From an optimization exercise on the open Yosys and OpenROAD flow, aimed at small area, a short achievable clock period and few clock cycles; shortcuts taken in it are not production practice. Where RTL was checked, it was by simulation tests only, not by an equivalence proof against the original. Some runs may be left out. An edit can pass the tests and still lose a function that they never use. The RTL of runs 3 and 4 was laid out without a check of its function.

Run 1, signal wires on met2:
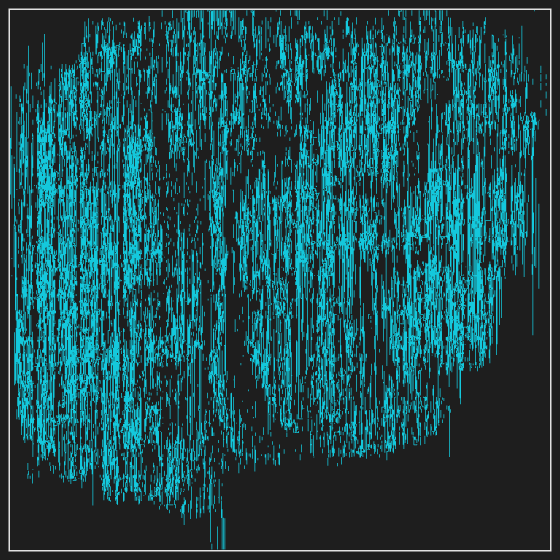
Run 1, M4 wires:
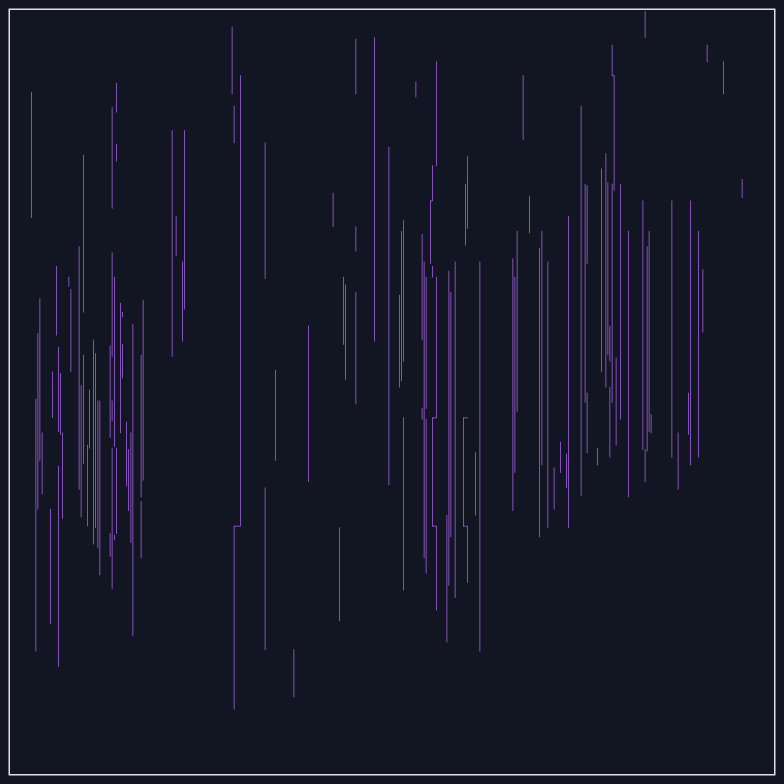
Run 1, cell outlines without signal wires:
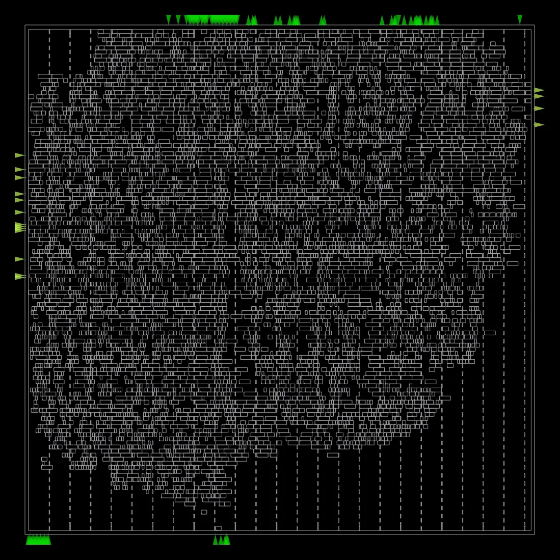
$ cat design/flow/run.sh
#!/bin/bash
# synth_recipe.tcl (not shown) runs the flow's synth.tcl, then flattens the netlist and writes it again
# the make line also repeats each setting of config.mk as NAME=value (left out here)
make -C /OpenROAD-flow-scripts/flow DESIGN_CONFIG=/design/flow/config.mk WORK_HOME=/design/flow/orfs CLKGATE_MAP_FILE= SYNTH_SCRIPT=/design/flow/synth_recipe.tcl finish
$ cat design/flow/design.v
module fp32_fma (
    input         clk,
    input  [31:0] a,
    input  [31:0] b,
    input  [31:0] c,
    output [31:0] result
);
wire        sa = a[31], sb = b[31], sc = c[31];
wire [7:0]  ea = a[30:23], eb = b[30:23], ec = c[30:23];
wire [22:0] fa = a[22:0],  fb = b[22:0],  fc = c[22:0];
wire a_zero = (ea == 8'd0);
wire b_zero = (eb == 8'd0);
wire c_zero = (ec == 8'd0);
wire sp  = sa ^ sb;
wire sub = sp ^ sc;
wire [23:0] x = {1'b1, fa};
wire [23:0] y = {1'b1, fb};
wire [25:0] yy = {2'b00, y};
wire [47:0] row [0:12];
genvar gi;
generate
    for (gi = 0; gi < 12; gi = gi + 1) begin : g_booth
        wire y2 = yy[2*gi+1];
        wire y1 = yy[2*gi];
        wire y0 = (gi == 0) ? 1'b0 : yy[2*gi-1];
        wire one = y1 ^ y0;
        wire two = (y2 & ~y1 & ~y0) | (~y2 & y1 & y0);
        wire neg = y2;
        wire [24:0] mag = ({25{one}} & {1'b0, x}) | ({25{two}} & {x, 1'b0});
        wire [24:0] ppx = mag ^ {25{neg}};
        wire [27:0] r0 = (gi == 0) ? {~neg, neg, neg, ppx} : {1'b1, ~neg, ppx};
        wire        pn = (gi == 0) ? 1'b0 : yy[2*gi-1];
        wire [47:0] rr = ({20'd0, r0} << (2*gi)) | ({47'd0, pn} << ((gi == 0) ? 0 : 2*gi-2));
        assign row[gi] = rr;
    end
endgenerate
assign row[12] = ({24'd0, x & {24{y[23]}}} << 24) | ({47'd0, y[23]} << 22);
function [95:0] csa;
    input [47:0] p, q, r;
    reg [47:0] s, k;
    begin
        s = p ^ q ^ r;
        k = (p & q) | (p & r) | (q & r);
        csa = {k[46:0], 1'b0, s};
    end
endfunction
wire [95:0] t1a = csa(row[0], row[1], row[2]);
wire [95:0] t1b = csa(row[3], row[4], row[5]);
wire [95:0] t1c = csa(row[6], row[7], row[8]);
wire [95:0] t1d = csa(row[9], row[10], row[11]);
wire [95:0] t2a = csa(t1a[47:0], t1a[95:48], t1b[47:0]);
wire [95:0] t2b = csa(t1b[95:48], t1c[47:0], t1c[95:48]);
wire [95:0] t2c = csa(t1d[47:0], t1d[95:48], row[12]);
wire [95:0] t3a = csa(t2a[47:0], t2a[95:48], t2b[47:0]);
wire [95:0] t3b = csa(t2b[95:48], t2c[47:0], t2c[95:48]);
wire [95:0] t4a = csa(t3a[47:0], t3a[95:48], t3b[47:0]);
wire [95:0] t5a = csa(t4a[47:0], t4a[95:48], t3b[95:48]);
wire [9:0] rs_full = {2'b00, ea} + {2'b00, eb} - {2'b00, ec} - 10'd100;
wire [6:0] rs0 = rs_full[9] ? 7'd0 : (rs_full > 10'd76) ? 7'd76 : rs_full[6:0];
reg [47:0] s1_ps, s1_pc;
reg [6:0]  s1_rs;
always @(posedge clk) begin
    s1_ps <= t5a[47:0];
    s1_pc <= t5a[95:48];
    s1_rs <= rs0;
end
wire [47:0] prod = s1_ps + s1_pc;
wire [23:0] mc = c_zero ? 24'd0 : {1'b1, fc};
wire [75:0] c_wide = {1'b0, mc, 51'd0} >> s1_rs;
reg  [23:0] lowmask;
integer j;
always @(*)
    for (j = 0; j < 24; j = j + 1)
        lowmask[j] = ({1'b0, s1_rs} >= 8'd51 + j);
wire c_stk = |(mc & lowmask);
reg [47:0] s2_p;
reg [75:0] s2_c;
always @(posedge clk) begin
    s2_p <= prod;
    s2_c <= {c_wide[75:1], c_stk};
end
wire [75:0] p_win = {27'd0, s2_p, 1'b0};
wire [76:0] sum1 = {1'b0, p_win} + ({1'b0, s2_c} ^ {77{sub}}) + {76'd0, sub};
wire [75:0] sum2 = s2_c - p_win;
wire        neg  = sub & sum1[76];
wire [75:0] mag  = neg ? sum2 : sum1[75:0];
reg [75:0] s3_m;
reg        s3_neg;
always @(posedge clk) begin
    s3_m   <= mag;
    s3_neg <= neg;
end
wire [79:0] v = {s3_m, 4'b0000};
wire [9:0]  gnz;
generate
    for (gi = 0; gi < 10; gi = gi + 1) begin : g_nz
        assign gnz[gi] = |v[8*gi +: 8];
    end
endgenerate
reg [3:0]  kc;     
reg [79:0] vs;
integer k;
always @(*) begin
    kc = 4'd9;
    for (k = 0; k < 9; k = k + 1)
        if (gnz[k + 1]) kc = 4'd8 - k[3:0];
    vs = v << {kc, 3'b000};
end
wire zero_sum = ~|s3_m;
reg [31:0] s4_v;
reg        s4_stk;
reg [3:0]  s4_kc;
reg        s4_zero;
reg        s4_neg;
always @(posedge clk) begin
    s4_v    <= vs[79:48];
    s4_stk  <= |vs[47:0];
    s4_kc   <= kc;
    s4_zero <= zero_sum;
    s4_neg  <= s3_neg;
end
reg [2:0] kf;      
always @(*) begin
    casez (s4_v[31:24])
        8'b1???????: kf = 3'd0;
        8'b01??????: kf = 3'd1;
        8'b001?????: kf = 3'd2;
        8'b0001????: kf = 3'd3;
        8'b00001???: kf = 3'd4;
        8'b000001??: kf = 3'd5;
        8'b0000001?: kf = 3'd6;
        default:     kf = 3'd7;
    endcase
end
wire [31:0] nv    = s4_v << kf;
wire [23:0] mant  = nv[31:8];
wire        guard = nv[7];
wire        stick = (|nv[6:0]) | s4_stk;
wire        inc   = guard & (stick | mant[0]);
wire [24:0] mant_r = {1'b0, mant} + {24'd0, inc};
wire [10:0] e_pre = {3'd0, ea} + {3'd0, eb} - 11'd99 - {4'd0, s4_kc, 3'd0} - {8'd0, kf};
reg [24:0] s5_m;
reg [10:0] s5_e;
reg        s5_zero;
reg        s5_neg;
always @(posedge clk) begin
    s5_m    <= mant_r;
    s5_e    <= e_pre;
    s5_zero <= s4_zero;
    s5_neg  <= s4_neg;
end
wire [10:0] e_r = s5_e + {10'd0, s5_m[24]};
wire rsign = s5_neg ? sc : sp;
wire a_inf = (ea == 8'hff) && (fa == 23'd0);
wire b_inf = (eb == 8'hff) && (fb == 23'd0);
wire c_inf = (ec == 8'hff) && (fc == 23'd0);
wire a_nan = (ea == 8'hff) && (fa != 23'd0);
wire b_nan = (eb == 8'hff) && (fb != 23'd0);
wire c_nan = (ec == 8'hff) && (fc != 23'd0);
wire prod_inf  = a_inf | b_inf;
wire prod_zero = a_zero | b_zero;
wire res_nan = a_nan | b_nan | c_nan |
               (a_inf & b_zero) | (a_zero & b_inf) |
               (prod_inf & c_inf & sub);
wire c_big = ~c_zero & rs_full[9];
reg [31:0] res;
always @(*) begin
    if (res_nan)
        res = 32'h7fc00000;
    else if (prod_inf)
        res = {sp, 8'hff, 23'd0};
    else if (c_inf)
        res = {sc, 8'hff, 23'd0};
    else if (prod_zero && c_zero)
        res = {sp & sc, 31'd0};
    else if (prod_zero || c_big)
        res = c;
    else if (s5_zero)
        res = 32'd0;
    else if (~e_r[10] && (e_r[9:0] >= 10'd255))
        res = {rsign, 8'hff, 23'd0};
    else if (e_r[10] || (e_r[9:0] == 10'd0))
        res = {rsign, 31'd0};
    else
        res = {rsign, e_r[7:0], s5_m[22:0]};
end
assign result = res;
endmodule
module core2float (
    input             clk_i,
    input             rst_i,
    input             strobe_i,
    input      [31:0] dev_addr_i,
    input             rw_i,
    input      [3:0]  byte_enable_i,
    input      [31:0] data_i,
    output reg        data_ready_o,
    output reg [31:0] data_o,
    output reg [31:0] float_a_data,
    output reg [31:0] float_b_data,
    output     [31:0] float_c_data,
    input      [31:0] float_result
);
wire [13:0] waddr = dev_addr_i[15:2];
wire raddr_status = (dev_addr_i[11:0] == 12'h8);
wire wr      = strobe_i & rw_i;
wire w_go    = wr & (waddr == 14'h1);
wire w_clear = wr & (waddr == 14'h3);
wire w_a     = wr & (waddr[13:10] == 4'd0) & (waddr[9:2] != 8'd0);
wire w_b     = wr & (waddr[13:10] != 4'd0);
wire rd_res  = strobe_i & ~rw_i & ~raddr_status;
reg [3:0] lanes;
always @(*) begin
    case (byte_enable_i)
        4'b1111: lanes = 4'b1111;
        4'b0001: lanes = 4'b0001;
        4'b0010: lanes = 4'b0010;
        4'b0100: lanes = 4'b0100;
        4'b1000: lanes = 4'b1000;
        default: lanes = 4'b0000;
    endcase
end
reg [31:0] result_q;    
reg        acc_valid;   
reg        done;        
reg [3:0]  busy;        
integer l;
always @(posedge clk_i) begin
    if (rst_i) begin
        float_a_data <= 32'd0;
        float_b_data <= 32'd0;
    end else begin
        for (l = 0; l < 4; l = l + 1) begin
            if (w_a & lanes[l]) float_a_data[8*l +: 8] <= data_i[8*l +: 8];
            if (w_b & lanes[l]) float_b_data[8*l +: 8] <= data_i[8*l +: 8];
        end
    end
end
always @(posedge clk_i) begin
    if (rst_i) begin
        busy <= 4'd0;
        done <= 1'b0;
        acc_valid <= 1'b0;
        result_q <= 32'd0;
        data_ready_o <= 1'b0;
    end else begin
        busy <= {busy[2:0], w_go};
        data_ready_o <= strobe_i;
        if (busy[0]) done <= 1'b1;
        else if (rd_res) done <= 1'b0;
        if (busy[3]) begin
            result_q <= float_result;
            acc_valid <= 1'b1;
        end else if (w_clear) begin
            acc_valid <= 1'b0;
        end
    end
end
wire [31:0] result_next = busy[3] ? float_result : result_q;
always @(posedge clk_i)
    data_o <= raddr_status ? {31'd0, done} : result_next;
assign float_c_data = acc_valid ? result_q : 32'd0;
endmodule
module dsa_top (
    input         clk,
    input         rst,
    input         strobe_i,
    input  [31:0] dev_addr_i,
    input         rw_i,
    input  [3:0]  byte_enable_i,
    input  [31:0] data_i,
    output        data_ready_o,
    output [31:0] data_o
);
wire [31:0] f_a, f_b, f_c, f_result;
core2float Data_feeder (
    .clk_i(clk),
    .rst_i(rst),
    .strobe_i(strobe_i),
    .dev_addr_i(dev_addr_i),
    .rw_i(rw_i),
    .byte_enable_i(byte_enable_i),
    .data_i(data_i),
    .data_ready_o(data_ready_o),
    .data_o(data_o),
    .float_a_data(f_a),
    .float_b_data(f_b),
    .float_c_data(f_c),
    .float_result(f_result)
);
fp32_fma float (
    .clk(clk),
    .a(f_a),
    .b(f_b),
    .c(f_c),
    .result(f_result)
);
endmodule
$ cat design/flow/config.mk
export PLATFORM = sky130hd
export DESIGN_NAME = dsa_top
export DESIGN_NICKNAME = dsa_top
export VERILOG_FILES = /design/flow/design.v
export SDC_FILE = /design/flow/constraint.sdc
export NUM_CORES = 4
export LEC_CHECK = 0
export CAP_MARGIN = 20
export CORE_MARGIN = 2
export CORE_UTILIZATION = 40
export SLEW_MARGIN = 20
$ cat design/flow/constraint.sdc
create_clock -name core_clock -period 12.5 [get_ports {clk}]
set_input_delay 2.5000 -clock core_clock [delete_from_list [all_inputs] [get_ports {clk}]]
set_output_delay 2.5000 -clock core_clock [all_outputs]
set_load 0.01 [all_outputs]
==> results.cfg, run 1 <==
[sta]
fmaxAchievable_mhz = 143
setup_viol = 0
finClkSkew_ps = 28.8
slew_headroom = 0.249
fin_tns_setup_ps = 0

[setup_path]
worstSetupEndpointType = flop
crit_buf_inv = 4
crit_path_max_incr_delay_ps = 780
cp_num_cells = 19
path_cells = xnor2_1, inv_1, ha_4, buf_4, ha_1, fa_1, a211oi_1, o211ai_1, a22oi_1, a211oi_1, a41o_1, a21oi_1, or4_1, nand2_4, inv_2, buf_4, a31o_2, o211ai_1, xnor2_1
rr_worst_depth = 19
worstPathMaxFanout = 63
crit_path_start_kind = flop

[clocking]
tritoncts = done
cts.repair.resized = 0
clock_sinks = 508
postCtsHoldBufs = 0
root_buffer = clkbuf_16

[yosys]
synth_area_leader_cell = dfxtp_1
synth_most_common_cell = nand2_1
synth_fa_ha_area_frac = 0.187
ys_types = 96
synthTopCellsByCount = 665 x nand2_1, 624 x nor2_1, 508 x dfxtp_1
synthArstFlopShare = 0
syn_area_um2 = 45300
synth_simple_gate_area_frac = 0.174
synthTopCellsByArea = dfxtp_1 22%, fa_1 12%, ha_1 7.1%

[pwr]
power_combinational_mw = 2.49
p_int_mw = 3.93
p_seq_frac = 0.331
ir_worst_vdd_mv = 0.178
switching_share = 0.394
power.total_mw = 6.48

[cells_and_area]
antenna_cells = 3
sh_seq_area = 0.208
largest_reg_flops = 76
fin_nets = 6206
layout_commonest_cell = nand2_1

[floorplan]
fp.dieW_um = 340
row_count = 123
io-pin-count = 105

[status]
status = timing/DRC/antenna clean

[worst_hold_path]
whs_endpoint = float.s2_p[1]$_DFF_P_
min_from = float.s1_ps[1]$_DFF_P_

[detailed_routing]
drt-initial-drc-count = 4157
vias_per_cell = 5.84
met1_length_um = 67700
wl_met2_um = 68900
top_layer = met5
detail_route.first_pass.iterations = 9

[global_routing]
track_usage = 0.260
busiest_layer = met2
use_met1 = 0.361
grt_pass1_vias = 38800

[placement]
place_inst = 7056
gp_congestion = 0.983
dp_hpwl_um = 117000

[run]
cap_violations = 0
Testbench counts for the RTL of run 1, summed over its fixed seeds: cycles 10,304.
About 'signal wires on met2':
longest straight run: 153 um
nets with wire on the layer: 4,840
share of all routed wire: 44%
wire length on this layer: 68.9 mm
met2 Track Usage GR: 0.406
via count: 41,800
total wire length: 155,000 um

About 'M4 wires':
wire length on this layer: 7,810 um
main direction: vertical
longest straight run: 201 um
nets with wire on the layer: 107

About 'cell outlines without signal wires':
Tapcells: 1,500
Fillers: 11,400

Run 1, metal 3:
Scale bar: 100 um.
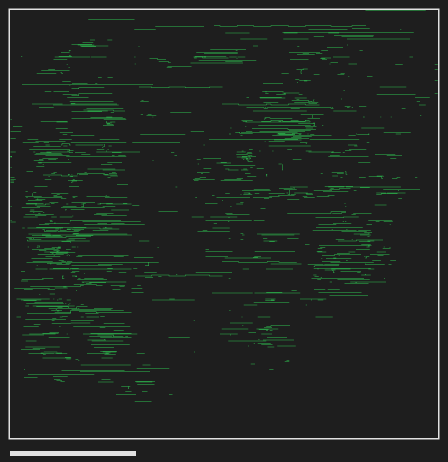

==> run 2, diff against run 1 <==
--- a/design/flow/design.v
+++ b/design/flow/design.v
@@ -75,12 +75,12 @@
 wire c_stk = |(mc & lowmask);
 reg [47:0] s2_p;
-reg [75:0] s2_c;
+reg [75:0] s2_cx;
 always @(posedge clk) begin
-    s2_p <= prod;
-    s2_c <= {c_wide[75:1], c_stk};
+    s2_p  <= prod;
+    s2_cx <= {c_wide[75:1], c_stk} ^ {76{sub}};
 end
 wire [75:0] p_win = {27'd0, s2_p, 1'b0};
-wire [76:0] sum1 = {1'b0, p_win} + ({1'b0, s2_c} ^ {77{sub}}) + {76'd0, sub};
-wire [75:0] sum2 = s2_c - p_win;
+wire [76:0] sum1 = {1'b0, p_win} + {sub, s2_cx} + {76'd0, sub};
+wire [75:0] sum2 = ~(p_win + s2_cx);
 wire        neg  = sub & sum1[76];
 wire [75:0] mag  = neg ? sum2 : sum1[75:0];
@@ -140,16 +140,4 @@
 wire [24:0] mant_r = {1'b0, mant} + {24'd0, inc};
 wire [10:0] e_pre = {3'd0, ea} + {3'd0, eb} - 11'd99 - {4'd0, s4_kc, 3'd0} - {8'd0, kf};
-reg [24:0] s5_m;
-reg [10:0] s5_e;
-reg        s5_zero;
-reg        s5_neg;
-always @(posedge clk) begin
-    s5_m    <= mant_r;
-    s5_e    <= e_pre;
-    s5_zero <= s4_zero;
-    s5_neg  <= s4_neg;
-end
-wire [10:0] e_r = s5_e + {10'd0, s5_m[24]};
-wire rsign = s5_neg ? sc : sp;
 wire a_inf = (ea == 8'hff) && (fa == 23'd0);
 wire b_inf = (eb == 8'hff) && (fb == 23'd0);
@@ -164,24 +152,52 @@
                (prod_inf & c_inf & sub);
 wire c_big = ~c_zero & rs_full[9];
+wire x_nan  = res_nan;
+wire x_inf  = ~res_nan & (prod_inf | c_inf);
+wire x_sinf = prod_inf ? sp : sc;
+wire x_zero = ~res_nan & ~prod_inf & ~c_inf & prod_zero & c_zero;
+wire x_c    = ~res_nan & ~prod_inf & ~c_inf & ~c_zero & (prod_zero | c_big);
+reg [24:0] s5_m;
+reg [7:0]  s5_e;
+reg        s5_e_ovf0, s5_e_ovf1, s5_e_unf0, s5_e_unf1;
+reg        s5_zero, s5_neg;
+reg        s5_nan, s5_inf, s5_sinf, s5_z, s5_c;
+always @(posedge clk) begin
+    s5_m      <= mant_r;
+    s5_e      <= e_pre[7:0];
+    s5_e_ovf0 <= ~e_pre[10] & (e_pre[9:0] >= 10'd255);
+    s5_e_ovf1 <= ~e_pre[10] & (e_pre[9:0] >= 10'd254);
+    s5_e_unf0 <= e_pre[10] | (e_pre == 11'd0);
+    s5_e_unf1 <= e_pre[10];
+    s5_zero   <= s4_zero;
+    s5_neg    <= s4_neg;
+    s5_nan    <= x_nan;
+    s5_inf    <= x_inf;
+    s5_sinf   <= x_sinf;
+    s5_z      <= x_zero;
+    s5_c      <= x_c;
+end
+wire       rc    = s5_m[24];
+wire [7:0] e_r   = s5_e + {7'd0, rc};
+wire       e_ovf = rc ? s5_e_ovf1 : s5_e_ovf0;
+wire       e_unf = rc ? s5_e_unf1 : s5_e_unf0;
+wire       rsign = s5_neg ? sc : sp;
 reg [31:0] res;
 always @(*) begin
-    if (res_nan)
+    if (s5_nan)
         res = 32'h7fc00000;
-    else if (prod_inf)
-        res = {sp, 8'hff, 23'd0};
-    else if (c_inf)
-        res = {sc, 8'hff, 23'd0};
-    else if (prod_zero && c_zero)
+    else if (s5_inf)
+        res = {s5_sinf, 8'hff, 23'd0};
+    else if (s5_z)
         res = {sp & sc, 31'd0};
-    else if (prod_zero || c_big)
+    else if (s5_c)
         res = c;
     else if (s5_zero)
         res = 32'd0;
-    else if (~e_r[10] && (e_r[9:0] >= 10'd255))
+    else if (e_ovf)
         res = {rsign, 8'hff, 23'd0};
-    else if (e_r[10] || (e_r[9:0] == 10'd0))
+    else if (e_unf)
         res = {rsign, 31'd0};
     else
-        res = {rsign, e_r[7:0], s5_m[22:0]};
+        res = {rsign, e_r, s5_m[22:0]};
 end
 assign result = res;
--- a/design/flow/config.mk
+++ b/design/flow/config.mk
@@ -9,3 +9,4 @@
 export CORE_MARGIN = 2
 export CORE_UTILIZATION = 40
+export SETUP_SLACK_MARGIN = 5
 export SLEW_MARGIN = 20
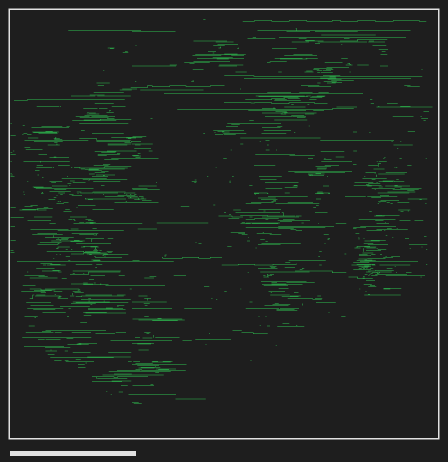
Run 2: metal 3
Scale bar: 100 um.
wire length on this layer: 11,500 um
longest straight run: 157 um
nets with wire on the layer: 550
main direction: horizontal
met3 Usage GRT: 0.0366
via count: 41,400
total wire length: 156,000 um

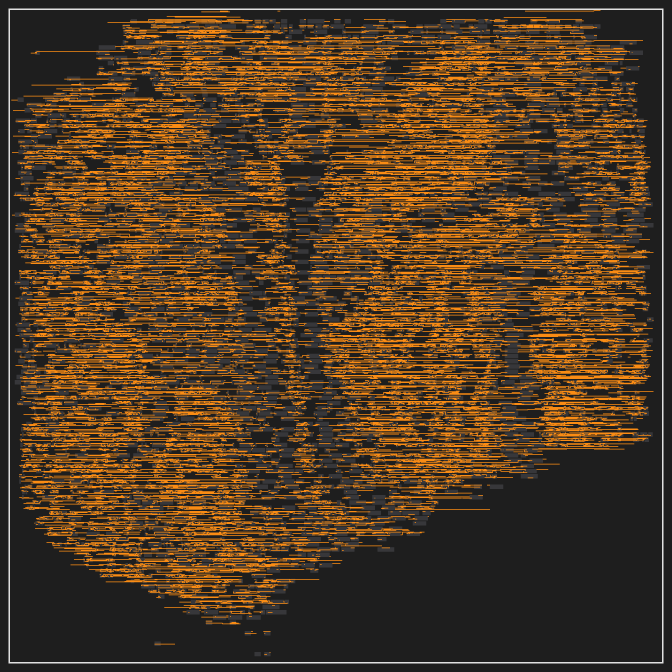
Run 2: metal 1
longest straight run: 65.8 um
main direction: horizontal
met1 usage: 0.365

==> results.cfg, run 2 <==
[sta]
fin_tns_setup_ps = 0
setup_viol = 0
finClkSkew_ps = 22.0

[yosys]
synth_most_common_cell = nand2_1
synth_simple_gate_area_frac = 0.177
synthArstFlopShare = 0
synthTopCellsByArea = dfxtp_1 23%, fa_1 12%, ha_1 5.9%
ys_types = 91
synthTopCellsByCount = 698 x nand2_1, 515 x dfxtp_1, 503 x nor2_1
synth_area_leader_cell = dfxtp_1
synth_fa_ha_area_frac = 0.180

[clocking]
postCtsHoldBufs = 0
tritoncts = done
clock_sinks = 515
cts.repair.resized = 0

[detailed_routing]
drt-initial-drc-count = 4591
vias_per_cell = 5.92
wl_met2_um = 70000
top_layer = met4

[placement]
gp_congestion = 1.01
dp_hpwl_um = 116000

[setup_path]
crit_path_max_incr_delay_ps = 790
crit_buf_inv = 3
path_cells = xnor2_1, inv_1, ha_4, ha_1, inv_1, fa_1, nor2b_1, o21a_1, o21ai_0, a21oi_1, o2111ai_1, a21o_1, a311o_1, nand2_1, buf_4, o21ai_0, xnor2_1
cp_num_cells = 17
rr_worst_depth = 17
worstPathMaxFanout = 53

[worst_hold_path]
whs_endpoint = float.s5_neg$_DFF_P_
min_from = float.s4_neg$_DFF_P_

[cells_and_area]
layout_commonest_cell = nand2_1
antenna_cells = 1
sh_seq_area = 0.213
nFillCells = 11200

[floorplan]
n_tap_cell = 1488
io-pin-count = 105
row_count = 122

[pwr]
power_combinational_mw = 2.37
switching_share = 0.389
p_seq_frac = 0.343

[global_routing]
track_usage = 0.264
grt_pass1_vias = 38900
busiest_layer = met2

[status]
status = timing/DRC/antenna clean

[run]
cap_violations = 0
Testbench counts for the RTL of run 2, summed over its fixed seeds: cycles 10,304.
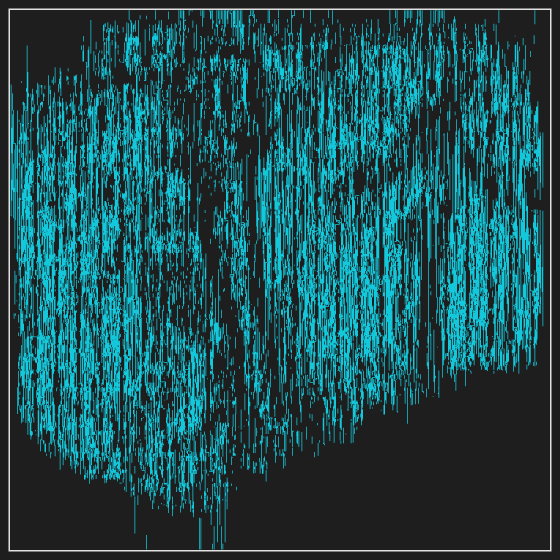
Run 2: signal wires on met2
share of all routed wire: 45%
wire length on this layer: 70.0 mm
longest straight run: 166 um
met2 Track Usage GR: 0.415

Run 2, M4 wires:
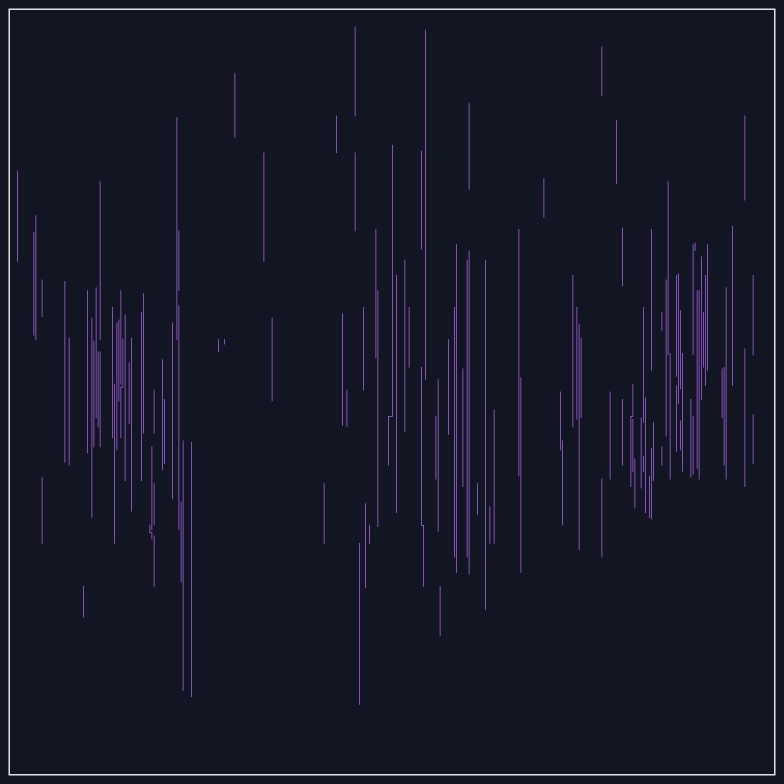

==> run 3, diff against run 2 <==
--- a/design/flow/design.v
+++ b/design/flow/design.v
@@ -81,8 +81,31 @@
 end
 wire [75:0] p_win = {27'd0, s2_p, 1'b0};
-wire [76:0] sum1 = {1'b0, p_win} + {sub, s2_cx} + {76'd0, sub};
-wire [75:0] sum2 = ~(p_win + s2_cx);
-wire        neg  = sub & sum1[76];
-wire [75:0] mag  = neg ? sum2 : sum1[75:0];
+wire [75:0] hh = p_win ^ s2_cx;
+wire [75:0] gg = p_win & s2_cx;
+wire [75:0] pg_g [0:7];
+wire [75:0] pg_p [0:7];
+assign pg_g[0] = gg;
+assign pg_p[0] = hh;
+generate
+    for (gi = 0; gi < 7; gi = gi + 1) begin : g_pfx
+        genvar bi;
+        for (bi = 0; bi < 76; bi = bi + 1) begin : g_bit
+            if ((bi >> gi) & 1) begin : g_op
+                localparam integer J = ((bi >> gi) << gi) - 1;
+                assign pg_g[gi+1][bi] = pg_g[gi][bi] | (pg_p[gi][bi] & pg_g[gi][J]);
+                assign pg_p[gi+1][bi] = pg_p[gi][bi] & pg_p[gi][J];
+            end else begin : g_pass
+                assign pg_g[gi+1][bi] = pg_g[gi][bi];
+                assign pg_p[gi+1][bi] = pg_p[gi][bi];
+            end
+        end
+    end
+endgenerate
+wire [75:0] cg = pg_g[7];
+wire [75:0] cp = pg_p[7];
+wire [75:0] sum0 = hh ^ {cg[74:0], 1'b0};
+wire [75:0] sum1 = hh ^ ({cg[74:0], 1'b1} | {cp[74:0], 1'b1});
+wire        neg  = sub & ~(cg[75] | cp[75]);
+wire [75:0] mag  = ~sub ? sum0 : neg ? ~sum0 : sum1;
 reg [75:0] s3_m;
 reg        s3_neg;
@@ -158,15 +181,10 @@
 wire x_c    = ~res_nan & ~prod_inf & ~c_inf & ~c_zero & (prod_zero | c_big);
 reg [24:0] s5_m;
-reg [7:0]  s5_e;
-reg        s5_e_ovf0, s5_e_ovf1, s5_e_unf0, s5_e_unf1;
+reg [10:0] s5_e;
 reg        s5_zero, s5_neg;
 reg        s5_nan, s5_inf, s5_sinf, s5_z, s5_c;
 always @(posedge clk) begin
     s5_m      <= mant_r;
-    s5_e      <= e_pre[7:0];
-    s5_e_ovf0 <= ~e_pre[10] & (e_pre[9:0] >= 10'd255);
-    s5_e_ovf1 <= ~e_pre[10] & (e_pre[9:0] >= 10'd254);
-    s5_e_unf0 <= e_pre[10] | (e_pre == 11'd0);
-    s5_e_unf1 <= e_pre[10];
+    s5_e      <= e_pre;
     s5_zero   <= s4_zero;
     s5_neg    <= s4_neg;
@@ -178,7 +196,7 @@
 end
 wire       rc    = s5_m[24];
-wire [7:0] e_r   = s5_e + {7'd0, rc};
-wire       e_ovf = rc ? s5_e_ovf1 : s5_e_ovf0;
-wire       e_unf = rc ? s5_e_unf1 : s5_e_unf0;
+wire [10:0] e_r  = s5_e + {10'd0, rc};
+wire       e_ovf = ~e_r[10] & (e_r[9:0] >= 10'd255);
+wire       e_unf = e_r[10] | (e_r == 11'd0);
 wire       rsign = s5_neg ? sc : sp;
 reg [31:0] res;
@@ -199,5 +217,5 @@
         res = {rsign, 31'd0};
     else
-        res = {rsign, e_r, s5_m[22:0]};
+        res = {rsign, e_r[7:0], s5_m[22:0]};
 end
 assign result = res;
--- a/design/flow/config.mk
+++ b/design/flow/config.mk
@@ -8,5 +8,7 @@
 export CAP_MARGIN = 20
 export CORE_MARGIN = 2
-export CORE_UTILIZATION = 40
+export CORE_UTILIZATION = 65
+export GPL_TIMING_DRIVEN = 1
+export PLACE_DENSITY = 0.75
 export SETUP_SLACK_MARGIN = 5
 export SLEW_MARGIN = 20
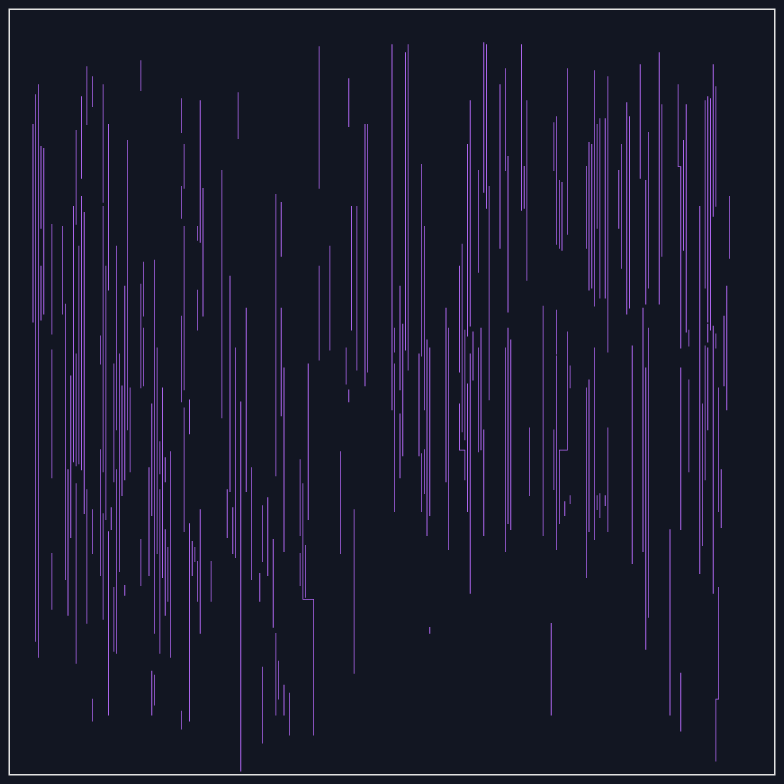
Run 3: M4 wires
nets with wire on the layer: 198
longest straight run: 195 um
share of all routed wire: 7.9%
wire length on this layer: 10,600 um
main direction: vertical
total wire length: 134,000 um
via count: 39,000

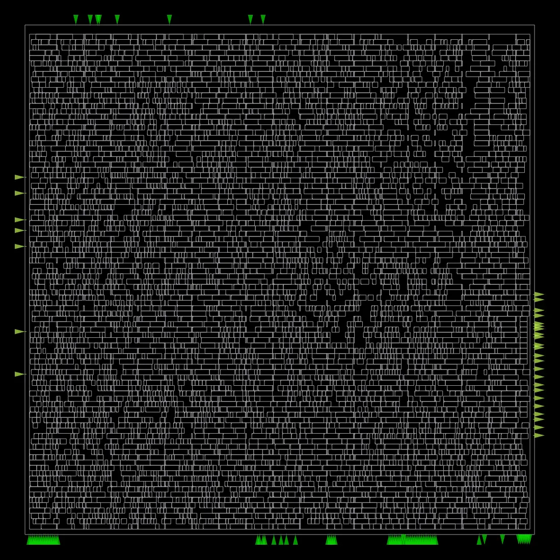
Run 3: cell outlines without signal wires
num sequential: 514
final core utilization: 0.707
Non-Filler Instances: 6,048
Tapcells: 855
total core area: 64,700 um2

==> results.cfg, run 3 <==
[worst_hold_path]
whs_endpoint = float.s2_p[4]$_DFF_P_
min_from = float.s1_ps[4]$_DFF_P_

[pwr]
power_combinational_mw = 2.05
p_int_mw = 3.77
switching_share = 0.371
power.total_mw = 5.99
ir_worst_vdd_mv = 0.150
p_seq_frac = 0.358

[global_routing]
grt.overflow.total = 0
grt_pass1_vias = 36200
track_usage = 0.388
use_met1 = 0.479
busiest_layer = met2

[clocking]
root_buffer = clkbuf_16
clock_sinks = 514
tritoncts = done
postCtsHoldBufs = 0
cts.repair.resized = 0

[detailed_routing]
vias_per_cell = 6.44
top_layer = met5
met1_length_um = 50700
wl_met2_um = 61000
detail_route.first_pass.iterations = 8
drt-initial-drc-count = 4250

[yosys]
synthTopCellsByArea = dfxtp_1 24%, fa_1 12%, ha_1 6.1%
synth_area_leader_cell = dfxtp_1
syn_area_um2 = 42700
synth_fa_ha_area_frac = 0.195
synth_simple_gate_area_frac = 0.160
ys_types = 87
synth_most_common_cell = nand2_1
synthArstFlopShare = 0

[placement]
dp_hpwl_um = 96100
place_inst = 5942

[setup_path]
worstPathMaxFanout = 30
rr_worst_depth = 14
path_cells = buf_4, inv_1, nor2_2, nor2_1, a211oi_1, nor2_1, a221oi_1, fa_1, inv_1, fa_1, fa_1, inv_1, fa_1, fa_1
worstSetupEndpointType = flop
crit_path_start_kind = flop

[cells_and_area]
antenna_cells = 0
nFillCells = 5210
area_share_clock_buf_inv = 0.0445
buffers = 174
fin_nets = 5692
sh_seq_area = 0.226

[sta]
fmaxAchievable_mhz = 186
slew_headroom = 0.260
fin_tns_setup_ps = 0
finClkSkew_ps = 60.3

[run]
cap_violations = 0

[floorplan]
fp.dieW_um = 260
io-pin-count = 105

[status]
status = timing/DRC/antenna clean
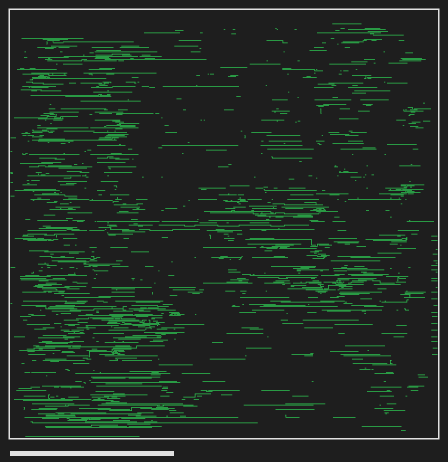
Run 3: metal 3
Scale bar: 100 um.
main direction: horizontal
nets with wire on the layer: 591
share of all routed wire: 8.6%
wire length on this layer: 11,600 um
met3 Usage GRT: 0.0558

==> run 4, diff against run 3 <==
--- a/design/flow/config.mk
+++ b/design/flow/config.mk
@@ -8,7 +8,5 @@
 export CAP_MARGIN = 20
 export CORE_MARGIN = 2
-export CORE_UTILIZATION = 65
-export GPL_TIMING_DRIVEN = 1
-export PLACE_DENSITY = 0.75
+export CORE_UTILIZATION = 40
 export SETUP_SLACK_MARGIN = 5
 export SLEW_MARGIN = 20
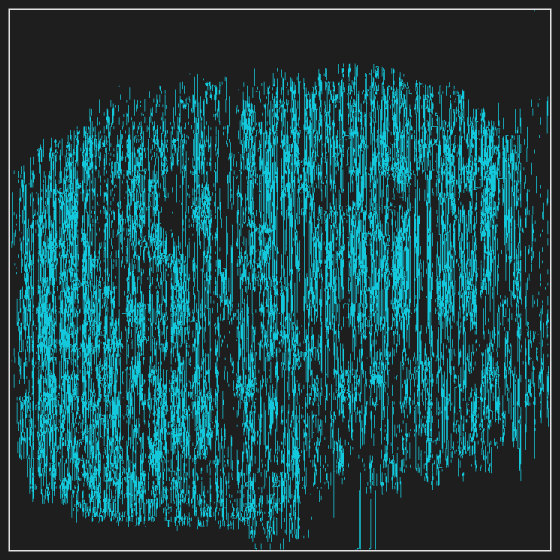
Run 4: signal wires on met2
nets with wire on the layer: 4,419
main direction: vertical
via count: 38,200
total wire length: 141,000 um

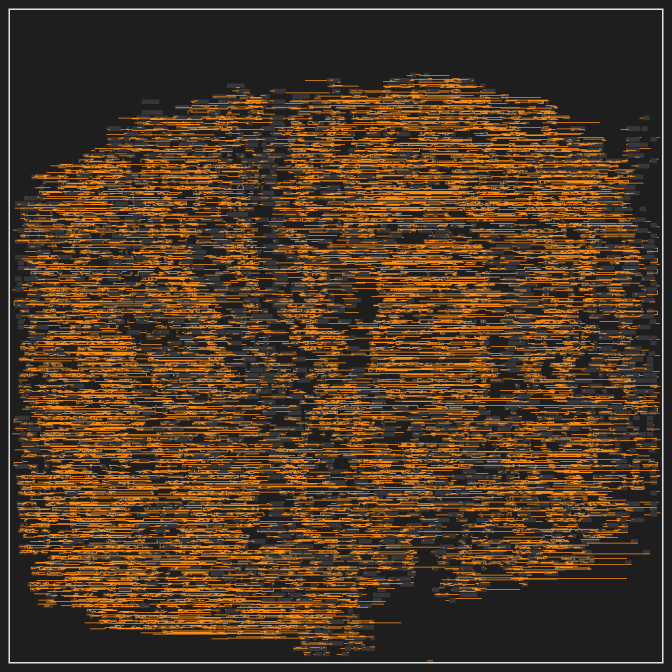
Run 4: metal 1
main direction: horizontal
longest straight run: 82.3 um
share of all routed wire: 42%
nets with wire on the layer: 5,336
met1 usage: 0.336

==> results.cfg, run 4 <==
[pwr]
power.total_mw = 5.97
combPwrFrac = 0.337
p_seq_frac = 0.354
power_combinational_mw = 2.01
p_int_mw = 3.85
maxPowerGroup = sequential cells
ir_worst_vdd_mv = 0.134
switching_share = 0.355

[floorplan]
io-pin-count = 105
fp.dieW_um = 331
n_tap_cell = 1391
core_area_um2 = 106000
row_count = 119

[worst_hold_path]
holdCritPathClass = reg2reg
min_from = float.s1_ps[1]$_DFF_P_
whs_endpoint = float.s2_p[1]$_DFF_P_

[setup_path]
worstPathArrival_ps = 5810
crit_path_start_kind = flop
crit_path_max_incr_delay_ps = 870
worstPathMaxFanout = 30
worstSetupEndpointType = flop
rr_worst_depth = 14
crit_end = float.s1_ps[17]$_DFF_P_
rrSetupSlack_ps = 7180
timing_worst_setup_path_type = reg2reg
r2r_end = float.s1_ps[17]$_DFF_P_
cp_num_cells = 14
crit_buf_inv = 4
path_cells = buf_4, inv_1, nor2_2, nor2_1, a211oi_1, nor2_1, a221oi_1, fa_1, inv_1, fa_1, fa_1, inv_1, fa_1, fa_1
critPathRequiredTime_ps = 12990

[yosys]
synth_simple_gate_area_frac = 0.160
synth_fa_ha_area_frac = 0.195
synth_most_common_cell = nand2_1
ys_seq_area_frac = 0.241
synthXorXnorAreaFrac = 0.0574
synth_area_leader_cell = dfxtp_1
ys_types = 87
ys.flop_type = dfxtp_1
synthArstFlopShare = 0
synthTopCellsByCount = 597 x nand2_1, 514 x dfxtp_1, 509 x nor2_1
syn_area_um2 = 42700
yosys.area.top_type_share = 0.241
synthTopCellsByArea = dfxtp_1 24%, fa_1 12%, ha_1 6.1%

[cells_and_area]
layout-drive-gt1-share = 0.0595
design_area_um2 = 46500
finish.utilization = 0.441
mostFrequentLayoutCells = 597 x nand2_1, 499 x nor2_1, 489 x dfxtp_1, 411 x a21oi_1, 389 x inv_1
syn_to_final_growth_pct = 8.86
reg_top3 = float.s2_cx (76), float.s3_m (76)
buffers = 178
area_share_clock_buf_inv = 0.0447
multi_input_area_um2 = 29300
design.seq.count = 514
antenna_cells = 3
layout_commonest_cell = nand2_1
fin_nets = 5699
nonClkBufAreaFrac = 0.0334

[sta]
period_share = 0.426
fmaxAchievable_mhz = 188
fin_tns_setup_ps = 0
rsz0062_at_grt = false
finClkSkew_ps = 18.0
slew_headroom = 0.233
setup_viol = 0
hold_violations = 0

[clocking]
cts.repair.resized = 0
cts.clk_slew.worst_paths_ps = 60
postCtsHoldBufs = 0
cts_setup_buffers = 0
clock_sinks = 514
root_buffer = clkbuf_16
tritoncts = done

[global_routing]
grtUsageMet2 = 0.413
grt.overflow.total = 0
busiest_layer = met2
use_met3 = 0.0353
grt_pass1_vias = 36200
track_usage = 0.255
grt_pass1_wl_um = 218000
grt_max_degree = 95

[detailed_routing]
wl_met2_um = 64100
detail_route.first_pass.iterations = 8
drtAntennaViolNets = 0
vias_per_cell = 5.80
met1_length_um = 59700
drc = 0
top_layer = met5
drt-initial-drc-count = 3758

[placement]
gp_congestion = 0.951
dp_hpwl_um = 104000
place_inst = 6482

[run]
cap_violations = 0

[status]
status = timing/DRC/antenna clean
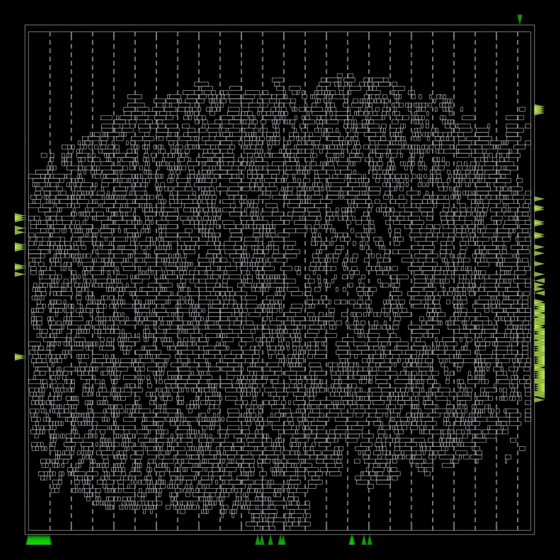
Run 4: cell outlines without signal wires
Non-Filler Instances: 6,591
Fillers: 10,500
fraction of area in registers: 0.222

==> run 5, diff against run 4 <==
--- a/design/flow/design.v
+++ b/design/flow/design.v
@@ -121,14 +121,40 @@
     end
 endgenerate
-reg [3:0]  kc;     
-reg [79:0] vs;
+wire [103:0] vp = {v, 24'd0};
+wire [9:0]   por;     
+assign por[0] = gnz[0];
+generate
+    for (gi = 1; gi < 10; gi = gi + 1) begin : g_por
+        assign por[gi] = por[gi-1] | gnz[gi];
+    end
+endgenerate
+wire [9:0] hot;
+generate
+    for (gi = 0; gi < 9; gi = gi + 1) begin : g_hot
+        if (gi == 8) begin : g_top
+            assign hot[gi] = gnz[9];
+        end else begin : g_mid
+            assign hot[gi] = gnz[gi+1] & ~|gnz[9:gi+2];
+        end
+    end
+endgenerate
+assign hot[9] = ~|gnz[9:1];
+reg [3:0]  kc;
+reg [31:0] vs;
+reg        vstk;
 integer k;
 always @(*) begin
-    kc = 4'd9;
-    for (k = 0; k < 9; k = k + 1)
-        if (gnz[k + 1]) kc = 4'd8 - k[3:0];
-    vs = v << {kc, 3'b000};
+    kc = 4'd0;
+    vs = 32'd0;
+    vstk = 1'b0;
+    for (k = 0; k < 9; k = k + 1) begin
+        if (hot[k]) kc = kc | (4'd8 - k[3:0]);
+        vs = vs | ({32{hot[k]}} & vp[8*k+8 +: 32]);
+        if (k >= 3) vstk = vstk | (hot[k] & por[k-3]);
+    end
+    if (hot[9]) kc = 4'd9;
+    vs = vs | ({32{hot[9]}} & vp[31:0]);
 end
-wire zero_sum = ~|s3_m;
+wire zero_sum = ~|gnz;
 reg [31:0] s4_v;
 reg        s4_stk;
@@ -137,6 +163,6 @@
 reg        s4_neg;
 always @(posedge clk) begin
-    s4_v    <= vs[79:48];
-    s4_stk  <= |vs[47:0];
+    s4_v    <= vs;
+    s4_stk  <= vstk;
     s4_kc   <= kc;
     s4_zero <= zero_sum;
--- a/design/flow/config.mk
+++ b/design/flow/config.mk
@@ -9,4 +9,3 @@
 export CORE_MARGIN = 2
 export CORE_UTILIZATION = 40
-export SETUP_SLACK_MARGIN = 5
 export SLEW_MARGIN = 20
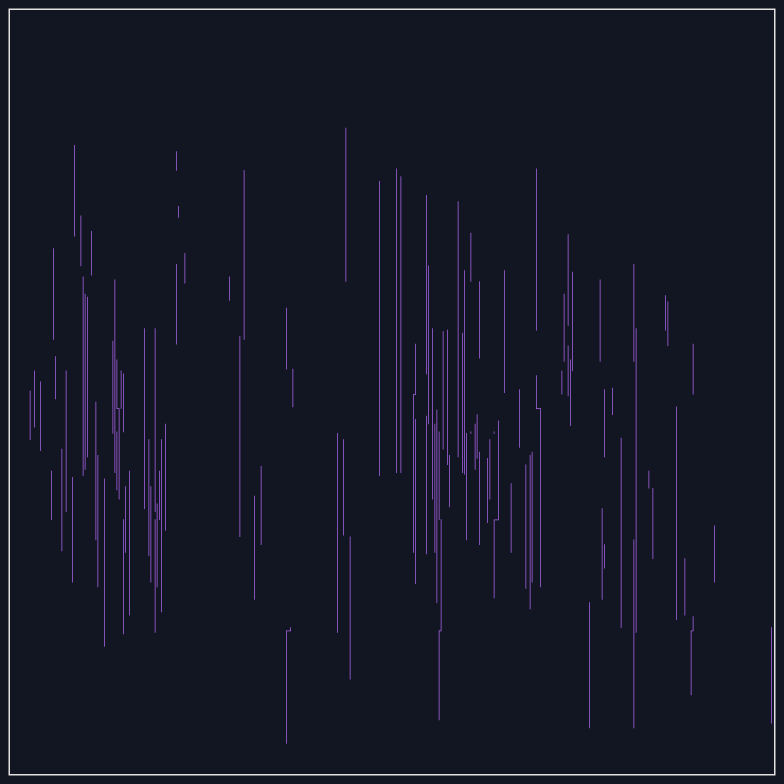
Run 5: M4 wires
nets with wire on the layer: 89
wire length on this layer: 5,590 um
share of all routed wire: 4.1%
main direction: vertical
total wire length: 137,000 um
via count: 38,100

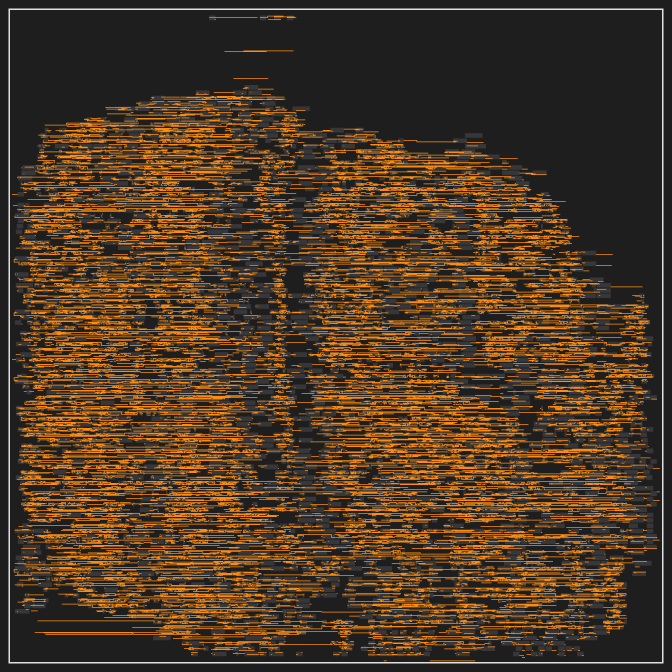
Run 5: metal 1
share of all routed wire: 43%
longest straight run: 75.4 um
nets with wire on the layer: 5,333
main direction: horizontal
met1 usage: 0.331

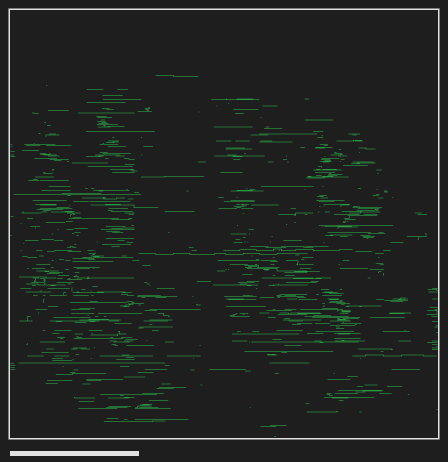
Run 5: metal 3
Scale bar: 100 um.
share of all routed wire: 6.1%
main direction: horizontal
longest straight run: 113 um
met3 Usage GRT: 0.0245

==> results.cfg, run 5 <==
[detailed_routing]
drt-initial-drc-count = 4216
drtAntennaViolNets = 0
vias_per_cell = 5.80
top_layer = met5
drc = 0
detail_route.first_pass.iterations = 11
met1_length_um = 59800

[cells_and_area]
mostFrequentLayoutCells = 573 x nand2_1, 518 x nor2_1, 489 x dfxtp_1, 387 x inv_1, 367 x a21oi_1
design.seq.count = 514
fin_nets = 5673
layout_commonest_cell = nand2_1
nFillCells = 10600
layout-drive-gt1-share = 0.0609
nonClkBufAreaFrac = 0.0339
design_area_um2 = 46700
reg_top3 = float.s2_cx (76), float.s3_m (76)
fin_cells = 6574
multi_input_area_um2 = 29600
nClkBuffers = 73
buffers = 182
antenna_cells = 1
finish.utilization = 0.438
syn_to_final_growth_pct = 8.71
dominant_cells = multi-input combinational cells
area_share_clock_buf_inv = 0.0423
sh_seq_area = 0.221

[floorplan]
core_area_um2 = 107000
io-pin-count = 105
fp.dieW_um = 332
row_count = 120
n_tap_cell = 1403

[yosys]
synthTopCellsByCount = 573 x nand2_1, 526 x nor2_1, 514 x dfxtp_1
syn_area_um2 = 43000
ys_types = 88
synth_most_common_cell = nand2_1
ys_seq_area_frac = 0.239
synth_fa_ha_area_frac = 0.195
yosys.area.top_type_share = 0.239
synthTopCellsByArea = dfxtp_1 24%, fa_1 12%, ha_1 6.1%
synthXorXnorAreaFrac = 0.0560
ys.flop_type = dfxtp_1
synth_simple_gate_area_frac = 0.162
synth_area_leader_cell = dfxtp_1
synthArstFlopShare = 0

[global_routing]
grt_max_degree = 96
grt_pass1_wl_um = 214000
track_usage = 0.244
grt.overflow.total = 0
grt_pass1_vias = 35900
grtUsageMet2 = 0.402
busiest_layer = met2

[run]
cap_violations = 0

[sta]
finClkSkew_ps = 40.0
rsz0062_at_grt = false
slew_headroom = 0.244
fmaxAchievable_mhz = 200
setup_viol = 0
fin_tns_setup_ps = 0
period_share = 0.400
timing.final.ws_setup_ps = 7490

[pwr]
power_combinational_mw = 1.96
power.total_mw = 5.86
ir_worst_vdd_mv = 0.125
p_seq_frac = 0.367
switching_share = 0.361
combPwrFrac = 0.334
maxPowerGroup = sequential cells
p_int_mw = 3.74

[setup_path]
r2r_start = Data_feeder.float_b_data[9]$_SDFFE_PP0P_
crit_path_start_kind = flop
crit_end = float.s1_ps[14]$_DFF_P_
worstPathArrival_ps = 5530
critical-path-slowest-cell = dfxtp_1
crit_buf_inv = 5
worstPathMaxFanout = 21
critPathRequiredTime_ps = 13020
path_cells = buf_4, inv_1, nand2_1, o21ai_0, nand2_1, o221ai_1, fa_1, fa_1, inv_1, fa_1, inv_1, fa_1, inv_1, ha_1
worstSetupEndpointType = flop
cp_num_cells = 14
crit_path_max_incr_delay_ps = 640
r2r_end = float.s1_ps[14]$_DFF_P_
timing_worst_setup_path_type = reg2reg
rr_worst_depth = 14

[placement]
dp_hpwl_um = 100000
place_inst = 6469
gp_congestion = 0.956

[worst_hold_path]
whs_endpoint = float.s2_p[3]$_DFF_P_
min_from = float.s1_ps[3]$_DFF_P_
holdCritPathClass = reg2reg

[clocking]
cts.repair.resized = 0
cts_setup_buffers = 0
root_buffer = clkbuf_16
tritoncts = done
cts.clk_slew.worst_paths_ps = 60
postCtsHoldBufs = 0
clock_sinks = 514

[status]
status = timing/DRC/antenna clean
Testbench counts for the RTL of run 5, summed over its fixed seeds: cycles 10,304.
Run 5, cell outlines without signal wires:
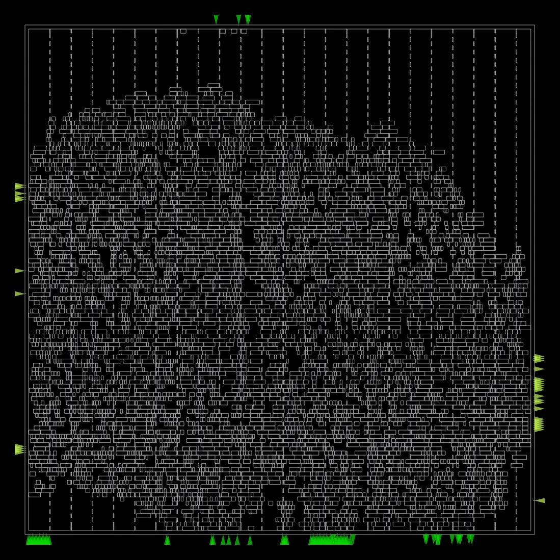

==> run 6, diff against run 5 <==
==> design/flow/flow/run.sh (new file) <==
#!/bin/bash
# Standard ORFS layout (standard.sh), with timing repair aimed at a
# slack margin, so that repair_timing works on paths that already meet the
# clock period. The SDC, clock period and every other setting are the standard flow's.
set -euo pipefail
export SETUP_SLACK_MARGIN=${MARGIN:-8.5}
bash standard.sh > standard.log 2>&1
==> design/flow/standard.sh (new file) <==
#!/bin/bash
# synth_recipe.tcl (not shown) runs the flow's synth.tcl, then flattens the netlist and writes it again
# the make line also repeats each setting of config.mk as NAME=value (left out here)
make -C /OpenROAD-flow-scripts/flow DESIGN_CONFIG=/design/flow/config.mk WORK_HOME=/design/flow/orfs CLKGATE_MAP_FILE= SYNTH_SCRIPT=/design/flow/synth_recipe.tcl "${@:-finish}"
removed: design/flow/run.sh
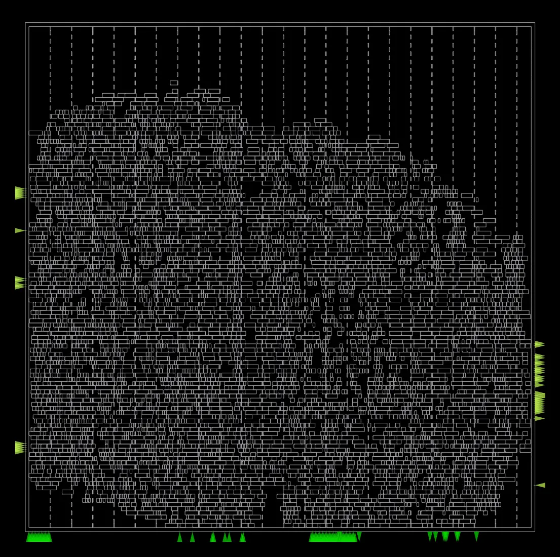
Run 6: cell outlines without signal wires
Tapcells: 1,403
final core utilization: 0.478

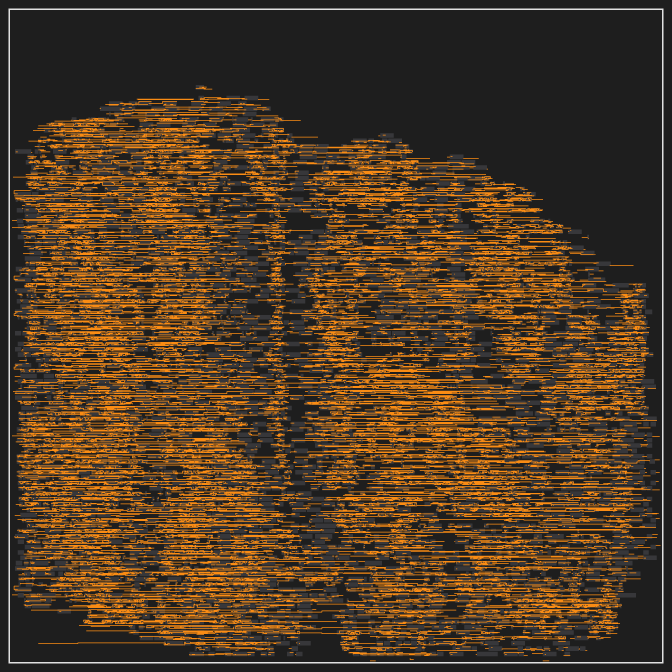
Run 6: metal 1
nets with wire on the layer: 5,516
main direction: horizontal
share of all routed wire: 41%
total wire length: 152,000 um
met1 usage: 0.340
via count: 40,600

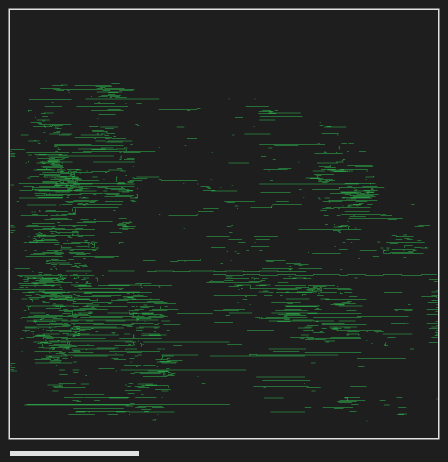
Run 6: metal 3
Scale bar: 100 um.
longest straight run: 157 um
wire length on this layer: 12,800 um
share of all routed wire: 8.4%
met3 Usage GRT: 0.0379

==> results.cfg, run 6 <==
[yosys]
synthTopCellsByCount = 573 x nand2_1, 526 x nor2_1, 514 x dfxtp_1
synth_area_leader_cell = dfxtp_1
synth_most_common_cell = nand2_1
ys_types = 88
synth_fa_ha_area_frac = 0.195
ys.flop_type = dfxtp_1
yosys.area.top_type_share = 0.239
synth_simple_gate_area_frac = 0.162
synthArstFlopShare = 0
ys_seq_area_frac = 0.239
synthTopCellsByArea = dfxtp_1 24%, fa_1 12%, ha_1 6.1%

[cells_and_area]
dominant_cells = multi-input combinational cells
multi_input_area_um2 = 31100
antenna_cells = 0
fin_cells = 6767
sh_seq_area = 0.204
syn_to_final_growth_pct = 18.8
buffers = 362
reg_top3 = float.s2_cx (76), float.s3_m (76)
mostFrequentLayoutCells = 560 x nand2_1, 506 x nor2_1, 466 x dfxtp_1, 347 x a21oi_1, 337 x inv_1
nFillCells = 10200
layout-drive-gt1-share = 0.155
layout_commonest_cell = nand2_1
area_share_clock_buf_inv = 0.0401
design_area_um2 = 51100
nClkBuffers = 71

[clocking]
cts.repair.resized = 486
tritoncts = done
postCtsHoldBufs = 0
clock_sinks = 514
root_buffer = clkbuf_16

[setup_path]
rr_worst_depth = 14
crit_path_max_incr_delay_ps = 570
path_cells = buf_12, xor2_4, and2_4, clkbuf_16, a22oi_1, o21ai_1, fa_1, inv_1, fa_1, inv_2, fa_2, fa_1, inv_1, fa_2
critical-path-slowest-cell = fa_1
crit_buf_inv = 5
worstPathMaxFanout = 6
worstSetupEndpointType = flop
cp_num_cells = 14
r2r_end = float.s1_ps[28]$_DFF_P_
timing_worst_setup_path_type = reg2reg
crit_end = float.s1_ps[28]$_DFF_P_
critPathRequiredTime_ps = 13080
crit_path_start_kind = flop

[pwr]
ir_worst_vdd_mv = 0.126
power.total_mw = 6.14
maxPowerGroup = combinational logic
combPwrFrac = 0.351
p_seq_frac = 0.351
power_combinational_mw = 2.16

[global_routing]
grt_max_degree = 71
busiest_layer = met2
grt_pass1_vias = 37800
grt_pass1_wl_um = 228000
grtUsageMet2 = 0.425

[detailed_routing]
top_layer = met5
drc = 0
wl_met2_um = 68600
vias_per_cell = 6.01
detail_route.first_pass.iterations = 14
drt-initial-drc-count = 5006

[worst_hold_path]
holdCritPathClass = reg2reg
whs_endpoint = float.s2_p[0]$_DFF_P_
min_from = float.s1_ps[0]$_DFF_P_

[sta]
rsz0062_at_grt = true
timing.final.ws_setup_ps = 8360
slew_headroom = 0.230
fmaxAchievable_mhz = 241
period_share = 0.332
finClkSkew_ps = 37.9

[status]
status = timing/DRC/antenna clean

[floorplan]
io-pin-count = 105
core_area_um2 = 107000

[run]
cap_violations = 0

[placement]
gp_congestion = 0.977
==> run 7, diff against run 6 <==
--- a/design/flow/design.v
+++ b/design/flow/design.v
@@ -55,15 +55,16 @@
 wire [95:0] t3b = csa(t2b[95:48], t2c[47:0], t2c[95:48]);
 wire [95:0] t4a = csa(t3a[47:0], t3a[95:48], t3b[47:0]);
-wire [95:0] t5a = csa(t4a[47:0], t4a[95:48], t3b[95:48]);
 wire [9:0] rs_full = {2'b00, ea} + {2'b00, eb} - {2'b00, ec} - 10'd100;
 wire [6:0] rs0 = rs_full[9] ? 7'd0 : (rs_full > 10'd76) ? 7'd76 : rs_full[6:0];
-reg [47:0] s1_ps, s1_pc;
+reg [47:0] s1_r0, s1_r1, s1_r2;
 reg [6:0]  s1_rs;
 always @(posedge clk) begin
-    s1_ps <= t5a[47:0];
-    s1_pc <= t5a[95:48];
+    s1_r0 <= t4a[47:0];
+    s1_r1 <= t4a[95:48];
+    s1_r2 <= t3b[95:48];
     s1_rs <= rs0;
 end
-wire [47:0] prod = s1_ps + s1_pc;
+wire [95:0] t5a = csa(s1_r0, s1_r1, s1_r2);
+wire [47:0] prod = t5a[47:0] + t5a[95:48];
 wire [23:0] mc = c_zero ? 24'd0 : {1'b1, fc};
 wire [75:0] c_wide = {1'b0, mc, 51'd0} >> s1_rs;
@@ -187,5 +188,5 @@
 wire        stick = (|nv[6:0]) | s4_stk;
 wire        inc   = guard & (stick | mant[0]);
-wire [24:0] mant_r = {1'b0, mant} + {24'd0, inc};
+wire        rcy   = inc & (&mant);
 wire [10:0] e_pre = {3'd0, ea} + {3'd0, eb} - 11'd99 - {4'd0, s4_kc, 3'd0} - {8'd0, kf};
 wire a_inf = (ea == 8'hff) && (fa == 23'd0);
@@ -206,10 +207,13 @@
 wire x_zero = ~res_nan & ~prod_inf & ~c_inf & prod_zero & c_zero;
 wire x_c    = ~res_nan & ~prod_inf & ~c_inf & ~c_zero & (prod_zero | c_big);
-reg [24:0] s5_m;
+reg [23:0] s5_m;
+reg        s5_inc, s5_rcy;
 reg [10:0] s5_e;
 reg        s5_zero, s5_neg;
 reg        s5_nan, s5_inf, s5_sinf, s5_z, s5_c;
 always @(posedge clk) begin
-    s5_m      <= mant_r;
+    s5_m      <= mant;
+    s5_inc    <= inc;
+    s5_rcy    <= rcy;
     s5_e      <= e_pre;
     s5_zero   <= s4_zero;
@@ -221,5 +225,6 @@
     s5_c      <= x_c;
 end
-wire       rc    = s5_m[24];
+wire [23:0] mant_r = s5_m + {23'd0, s5_inc};
+wire       rc    = s5_rcy;
 wire [10:0] e_r  = s5_e + {10'd0, rc};
 wire       e_ovf = ~e_r[10] & (e_r[9:0] >= 10'd255);
@@ -243,5 +248,5 @@
         res = {rsign, 31'd0};
     else
-        res = {rsign, e_r[7:0], s5_m[22:0]};
+        res = {rsign, e_r[7:0], mant_r[22:0]};
 end
 assign result = res;
==> results.cfg, run 7 <==
[detailed_routing]
drt-initial-drc-count = 4320
wl_per_cell_um = 21.4
vias_per_cell = 5.87
wl_met2_um = 64100
drtAntennaViolNets = 0
top_layer = met4
drc = 0
met1_length_um = 61300
detail_route.first_pass.iterations = 6

[sta]
rsz0062_at_grt = true
fin_tns_setup_ps = 0
period_share = 0.317
finClkSkew_ps = 50.7
slew_headroom = 0.240
timing.final.ws_setup_ps = 8540
fmaxAchievable_mhz = 253
setup_viol = 0
hold_violations = 0

[clocking]
root_buffer = clkbuf_16
tritoncts = done
cts_setup_buffers = 3
cts.repair.resized = 99
cts.clk_slew.worst_paths_ps = 70
postCtsHoldBufs = 0
clock_sinks = 542

[yosys]
synthTopCellsByCount = 645 x nand2_1, 542 x dfxtp_1, 451 x nor2_1
synth_simple_gate_area_frac = 0.168
yosys.area.top_type_share = 0.249
synth_edf_count = 0
syn_area_um2 = 43500
ys_types = 92
synthArstFlopShare = 0
synth_fa_ha_area_frac = 0.192
synthXorXnorAreaFrac = 0.0558
synth_area_leader_cell = dfxtp_1
synthTopCellsByArea = dfxtp_1 25%, fa_1 12%, ha_1 6.0%
ys_warn_count = 2
ys_seq_area_frac = 0.249
ys.flop_type = dfxtp_1

[placement]
gp_congestion = 0.966
placed_area_um2 = 45100
place_inst = 6490

[setup_path]
worstSetupEndpointType = flop
r2r_start = Data_feeder.float_b_data[8]$_SDFFE_PP0P_
critPathLaunch = Data_feeder.float_b_data[8]$_SDFFE_PP0P_
path_cells = clkbuf_8, and2_4, a21oi_1, o221ai_1, fa_1, fa_1, fa_1, inv_1, fa_1
crit_buf_inv = 2
crit_end = float.s1_r0[20]$_DFF_P_
crit_path_max_incr_delay_ps = 540
cp_num_cells = 9
rr_worst_depth = 9
crit_path_start_kind = flop
worstPathMaxFanout = 45
critPathRequiredTime_ps = 13000
rrSetupSlack_ps = 8540
critical-path-slowest-cell = fa_1
r2r_end = float.s1_r0[20]$_DFF_P_
worstPathArrival_ps = 4460
timing_worst_setup_path_type = reg2reg

[pwr]
p_clk_frac = 0.309
p_int_mw = 3.79
combPwrFrac = 0.313
p_seq_frac = 0.378
power_combinational_mw = 1.84
maxPowerGroup = sequential cells
switching_share = 0.357
ir_worst_vdd_mv = 0.103
power.total_mw = 5.89

[global_routing]
use_met3 = 0.0339
grt.overflow.total = 0
grt_max_degree = 98
grt_pass1_wl_um = 218000
grt_pass1_vias = 36200
track_usage = 0.246
busiest_layer = met2

[cells_and_area]
multi_input_area_share = 0.631
buffers = 179
antenna_cells = 0
layout-drive-gt1-share = 0.0711
mostFrequentLayoutCells = 634 x nand2_1, 510 x dfxtp_1, 434 x nor2_1, 381 x o21ai_0, 379 x a21oi_1
syn_to_final_growth_pct = 10.1
nFillCells = 10600
nonClkBufAreaFrac = 0.0367
dominant_cells = multi-input combinational cells
multi_input_area_um2 = 30200
fin_nets = 5719
design_area_um2 = 47900
layout_commonest_cell = nand2_1
nClkBuffers = 81
reg_top3 = float.s2_cx (76), float.s3_m (76)
area_share_clock_buf_inv = 0.0423

[floorplan]
io-pin-count = 105
start_util = 0.405
core_area_um2 = 108000
n_tap_cell = 1403
fp.dieW_um = 334

[status]
status = timing/DRC/antenna clean

[worst_hold_path]
min_from = float.s1_r0[2]$_DFF_P_
holdCritPathClass = reg2reg
whs_endpoint = float.s2_p[2]$_DFF_P_

[run]
cap_violations = 0
Testbench counts for the RTL of run 7, summed over its fixed seeds: cycles 10,304.
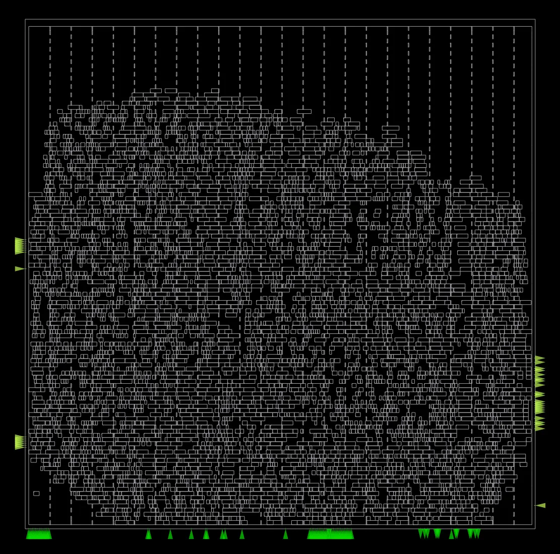
Run 7: cell outlines without signal wires
fraction of area in registers: 0.228
num sequential: 542
final core utilization: 0.446
row cnt: 120

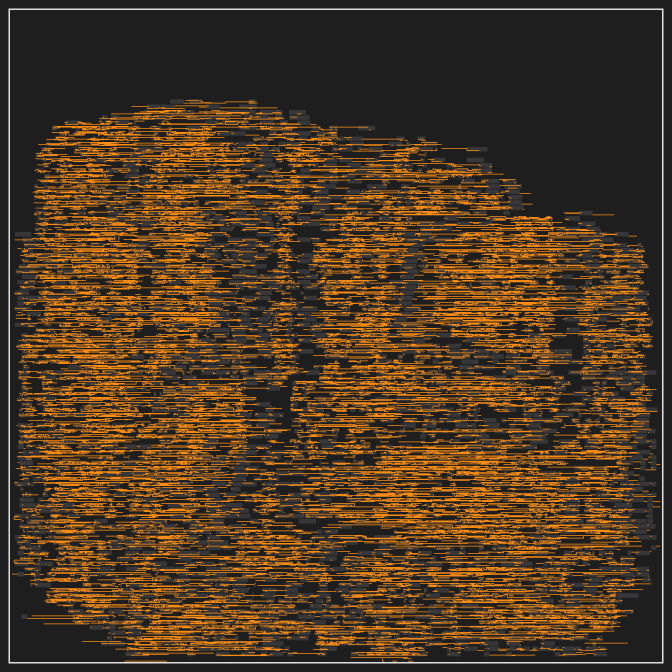
Run 7: metal 1
share of all routed wire: 43%
nets with wire on the layer: 5,369
wire length on this layer: 61.3 mm
longest straight run: 72.2 um
main direction: horizontal
total wire length: 142,000 um
via count: 38,900
met1 usage: 0.338

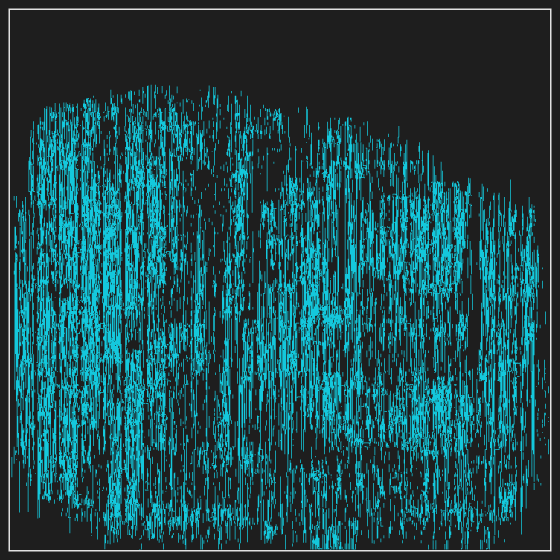
Run 7: signal wires on met2
longest straight run: 146 um
main direction: vertical
wire length on this layer: 64.1 mm
nets with wire on the layer: 4,430
share of all routed wire: 45%
met2 Track Usage GR: 0.393

==> run 8, diff against run 7 <==
==> design/flow/flow/run.sh (replaced) <==
#!/bin/bash
# Standard ORFS layout (standard.sh) with two changes to how the
# layout is optimised; the SDC, clock period and all other settings are the standard flow's:
#  - timing repair aims at a slack margin, so that repair_timing also works
#    on paths that already meet the clock period;
#  - the port buffers that ORFS inserts on every input and output are buf_4
#    cells instead of the default delay buffer.
set -euo pipefail
export SETUP_SLACK_MARGIN=9.0
export BUFFER_PORTS_ARGS="-buffer_cell sky130_fd_sc_hd__buf_4"
bash standard.sh > standard.log 2>&1
==> results.cfg, run 8 <==
[status]
status = timing/DRC/antenna clean

[pwr]
p_seq_frac = 0.370
p_int_mw = 3.88
ir_worst_vdd_mv = 0.131
power.total_mw = 6.04

[cells_and_area]
sh_seq_area = 0.211
buffers = 361
layout-drive-gt1-share = 0.184
antenna_cells = 0
syn_to_final_growth_pct = 20.3
finish.utilization = 0.487
dominant_cells = multi-input combinational cells
multi_input_area_um2 = 31900
reg_top3 = float.s2_cx (76), float.s3_m (76)
layout_commonest_cell = nand2_1
fin_nets = 5915

[yosys]
synth_fa_ha_area_frac = 0.192
ys_types = 92
synth_area_leader_cell = dfxtp_1
yosys.area.top_type_share = 0.249
ys_warn_count = 2
synthArstFlopShare = 0
ys_seq_area_frac = 0.249

[clocking]
cts_setup_buffers = 103
cts.clk_slew.worst_paths_ps = 60
tritoncts = done

[setup_path]
r2r_start = Data_feeder.float_b_data[13]$_SDFFE_PP0P_
crit_path_start_kind = flop
crit_path_max_incr_delay_ps = 610
critPathRequiredTime_ps = 13020
rr_worst_depth = 13
cp_num_cells = 13
path_cells = buf_12, xor2_4, and2_4, buf_12, a22oi_2, o21ai_1, fa_2, inv_2, fa_1, inv_2, fa_2, inv_1, fa_1
timing_worst_setup_path_type = reg2reg
critical-path-slowest-cell = fa_2
worstPathMaxFanout = 6
worstPathArrival_ps = 4180
crit_end = float.s1_r0[19]$_DFF_P_

[detailed_routing]
met1_length_um = 64000
vias_per_cell = 6.05
wl_met2_um = 70300
drtAntennaViolNets = 0

[floorplan]
io-pin-count = 105
n_tap_cell = 1403
row_count = 120
start_util = 0.405

[sta]
slew_headroom = 0.179
period_share = 0.293
fmaxAchievable_mhz = 273
timing.final.ws_setup_ps = 8840
rsz0062_at_grt = true
finClkSkew_ps = 46.3

[global_routing]
use_met3 = 0.0402
grt.overflow.total = 0
grt_max_degree = 70
grt_pass1_vias = 38600

[worst_hold_path]
whs_endpoint = float.s4_neg$_DFF_P_

[placement]
placed_area_um2 = 45100
place_inst = 6493
gp_congestion = 0.969
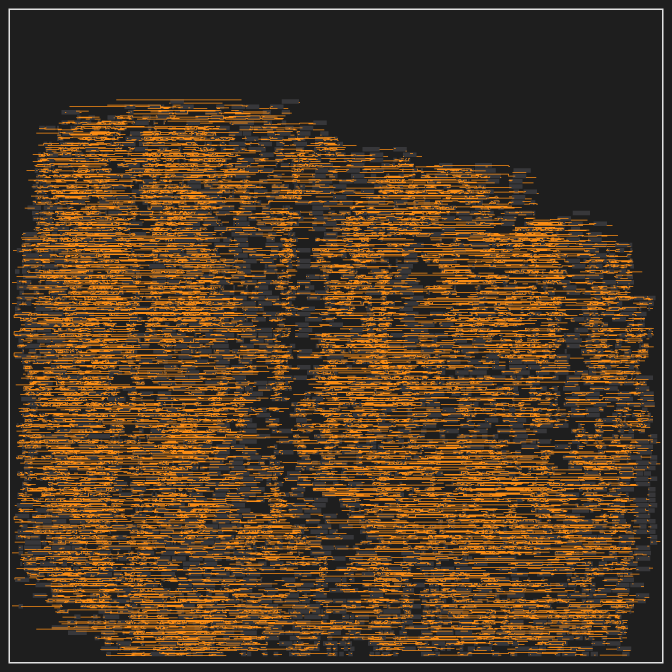
Run 8: metal 1
main direction: horizontal
nets with wire on the layer: 5,550
share of all routed wire: 40%
wire length on this layer: 64.0 mm
longest straight run: 85.1 um
total wire length: 159,000 um
met1 usage: 0.357

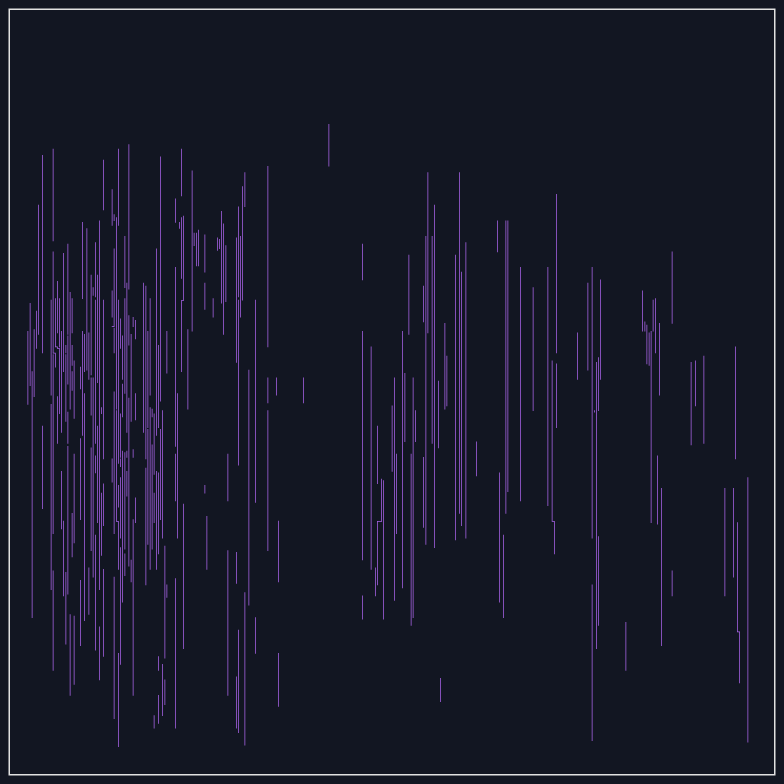
Run 8: M4 wires
wire length on this layer: 10,600 um
main direction: vertical
share of all routed wire: 6.7%
longest straight run: 161 um
via count: 41,300

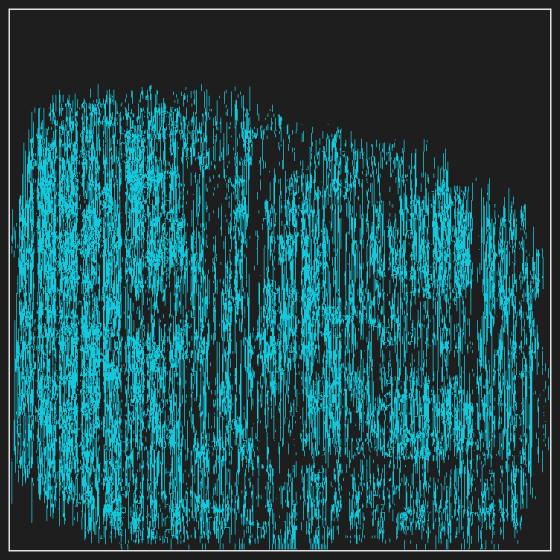
Run 8: signal wires on met2
longest straight run: 120 um
share of all routed wire: 44%
wire length on this layer: 70.3 mm
main direction: vertical
nets with wire on the layer: 4,740
met2 Track Usage GR: 0.426

Run 8, metal 3:
Scale bar: 100 um.
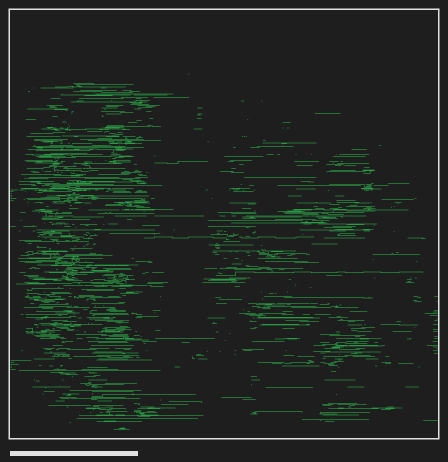

==> run 9, diff against run 8 <==
--- a/design/flow/design.v
+++ b/design/flow/design.v
@@ -314,10 +314,7 @@
         if (busy[0]) done <= 1'b1;
         else if (rd_res) done <= 1'b0;
-        if (busy[3]) begin
-            result_q <= float_result;
-            acc_valid <= 1'b1;
-        end else if (w_clear) begin
-            acc_valid <= 1'b0;
-        end
+        if (busy[3]) result_q <= float_result;
+        if (w_clear) acc_valid <= 1'b0;
+        else if (busy[3]) acc_valid <= 1'b1;
     end
 end
--- a/design/flow/flow/run.sh
+++ b/design/flow/flow/run.sh
@@ -7,5 +7,5 @@
 #    cells instead of the default delay buffer.
 set -euo pipefail
-export SETUP_SLACK_MARGIN=9.0
+export SETUP_SLACK_MARGIN=8.6
 export BUFFER_PORTS_ARGS="-buffer_cell sky130_fd_sc_hd__buf_4"
 bash standard.sh > standard.log 2>&1
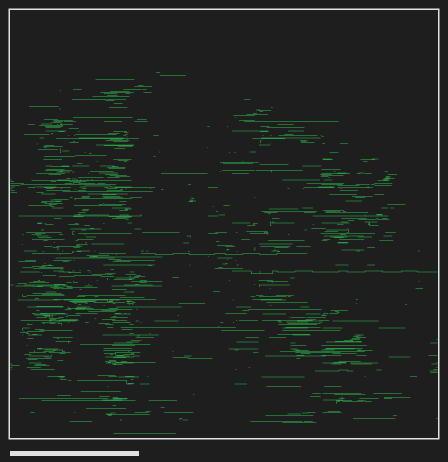
Run 9: metal 3
Scale bar: 100 um.
share of all routed wire: 7.0%
nets with wire on the layer: 471
main direction: horizontal
total wire length: 144,000 um
via count: 38,900
met3 Usage GRT: 0.0297

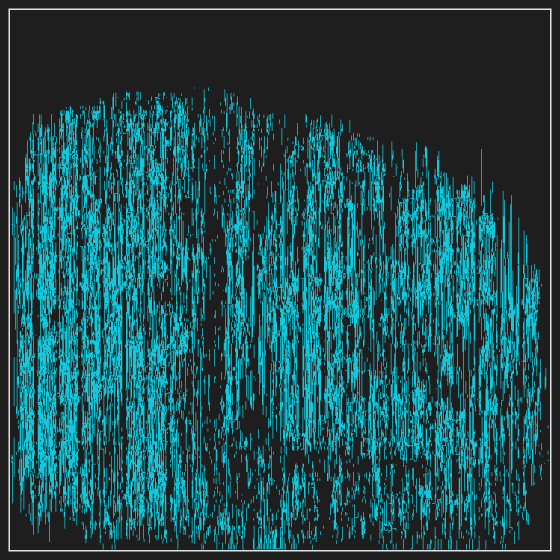
Run 9: signal wires on met2
share of all routed wire: 45%
main direction: vertical
met2 Track Usage GR: 0.403

==> results.cfg, run 9 <==
[setup_path]
worstPathArrival_ps = 4350
crit_path_max_incr_delay_ps = 580
rr_worst_depth = 11
critPathRequiredTime_ps = 13000
r2r_start = Data_feeder.float_b_data[3]$_SDFFE_PP0P_
crit_buf_inv = 4
worstSetupEndpointType = flop
cp_num_cells = 11
critPathLaunch = Data_feeder.float_b_data[3]$_SDFFE_PP0P_
critical-path-slowest-cell = fa_1
r2r_end = float.s1_r0[15]$_DFF_P_
worstPathMaxFanout = 20
path_cells = buf_6, xor2_1, and2_4, buf_4, a221oi_2, fa_1, inv_1, fa_1, inv_1, fa_1, fa_1
rrSetupSlack_ps = 8650
crit_end = float.s1_r0[15]$_DFF_P_

[floorplan]
start_util = 0.403
fp.dieW_um = 332
io-pin-count = 105
core_area_um2 = 107000
row_count = 120
n_tap_cell = 1403

[worst_hold_path]
whs_endpoint = float.s2_p[0]$_DFF_P_
holdCritPathClass = reg2reg

[pwr]
switching_share = 0.354
power_combinational_mw = 1.69
p_clk_frac = 0.323
ir_worst_vdd_mv = 0.122
maxPowerGroup = sequential cells
clk-power_mw = 1.87
power.total_mw = 5.80

[global_routing]
track_usage = 0.248
busiest_layer = met2
grt_pass1_vias = 36200
grt.overflow.total = 0
grt_max_degree = 99

[yosys]
synthArstFlopShare = 0
ys_seq_area_frac = 0.252
synthTopCellsByArea = dfxtp_1 25%, fa_1 12%, ha_1 6.0%
syn_area_um2 = 43100
ys_types = 93
synth_most_common_cell = nand2_1
synthXorXnorAreaFrac = 0.0565
synth_fa_ha_area_frac = 0.193
synth_area_leader_cell = dfxtp_1
synth_edf_count = 0
ys.flop_type = dfxtp_1
synthTopCellsByCount = 632 x nand2_1, 542 x dfxtp_1, 492 x nor2_1
synth_simple_gate_area_frac = 0.168
yosys.area.top_type_share = 0.252
ys_warn_count = 2

[sta]
fin_tns_setup_ps = 0
setup_viol = 0
finClkSkew_ps = 56.4
hold_violations = 0
timing.final.ws_setup_ps = 8650
fmaxAchievable_mhz = 260
period_share = 0.308
rsz0062_at_grt = true

[clocking]
postCtsHoldBufs = 0
tritoncts = done
root_buffer = clkbuf_16
cts.clk_slew.worst_paths_ps = 70
cts_buffer_depth = 3
cts_setup_buffers = 4
clock_sinks = 542
cts.repair.resized = 99

[cells_and_area]
design.seq.count = 542
multi_input_area_um2 = 30000
fin_nets = 5715
finish.utilization = 0.447
multi_input_area_share = 0.628
reg_top3 = float.s2_cx (76), float.s3_m (76)
layout-drive-gt1-share = 0.0970
antenna_cells = 0
sh_seq_area = 0.229
nFillCells = 10500
nonClkBufAreaFrac = 0.0365
fin_cells = 6621
syn_to_final_growth_pct = 10.9
design_area_um2 = 47800
mostFrequentLayoutCells = 622 x nand2_1, 506 x dfxtp_1, 476 x nor2_1, 397 x o21ai_0, 390 x a21oi_1
layout_commonest_cell = nand2_1
nClkBuffers = 71
area_share_clock_buf_inv = 0.0437
dominant_cells = multi-input combinational cells

[detailed_routing]
met1_length_um = 61700
drt-initial-drc-count = 4408
top_layer = met5
drc = 0
drtAntennaViolNets = 0
wl_per_cell_um = 21.7

[placement]
gp_congestion = 0.953
place_inst = 6486
placed_area_um2 = 44600
dp_hpwl_um = 102000

[status]
status = timing/DRC/antenna clean

[run]
cap_violations = 0
Testbench counts for the RTL of run 9, summed over its fixed seeds: cycles 10,304.
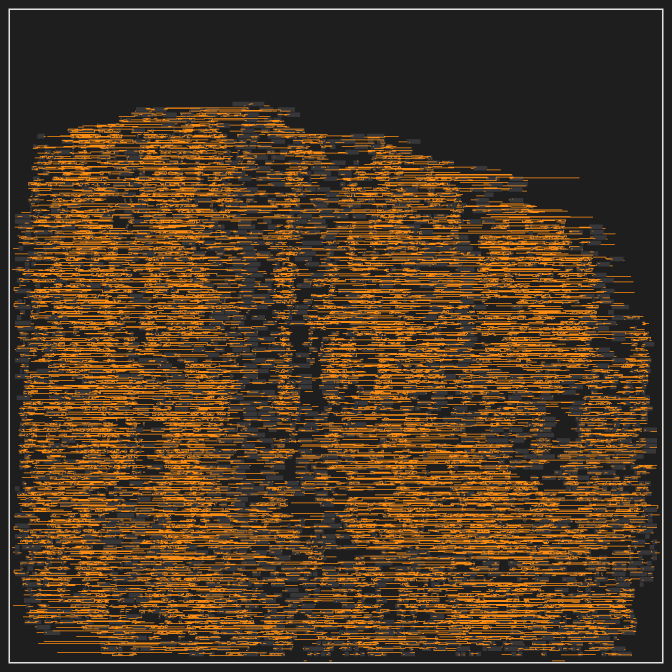
Run 9: metal 1
longest straight run: 72.2 um
share of all routed wire: 43%
nets with wire on the layer: 5,387
met1 usage: 0.336

==> run 10, diff against run 9 <==
--- a/design/flow/flow/run.sh
+++ b/design/flow/flow/run.sh
@@ -7,5 +7,5 @@
 #    cells instead of the default delay buffer.
 set -euo pipefail
-export SETUP_SLACK_MARGIN=8.6
+export SETUP_SLACK_MARGIN=8.75
 export BUFFER_PORTS_ARGS="-buffer_cell sky130_fd_sc_hd__buf_4"
 bash standard.sh > standard.log 2>&1
--- a/design/flow/config.mk
+++ b/design/flow/config.mk
@@ -6,4 +6,5 @@
 export NUM_CORES = 4
 export LEC_CHECK = 0
+export ABC_AREA = 1
 export CAP_MARGIN = 20
 export CORE_MARGIN = 2
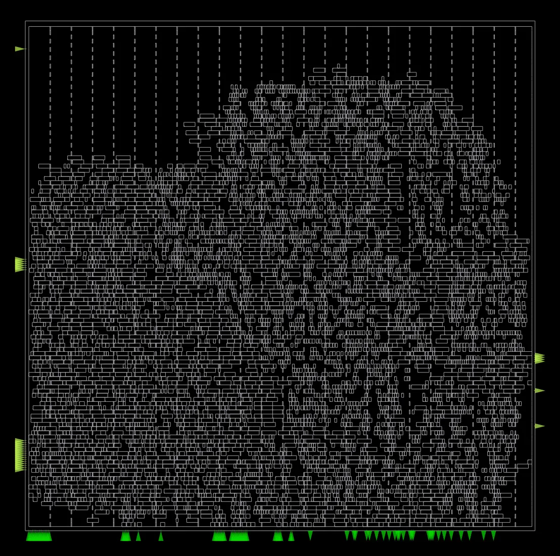
Run 10: cell outlines without signal wires
Non-Filler Instances: 7,394
total core area: 107,000 um2
final core utilization: 0.450
Fillers: 10,900

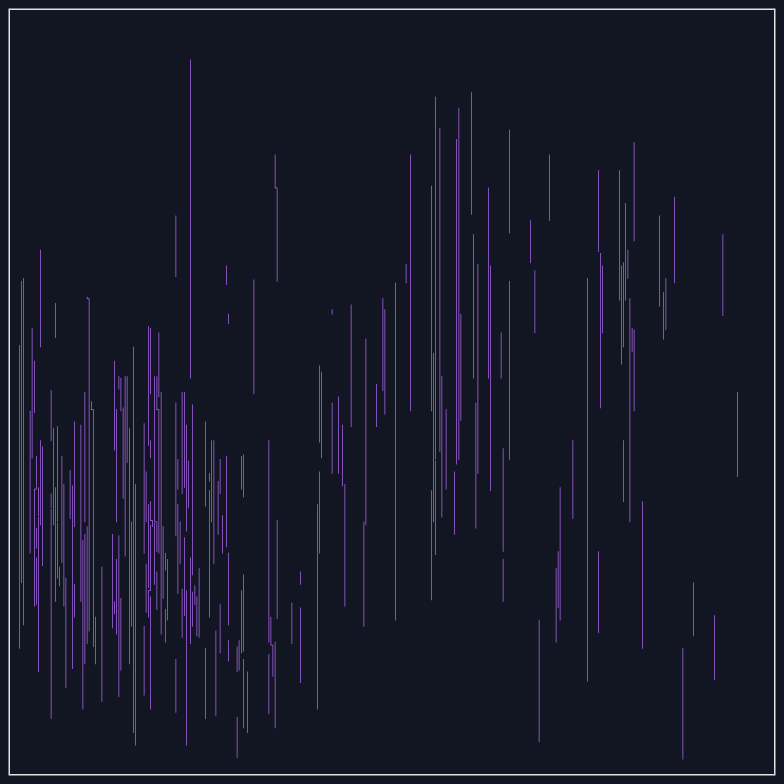
Run 10: M4 wires
wire length on this layer: 9,450 um
main direction: vertical
nets with wire on the layer: 156
share of all routed wire: 6.1%
longest straight run: 175 um
via count: 41,400
total wire length: 154,000 um

==> results.cfg, run 10 <==
[clocking]
tritoncts = done
cts.repair.resized = 136
cts.clk_slew.worst_paths_ps = 60
root_buffer = clkbuf_16
cts_setup_buffers = 17
cts_buffer_depth = 3
clock_sinks = 542

[setup_path]
cp_num_cells = 10
r2r_start = Data_feeder.float_b_data[11]$_SDFFE_PP0P_
critPathLaunch = Data_feeder.float_b_data[11]$_SDFFE_PP0P_
worstPathMaxFanout = 23
crit_buf_inv = 1
worstSetupEndpointType = flop
critical-path-slowest-cell = fa_1
path_cells = or2_2, nand2_2, nand2_8, o22ai_1, xor2_1, fa_1, fa_1, fa_1, inv_1, fa_1
crit_end = float.s1_r0[25]$_DFF_P_
crit_path_start_kind = flop
crit_path_max_incr_delay_ps = 600
r2r_end = float.s1_r0[25]$_DFF_P_
critPathRequiredTime_ps = 12980
rrSetupSlack_ps = 8680
worstPathArrival_ps = 4300
timing_worst_setup_path_type = reg2reg
rr_worst_depth = 10

[global_routing]
grtUsageMet2 = 0.439
grt_max_degree = 90
grt_pass1_vias = 39300
use_met1 = 0.337
busiest_layer = met2
track_usage = 0.269
grt_pass1_wl_um = 232000

[sta]
slew_headroom = 0.207
timing.final.ws_setup_ps = 8680
setup_viol = 0
fmaxAchievable_mhz = 262
hold_violations = 0
period_share = 0.306
rsz0062_at_grt = true
finClkSkew_ps = 24.0
fin_tns_setup_ps = 0

[floorplan]
io-pin-count = 105
row_count = 120
n_tap_cell = 1403
start_util = 0.403
fp.dieW_um = 333

[yosys]
synth_most_common_cell = nand2_1
synth_cells = 5995
ys_warn_count = 2
synth_top_family_by_area = simple AND/OR/NAND/NOR gates
synthXorXnorAreaFrac = 0.0826
ys_seq_area_frac = 0.251
synth_edf_count = 0
synth_area_leader_cell = dfxtp_1
synthTopCellsByArea = dfxtp_1 25%, fa_1 12%, nand2_1 11%
synth_simple_gate_area_frac = 0.252
synth_fa_ha_area_frac = 0.183
synthArstFlopShare = 0
synthTopCellsByCount = 1,292 x nand2_1, 729 x inv_1, 567 x nand3_1
syn_area_um2 = 43200
ys_types = 60
yosys.area.top_type_share = 0.251

[pwr]
combPwrFrac = 0.424
ir_worst_vdd_mv = 0.110
p_int_mw = 4.31
p_seq_frac = 0.311
power_combinational_mw = 3.20
clk-power_mw = 1.99
maxPowerGroup = combinational logic
power.total_mw = 7.53
switching_share = 0.428

[detailed_routing]
vias_per_cell = 5.60
met1_length_um = 62600
wl_met2_um = 70600
top_layer = met5
drtAntennaViolNets = 0
drc = 0
drt-initial-drc-count = 4057
detail_route.first_pass.iterations = 8
wl_per_cell_um = 20.8

[cells_and_area]
buffers = 159
reg_top3 = float.s2_cx (76), float.s3_m (76)
dominant_cells = multi-input combinational cells
n_all_inverters = 782
syn_to_final_growth_pct = 11.6
layout_commonest_cell = nand2_1
layout-drive-gt1-share = 0.0826
design_area_um2 = 48300
area_share_clock_buf_inv = 0.0463
mostFrequentLayoutCells = 1,256 x nand2_1, 722 x inv_1, 565 x nand3_1, 530 x dfxtp_1, 375 x nor2_1
fin_nets = 6489
multi_input_area_um2 = 28900
nClkBuffers = 81
sh_seq_area = 0.225
multi_input_area_share = 0.599
antenna_cells = 0
design.seq.count = 542
nonClkBufAreaFrac = 0.0286

[placement]
placed_area_um2 = 44700
place_inst = 7230
dp_hpwl_um = 113000

[run]
cap_violations = 0

[status]
status = timing/DRC/antenna clean

[worst_hold_path]
holdCritPathClass = reg2reg
whs_endpoint = float.s4_neg$_DFF_P_
min_from = float.s3_neg$_DFF_P_
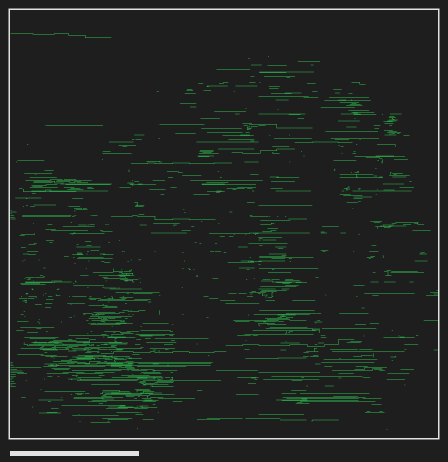
Run 10: metal 3
Scale bar: 100 um.
nets with wire on the layer: 553
longest straight run: 126 um
met3 Usage GRT: 0.0435

==> run 11, diff against run 10 <==
--- a/design/flow/config.mk
+++ b/design/flow/config.mk
@@ -6,5 +6,4 @@
 export NUM_CORES = 4
 export LEC_CHECK = 0
-export ABC_AREA = 1
 export CAP_MARGIN = 20
 export CORE_MARGIN = 2
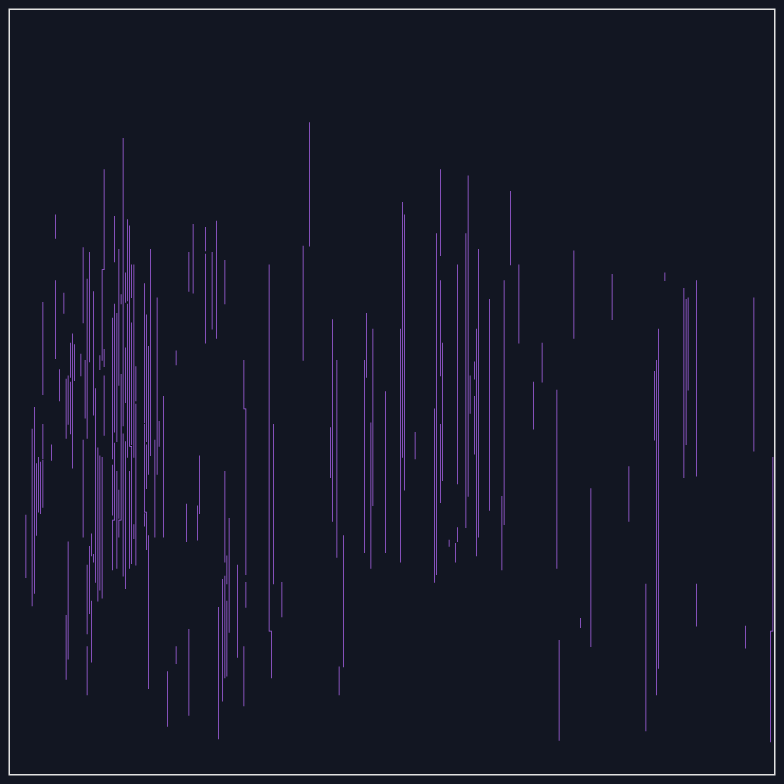
Run 11: M4 wires
nets with wire on the layer: 134
wire length on this layer: 7,950 um
share of all routed wire: 5.4%
main direction: vertical
via count: 39,400
total wire length: 149,000 um

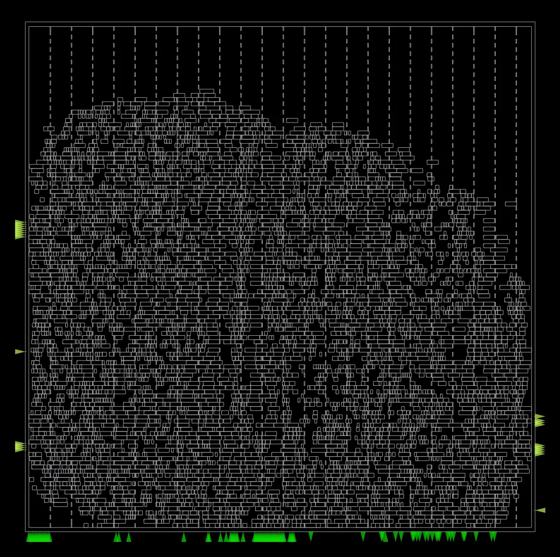
Run 11: cell outlines without signal wires
fraction of area in registers: 0.224
final core utilization: 0.458
total core area: 107,000 um2
Non-Filler Instances: 6,690

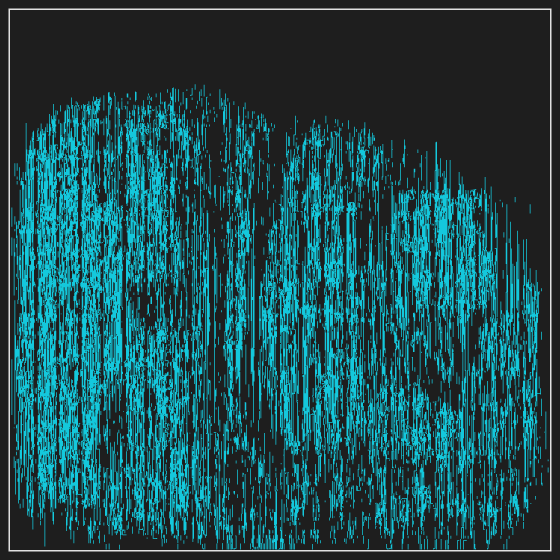
Run 11: signal wires on met2
wire length on this layer: 66.7 mm
nets with wire on the layer: 4,500
met2 Track Usage GR: 0.404

==> results.cfg, run 11 <==
[setup_path]
r2r_end = float.s1_r0[26]$_DFF_P_
crit_end = float.s1_r0[26]$_DFF_P_
critPathRequiredTime_ps = 13030
rrSetupSlack_ps = 8810
worstSetupEndpointType = flop
worstPathArrival_ps = 4220
critPathLaunch = Data_feeder.float_b_data[5]$_SDFFE_PP0P_
r2r_start = Data_feeder.float_b_data[5]$_SDFFE_PP0P_
crit_buf_inv = 3
crit_path_max_incr_delay_ps = 550
rr_worst_depth = 11
cp_num_cells = 11

[pwr]
p_clk_frac = 0.329
p_int_mw = 3.84
ir_worst_vdd_mv = 0.106
maxPowerGroup = sequential cells
p_seq_frac = 0.380
combPwrFrac = 0.291
power_combinational_mw = 1.71
switching_share = 0.348
clk-power_mw = 1.94

[clocking]
cts_setup_buffers = 19
root_buffer = clkbuf_16
postCtsHoldBufs = 0
cts.clk_slew.worst_paths_ps = 60
cts_buffer_depth = 3
cts.repair.resized = 159
clock_sinks = 542

[cells_and_area]
multi_input_area_share = 0.618
antenna_cells = 0
nFillCells = 10400
area_share_clock_buf_inv = 0.0449
nClkBuffers = 76
nonClkBufAreaFrac = 0.0515
syn_to_final_growth_pct = 13.6
layout-drive-gt1-share = 0.118
mostFrequentLayoutCells = 621 x nand2_1, 501 x dfxtp_1, 472 x nor2_1, 387 x o21ai_0, 384 x a21oi_1
design.seq.count = 542
dominant_cells = multi-input combinational cells
buffers = 247
reg_top3 = float.s2_cx (76), float.s3_m (76)
n_all_inverters = 322

[detailed_routing]
vias_per_cell = 5.89
drc = 0
drt-initial-drc-count = 4650
met1_length_um = 62200
drtAntennaViolNets = 0
detail_route.first_pass.iterations = 6
wl_met2_um = 66700

[yosys]
yosys.area.top_type_share = 0.252
ys.flop_type = dfxtp_1
syn_area_um2 = 43100
synth_top_family_by_area = compound AO/OA/AOI/OAI gates
synth_edf_count = 0
synthArstFlopShare = 0
synthTopCellsByCount = 632 x nand2_1, 542 x dfxtp_1, 492 x nor2_1
ys_types = 93
synth_area_leader_cell = dfxtp_1
synthTopCellsByArea = dfxtp_1 25%, fa_1 12%, ha_1 6.0%
synth_most_common_cell = nand2_1
ys_warn_count = 2
ys_seq_area_frac = 0.252

[placement]
place_inst = 6483
dp_hpwl_um = 101000
gp_congestion = 0.938

[worst_hold_path]
whs_endpoint = float.s2_p[2]$_DFF_P_
min_from = float.s1_r0[2]$_DFF_P_

[sta]
fmaxAchievable_mhz = 271
setup_viol = 0
slew_headroom = 0.259
finClkSkew_ps = 59.5
fin_tns_setup_ps = 0
hold_violations = 0
period_share = 0.295

[global_routing]
track_usage = 0.252
use_met3 = 0.0295
grt_pass1_vias = 36300
busiest_layer = met2
use_met1 = 0.344
grt_pass1_wl_um = 221000
grt.overflow.total = 0

[floorplan]
start_util = 0.403
io-pin-count = 105
n_tap_cell = 1403
row_count = 120
fp.dieW_um = 332

[status]
status = timing/DRC/antenna clean
==> run 12, diff against run 11 <==
--- a/design/flow/config.mk
+++ b/design/flow/config.mk
@@ -8,4 +8,5 @@
 export CAP_MARGIN = 20
 export CORE_MARGIN = 2
-export CORE_UTILIZATION = 40
+export CORE_UTILIZATION = 55
+export PLACE_DENSITY = 0.65
 export SLEW_MARGIN = 20
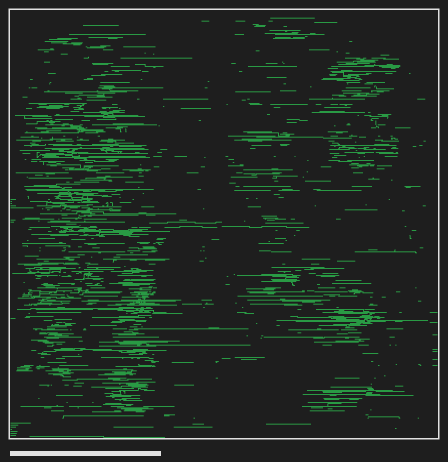
Run 12: metal 3
Scale bar: 100 um.
longest straight run: 84.9 um
share of all routed wire: 8.6%
wire length on this layer: 12,600 um
total wire length: 146,000 um
met3 Usage GRT: 0.0510

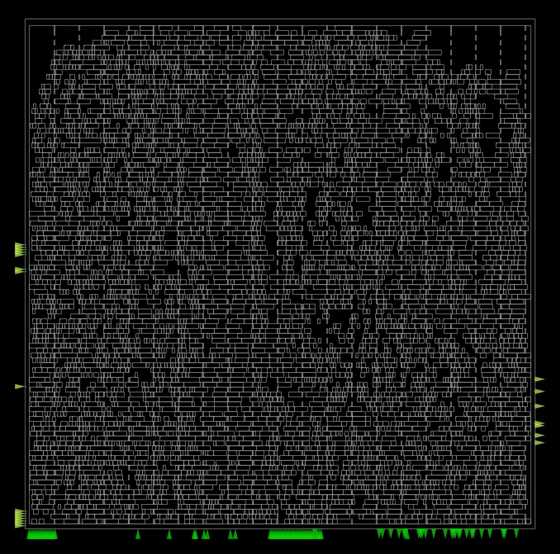
Run 12: cell outlines without signal wires
row cnt: 102
Non-Filler Instances: 6,312

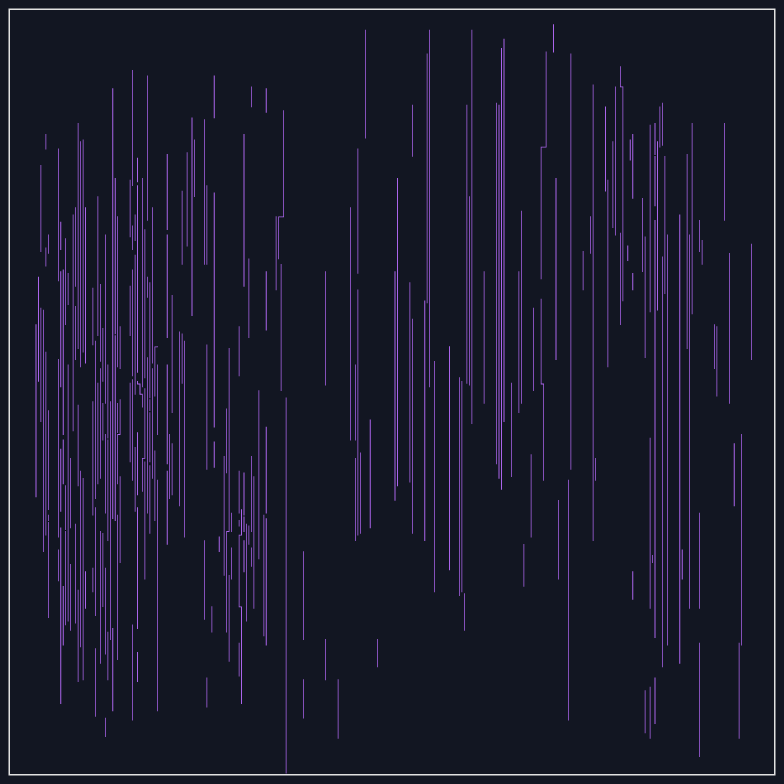
Run 12: M4 wires
share of all routed wire: 8.0%
wire length on this layer: 11,700 um
nets with wire on the layer: 197
main direction: vertical
via count: 39,800

==> results.cfg, run 12 <==
[setup_path]
cp_num_cells = 10
timing_worst_setup_path_type = reg2reg
rr_worst_depth = 10
path_cells = buf_12, and2_4, clkbuf_4, a21oi_1, o221ai_1, fa_1, fa_1, fa_1, inv_1, fa_1
r2r_start = Data_feeder.float_b_data[8]$_SDFFE_PP0P_
crit_end = float.s1_r0[18]$_DFF_P_
r2r_end = float.s1_r0[18]$_DFF_P_
rrSetupSlack_ps = 8770
worstPathArrival_ps = 4230
critPathRequiredTime_ps = 13010
critPathLaunch = Data_feeder.float_b_data[8]$_SDFFE_PP0P_
worstPathMaxFanout = 13
crit_path_max_incr_delay_ps = 550
crit_path_start_kind = flop
critical-path-slowest-cell = fa_1
worstSetupEndpointType = flop

[sta]
setup_viol = 0
slew_headroom = 0.254
fmaxAchievable_mhz = 268
period_share = 0.298
rsz0062_at_grt = true
hold_violations = 0
fin_tns_setup_ps = 0

[cells_and_area]
area_share_clock_buf_inv = 0.0437
nFillCells = 6834
nClkBuffers = 72
layout_commonest_cell = nand2_1
antenna_cells = 0
syn_to_final_growth_pct = 12.1
buffers = 232
sh_seq_area = 0.227
nonClkBufAreaFrac = 0.0499
design.seq.count = 542
multi_input_area_um2 = 30300
n_all_inverters = 322
design_area_um2 = 48300
finish.utilization = 0.624

[global_routing]
track_usage = 0.340
grt_pass1_wl_um = 217000
grtUsageMet2 = 0.549
grt_max_degree = 78
busiest_layer = met2

[detailed_routing]
wl_met2_um = 65700
detail_route.first_pass.iterations = 10
met1_length_um = 56300
drtAntennaViolNets = 0
drc = 0
vias_per_cell = 6.31

[clocking]
cts_setup_buffers = 15
root_buffer = clkbuf_16
clock_sinks = 542
postCtsHoldBufs = 0
cts.clk_slew.worst_paths_ps = 60
tritoncts = done

[floorplan]
io-pin-count = 105
n_tap_cell = 1040
start_util = 0.556
fp.dieW_um = 284

[yosys]
synth_most_common_cell = nand2_1
syn_area_um2 = 43100
ys.flop_type = dfxtp_1
synth_simple_gate_area_frac = 0.168
synth_top_family_by_area = compound AO/OA/AOI/OAI gates
synth_fa_ha_area_frac = 0.193
ys_types = 93
ys_seq_area_frac = 0.252
synthTopCellsByCount = 632 x nand2_1, 542 x dfxtp_1, 492 x nor2_1
synth_cells = 5342
synthTopCellsByArea = dfxtp_1 25%, fa_1 12%, ha_1 6.0%

[pwr]
switching_share = 0.355
clk-power_mw = 1.88
combPwrFrac = 0.303
maxPowerGroup = sequential cells
power_combinational_mw = 1.79
ir_worst_vdd_mv = 0.130
p_seq_frac = 0.378
p_clk_frac = 0.319
power.total_mw = 5.89

[worst_hold_path]
min_from = float.s1_r0[2]$_DFF_P_
whs_endpoint = float.s2_p[2]$_DFF_P_
holdCritPathClass = reg2reg

[status]
status = timing/DRC/antenna clean

[placement]
placed_area_um2 = 44100
gp_congestion = 0.976
dp_hpwl_um = 99500
==> run 13, diff against run 12 <==
--- a/design/flow/flow/run.sh
+++ b/design/flow/flow/run.sh
@@ -7,5 +7,5 @@
 #    cells instead of the default delay buffer.
 set -euo pipefail
-export SETUP_SLACK_MARGIN=8.75
+export SETUP_SLACK_MARGIN=8.85
 export BUFFER_PORTS_ARGS="-buffer_cell sky130_fd_sc_hd__buf_4"
 bash standard.sh > standard.log 2>&1
--- a/design/flow/config.mk
+++ b/design/flow/config.mk
@@ -6,7 +6,7 @@
 export NUM_CORES = 4
 export LEC_CHECK = 0
+export ABC_AREA = 1
 export CAP_MARGIN = 20
 export CORE_MARGIN = 2
-export CORE_UTILIZATION = 55
-export PLACE_DENSITY = 0.65
+export CORE_UTILIZATION = 40
 export SLEW_MARGIN = 20
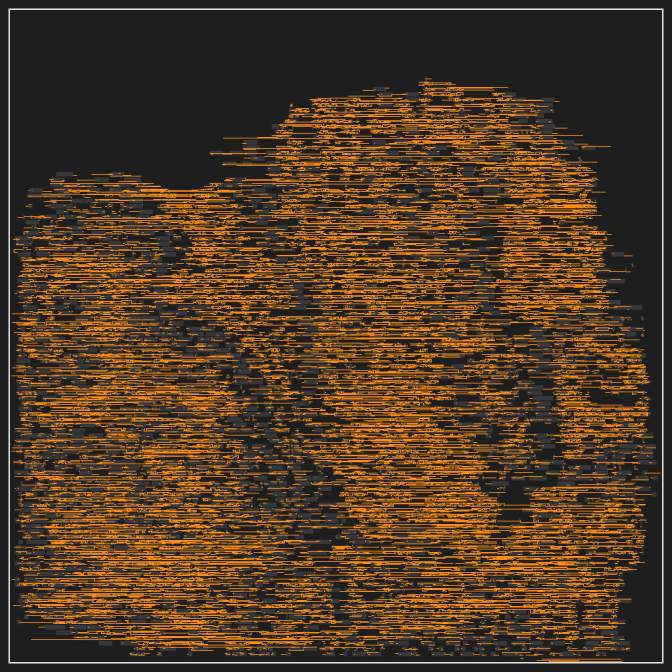
Run 13: metal 1
nets with wire on the layer: 6,207
wire length on this layer: 62.3 mm
met1 usage: 0.338
total wire length: 155,000 um
via count: 41,700

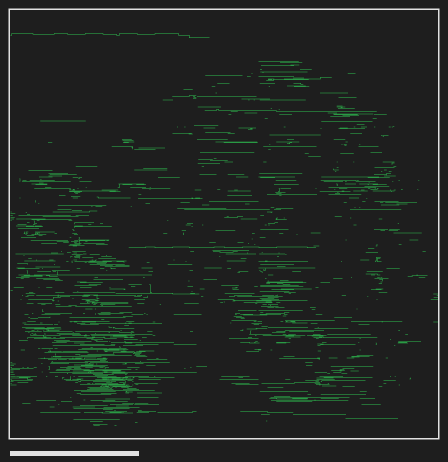
Run 13: metal 3
Scale bar: 100 um.
main direction: horizontal
nets with wire on the layer: 590
met3 Usage GRT: 0.0343

==> results.cfg, run 13 <==
[placement]
dp_hpwl_um = 112000
placed_area_um2 = 44700
place_inst = 7233

[floorplan]
fp.dieW_um = 333
n_tap_cell = 1403
io-pin-count = 105

[setup_path]
crit_buf_inv = 4
rrSetupSlack_ps = 8800
crit_end = float.s1_r0[11]$_DFF_P_
critPathLaunch = Data_feeder.float_b_data[9]$_SDFFE_PP0P_
path_cells = inv_8, nand2_2, nand2_4, o22ai_2, xor2_1, fa_1, inv_1, fa_1, inv_1, fa_1, inv_1, fa_1
crit_path_start_kind = flop
rr_worst_depth = 12
crit_path_max_incr_delay_ps = 520

[pwr]
power.total_mw = 7.46
switching_share = 0.425
power_combinational_mw = 3.20
p_int_mw = 4.29
clk-power_mw = 1.93
p_seq_frac = 0.313

[yosys]
synth_edf_count = 0
synthTopCellsByArea = dfxtp_1 25%, fa_1 12%, nand2_1 11%
synthXorXnorAreaFrac = 0.0826
synth_area_leader_cell = dfxtp_1
yosys.area.top_type_share = 0.251
ys_warn_count = 2
syn_area_um2 = 43200
synth_most_common_cell = nand2_1
ys_seq_area_frac = 0.251

[detailed_routing]
drtAntennaViolNets = 0
detail_route.first_pass.iterations = 7
wl_per_cell_um = 20.9
top_layer = met5

[cells_and_area]
layout-drive-gt1-share = 0.0962
fin_nets = 6515
nClkBuffers = 83
layout_commonest_cell = nand2_1
dominant_cells = multi-input combinational cells
area_share_clock_buf_inv = 0.0440
antenna_cells = 1
reg_top3 = float.s2_cx (76), float.s3_m (76)
n_all_inverters = 783
design.seq.count = 542
multi_input_area_share = 0.599
mostFrequentLayoutCells = 1,247 x nand2_1, 718 x inv_1, 562 x nand3_1, 519 x dfxtp_1, 374 x nor2_1
buffers = 182

[clocking]
cts.repair.resized = 180
tritoncts = done
root_buffer = clkbuf_16
postCtsHoldBufs = 0
clock_sinks = 542
cts_setup_buffers = 25

[status]
status = timing/DRC/antenna clean

[global_routing]
grt_pass1_vias = 39500
grt.overflow.total = 0
grt_pass1_wl_um = 232000

[sta]
fin_tns_setup_ps = 0
rsz0062_at_grt = true
period_share = 0.296
timing.final.ws_setup_ps = 8800

[worst_hold_path]
whs_endpoint = float.s5_zero$_DFF_P_
holdCritPathClass = reg2reg
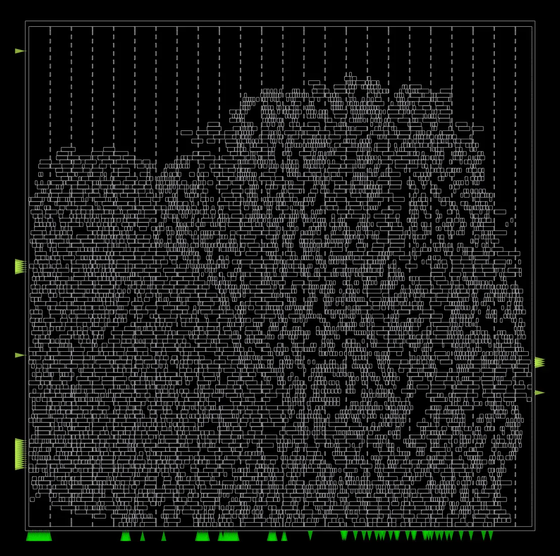
Run 13: cell outlines without signal wires
Non-Filler Instances: 7,423
row cnt: 120
total core area: 107,000 um2
Fillers: 10,800
final core utilization: 0.458

==> run 14, diff against run 13 <==
--- a/design/flow/design.v
+++ b/design/flow/design.v
@@ -261,5 +261,5 @@
     input      [31:0] data_i,
     output reg        data_ready_o,
-    output reg [31:0] data_o,
+    output     [31:0] data_o,
     output reg [31:0] float_a_data,
     output reg [31:0] float_b_data,
@@ -319,7 +319,8 @@
     end
 end
-wire [31:0] result_next = busy[3] ? float_result : result_q;
+reg rd_status;
 always @(posedge clk_i)
-    data_o <= raddr_status ? {31'd0, done} : result_next;
+    rd_status <= raddr_status;
+assign data_o = rd_status ? {31'd0, done} : result_q;
 assign float_c_data = acc_valid ? result_q : 32'd0;
 endmodule
--- a/design/flow/flow/run.sh
+++ b/design/flow/flow/run.sh
@@ -7,5 +7,5 @@
 #    cells instead of the default delay buffer.
 set -euo pipefail
-export SETUP_SLACK_MARGIN=8.85
+export SETUP_SLACK_MARGIN=8.75
 export BUFFER_PORTS_ARGS="-buffer_cell sky130_fd_sc_hd__buf_4"
 bash standard.sh > standard.log 2>&1
--- a/design/flow/config.mk
+++ b/design/flow/config.mk
@@ -6,5 +6,4 @@
 export NUM_CORES = 4
 export LEC_CHECK = 0
-export ABC_AREA = 1
 export CAP_MARGIN = 20
 export CORE_MARGIN = 2
==> results.cfg, run 14 <==
[status]
status = timing/DRC/antenna clean

[floorplan]
core_area_um2 = 105000
io-pin-count = 105
fp.dieW_um = 330
start_util = 0.403

[detailed_routing]
vias_per_cell = 5.90
drc = 0
detail_route.first_pass.iterations = 18

[placement]
dp_hpwl_um = 104000
place_inst = 6430

[sta]
fin_tns_setup_ps = 0
hold_violations = 0
fmaxAchievable_mhz = 253
timing.final.ws_setup_ps = 8550

[setup_path]
r2r_start = float.s2_p[1]$_DFF_P_
r2r_end = float.s3_m[23]$_DFF_P_
crit_buf_inv = 1
crit_end = data_o[0]
worstPathMaxFanout = 3
critPathRequiredTime_ps = 10000

[yosys]
yosys.area.top_type_share = 0.241
synth_cells = 5308
ys_warn_count = 2
synthTopCellsByCount = 749 x nand2_1, 511 x dfxtp_1, 420 x nor2_1
synth_edf_count = 0
synth_area_leader_cell = dfxtp_1
ys_seq_area_frac = 0.241
synth_most_common_cell = nand2_1
synth_fa_ha_area_frac = 0.191

[clocking]
tritoncts = done
cts_setup_buffers = 20
clock_sinks = 511

[pwr]
maxPowerGroup = sequential cells
combPwrFrac = 0.304
clk-power_mw = 1.74

[global_routing]
use_met1 = 0.342
busiest_layer = met2
grt.overflow.total = 0

[cells_and_area]
reg_top3 = float.s2_cx (76), float.s3_m (76)
layout_commonest_cell = nand2_1
nClkBuffers = 73
buffers = 238
fin_nets = 5736
multi_input_area_um2 = 30200
multi_input_area_share = 0.632
Testbench counts for the RTL of run 14, summed over its fixed seeds: cycles 10,304.
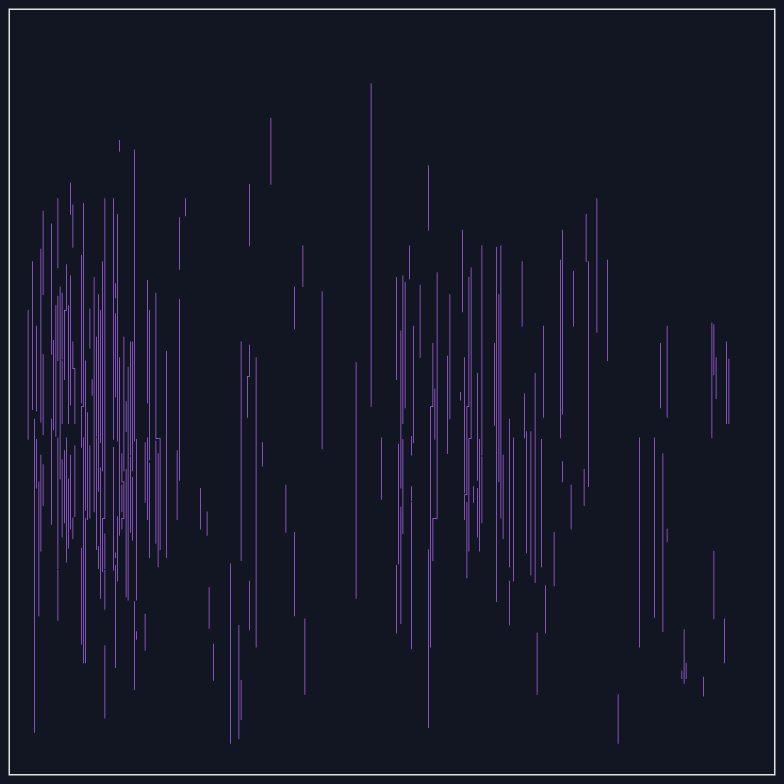
Run 14: M4 wires
wire length on this layer: 9,210 um
share of all routed wire: 6.2%
nets with wire on the layer: 155
longest straight run: 153 um
main direction: vertical
total wire length: 148,000 um
via count: 39,100

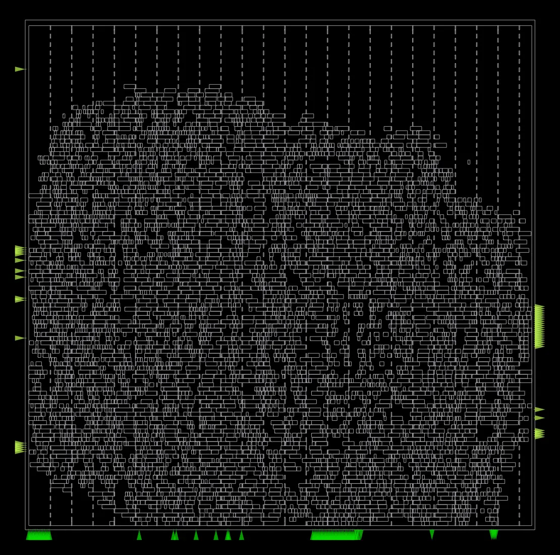
Run 14: cell outlines without signal wires
Fillers: 10,400
final core utilization: 0.453
num sequential: 511
row cnt: 119
Non-Filler Instances: 6,627

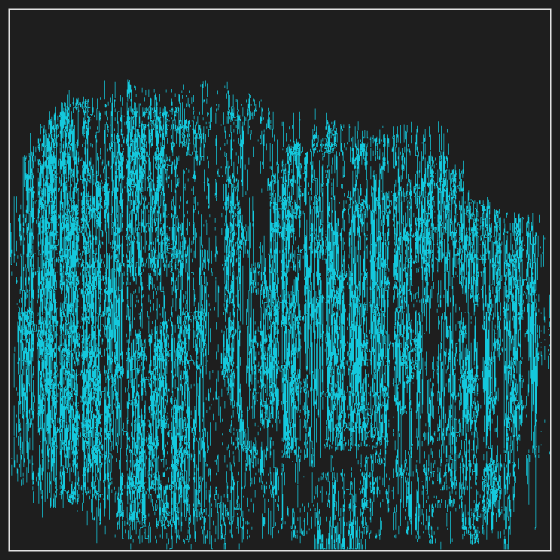
Run 14: signal wires on met2
longest straight run: 140 um
share of all routed wire: 45%
main direction: vertical
nets with wire on the layer: 4,449
wire length on this layer: 66.2 mm
met2 Track Usage GR: 0.418


==> layout pictures side by side <==
Metal 3.
Scale bar: 100 um.
panel A
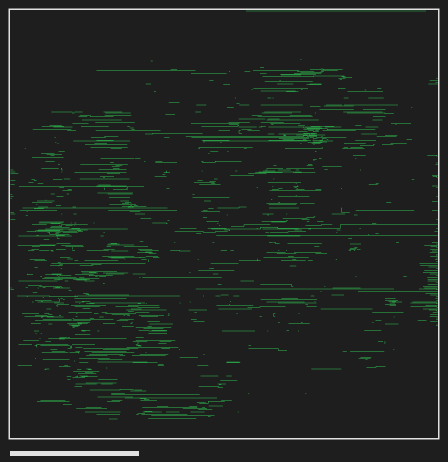
panel B
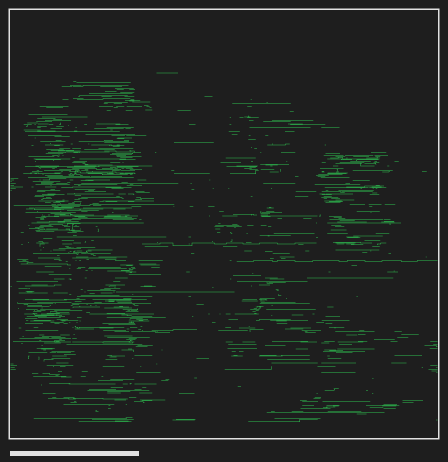
For run 11, see panel B.
For run 4, see panel A.

Key to panel B:
wire length on this layer: 11,900 um
share of all routed wire: 8.0%


==> notes/layouts.md <==
Pictures saved along the way, in no particular order.

Cell outlines without signal wires.
shot_01.png
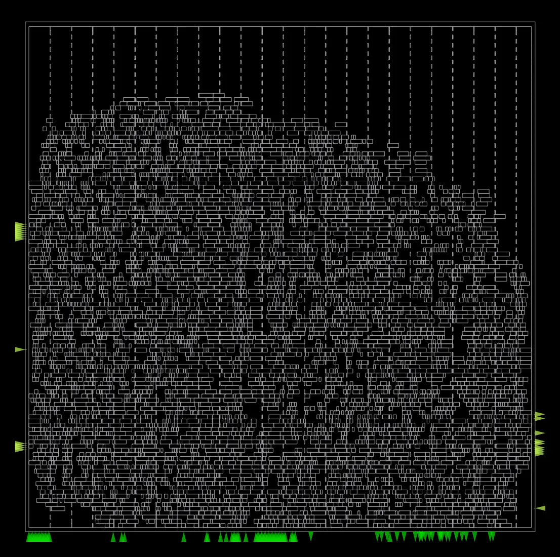
shot_02.png
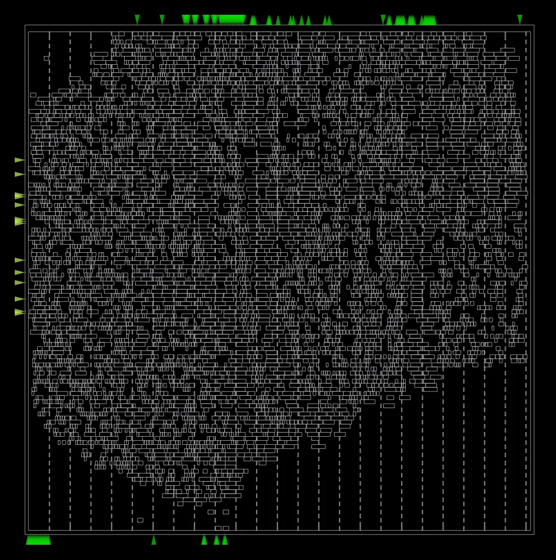
- shot_01.png = run 9
- shot_02.png = run 2

afterwards: timing with drivers on the ports:
No port has a modelled driver above. Below, the same layouts with a new extraction and two added sets of constraints.
Step 1 (the two cells are an assumption about what drives the block):
set clk [get_ports {clk}]
set_driving_cell -lib_cell sky130_fd_sc_hd__clkbuf_16 $clk
set_driving_cell -lib_cell sky130_fd_sc_hd__buf_2 [delete_from_list [all_inputs] $clk]
Step 2 moves the port delays by t, midway between the first and last clock arrival at a register: inputs arrive t later, outputs are due t later. That takes back most of the time a late clock gives input paths.
Slacks: no drivers / after step 1 / after step 2; pairs: no drivers / after step 1.
run | shift t [ns] | slack for setup (ns) | worst setup path at the end | clock arrival spread, ns | worst slew at a driven data input, ns
run 1 | 0.742 | 5.506 / 5.506 / 5.506 | register to register | 0.029 / 0.029 | 0.06
run 2 | 0.755 | 6.777 / 6.777 / 6.777 | register to register | 0.026 / 0.026 | 0.08
run 3 | 0.698 | 7.130 / 7.130 / 7.130 | register to register | 0.065 / 0.065 | 0.07
run 4 | 0.706 | 7.179 / 7.179 / 7.179 | register to register | 0.018 / 0.018 | 0.20
run 5 | 0.724 | 7.495 / 7.495 / 7.137 | input to register | 0.043 / 0.043 | 0.06
run 6 | 0.722 | 8.356 / 8.356 / 7.861 | input to register | 0.038 / 0.038 | 0.07
run 7 | 0.718 | 8.542 / 8.542 / 7.898 | input to register | 0.050 / 0.051 | 0.08
run 8 | 0.740 | 8.838 / 8.795 / 8.360 | input to register | 0.047 / 0.047 | 0.05
run 9 | 0.730 | 8.648 / 8.648 / 8.074 | input to register | 0.057 / 0.056 | 0.05
run 10 | 0.695 | 8.678 / 8.678 / 8.039 | input to register | 0.024 / 0.024 | 0.05
run 11 | 0.745 | 8.807 / 8.762 / 8.157 | input to register | 0.063 / 0.064 | 0.05
run 12 | 0.714 | 8.774 / 8.774 / 8.228 | input to register | 0.052 / 0.052 | 0.06
run 13 | 0.716 | 8.802 / 8.802 / 8.353 | input to register | 0.049 / 0.049 | 0.06
run 14 | 0.711 | 8.550 / 8.484 / 8.282 | input to register | 0.028 / 0.028 | 0.06
After both steps setup and hold are still met in every run listed. The setup slack of run 11, which loses most, moves by -0.045 ns with the drivers and by -0.650 ns with both steps.
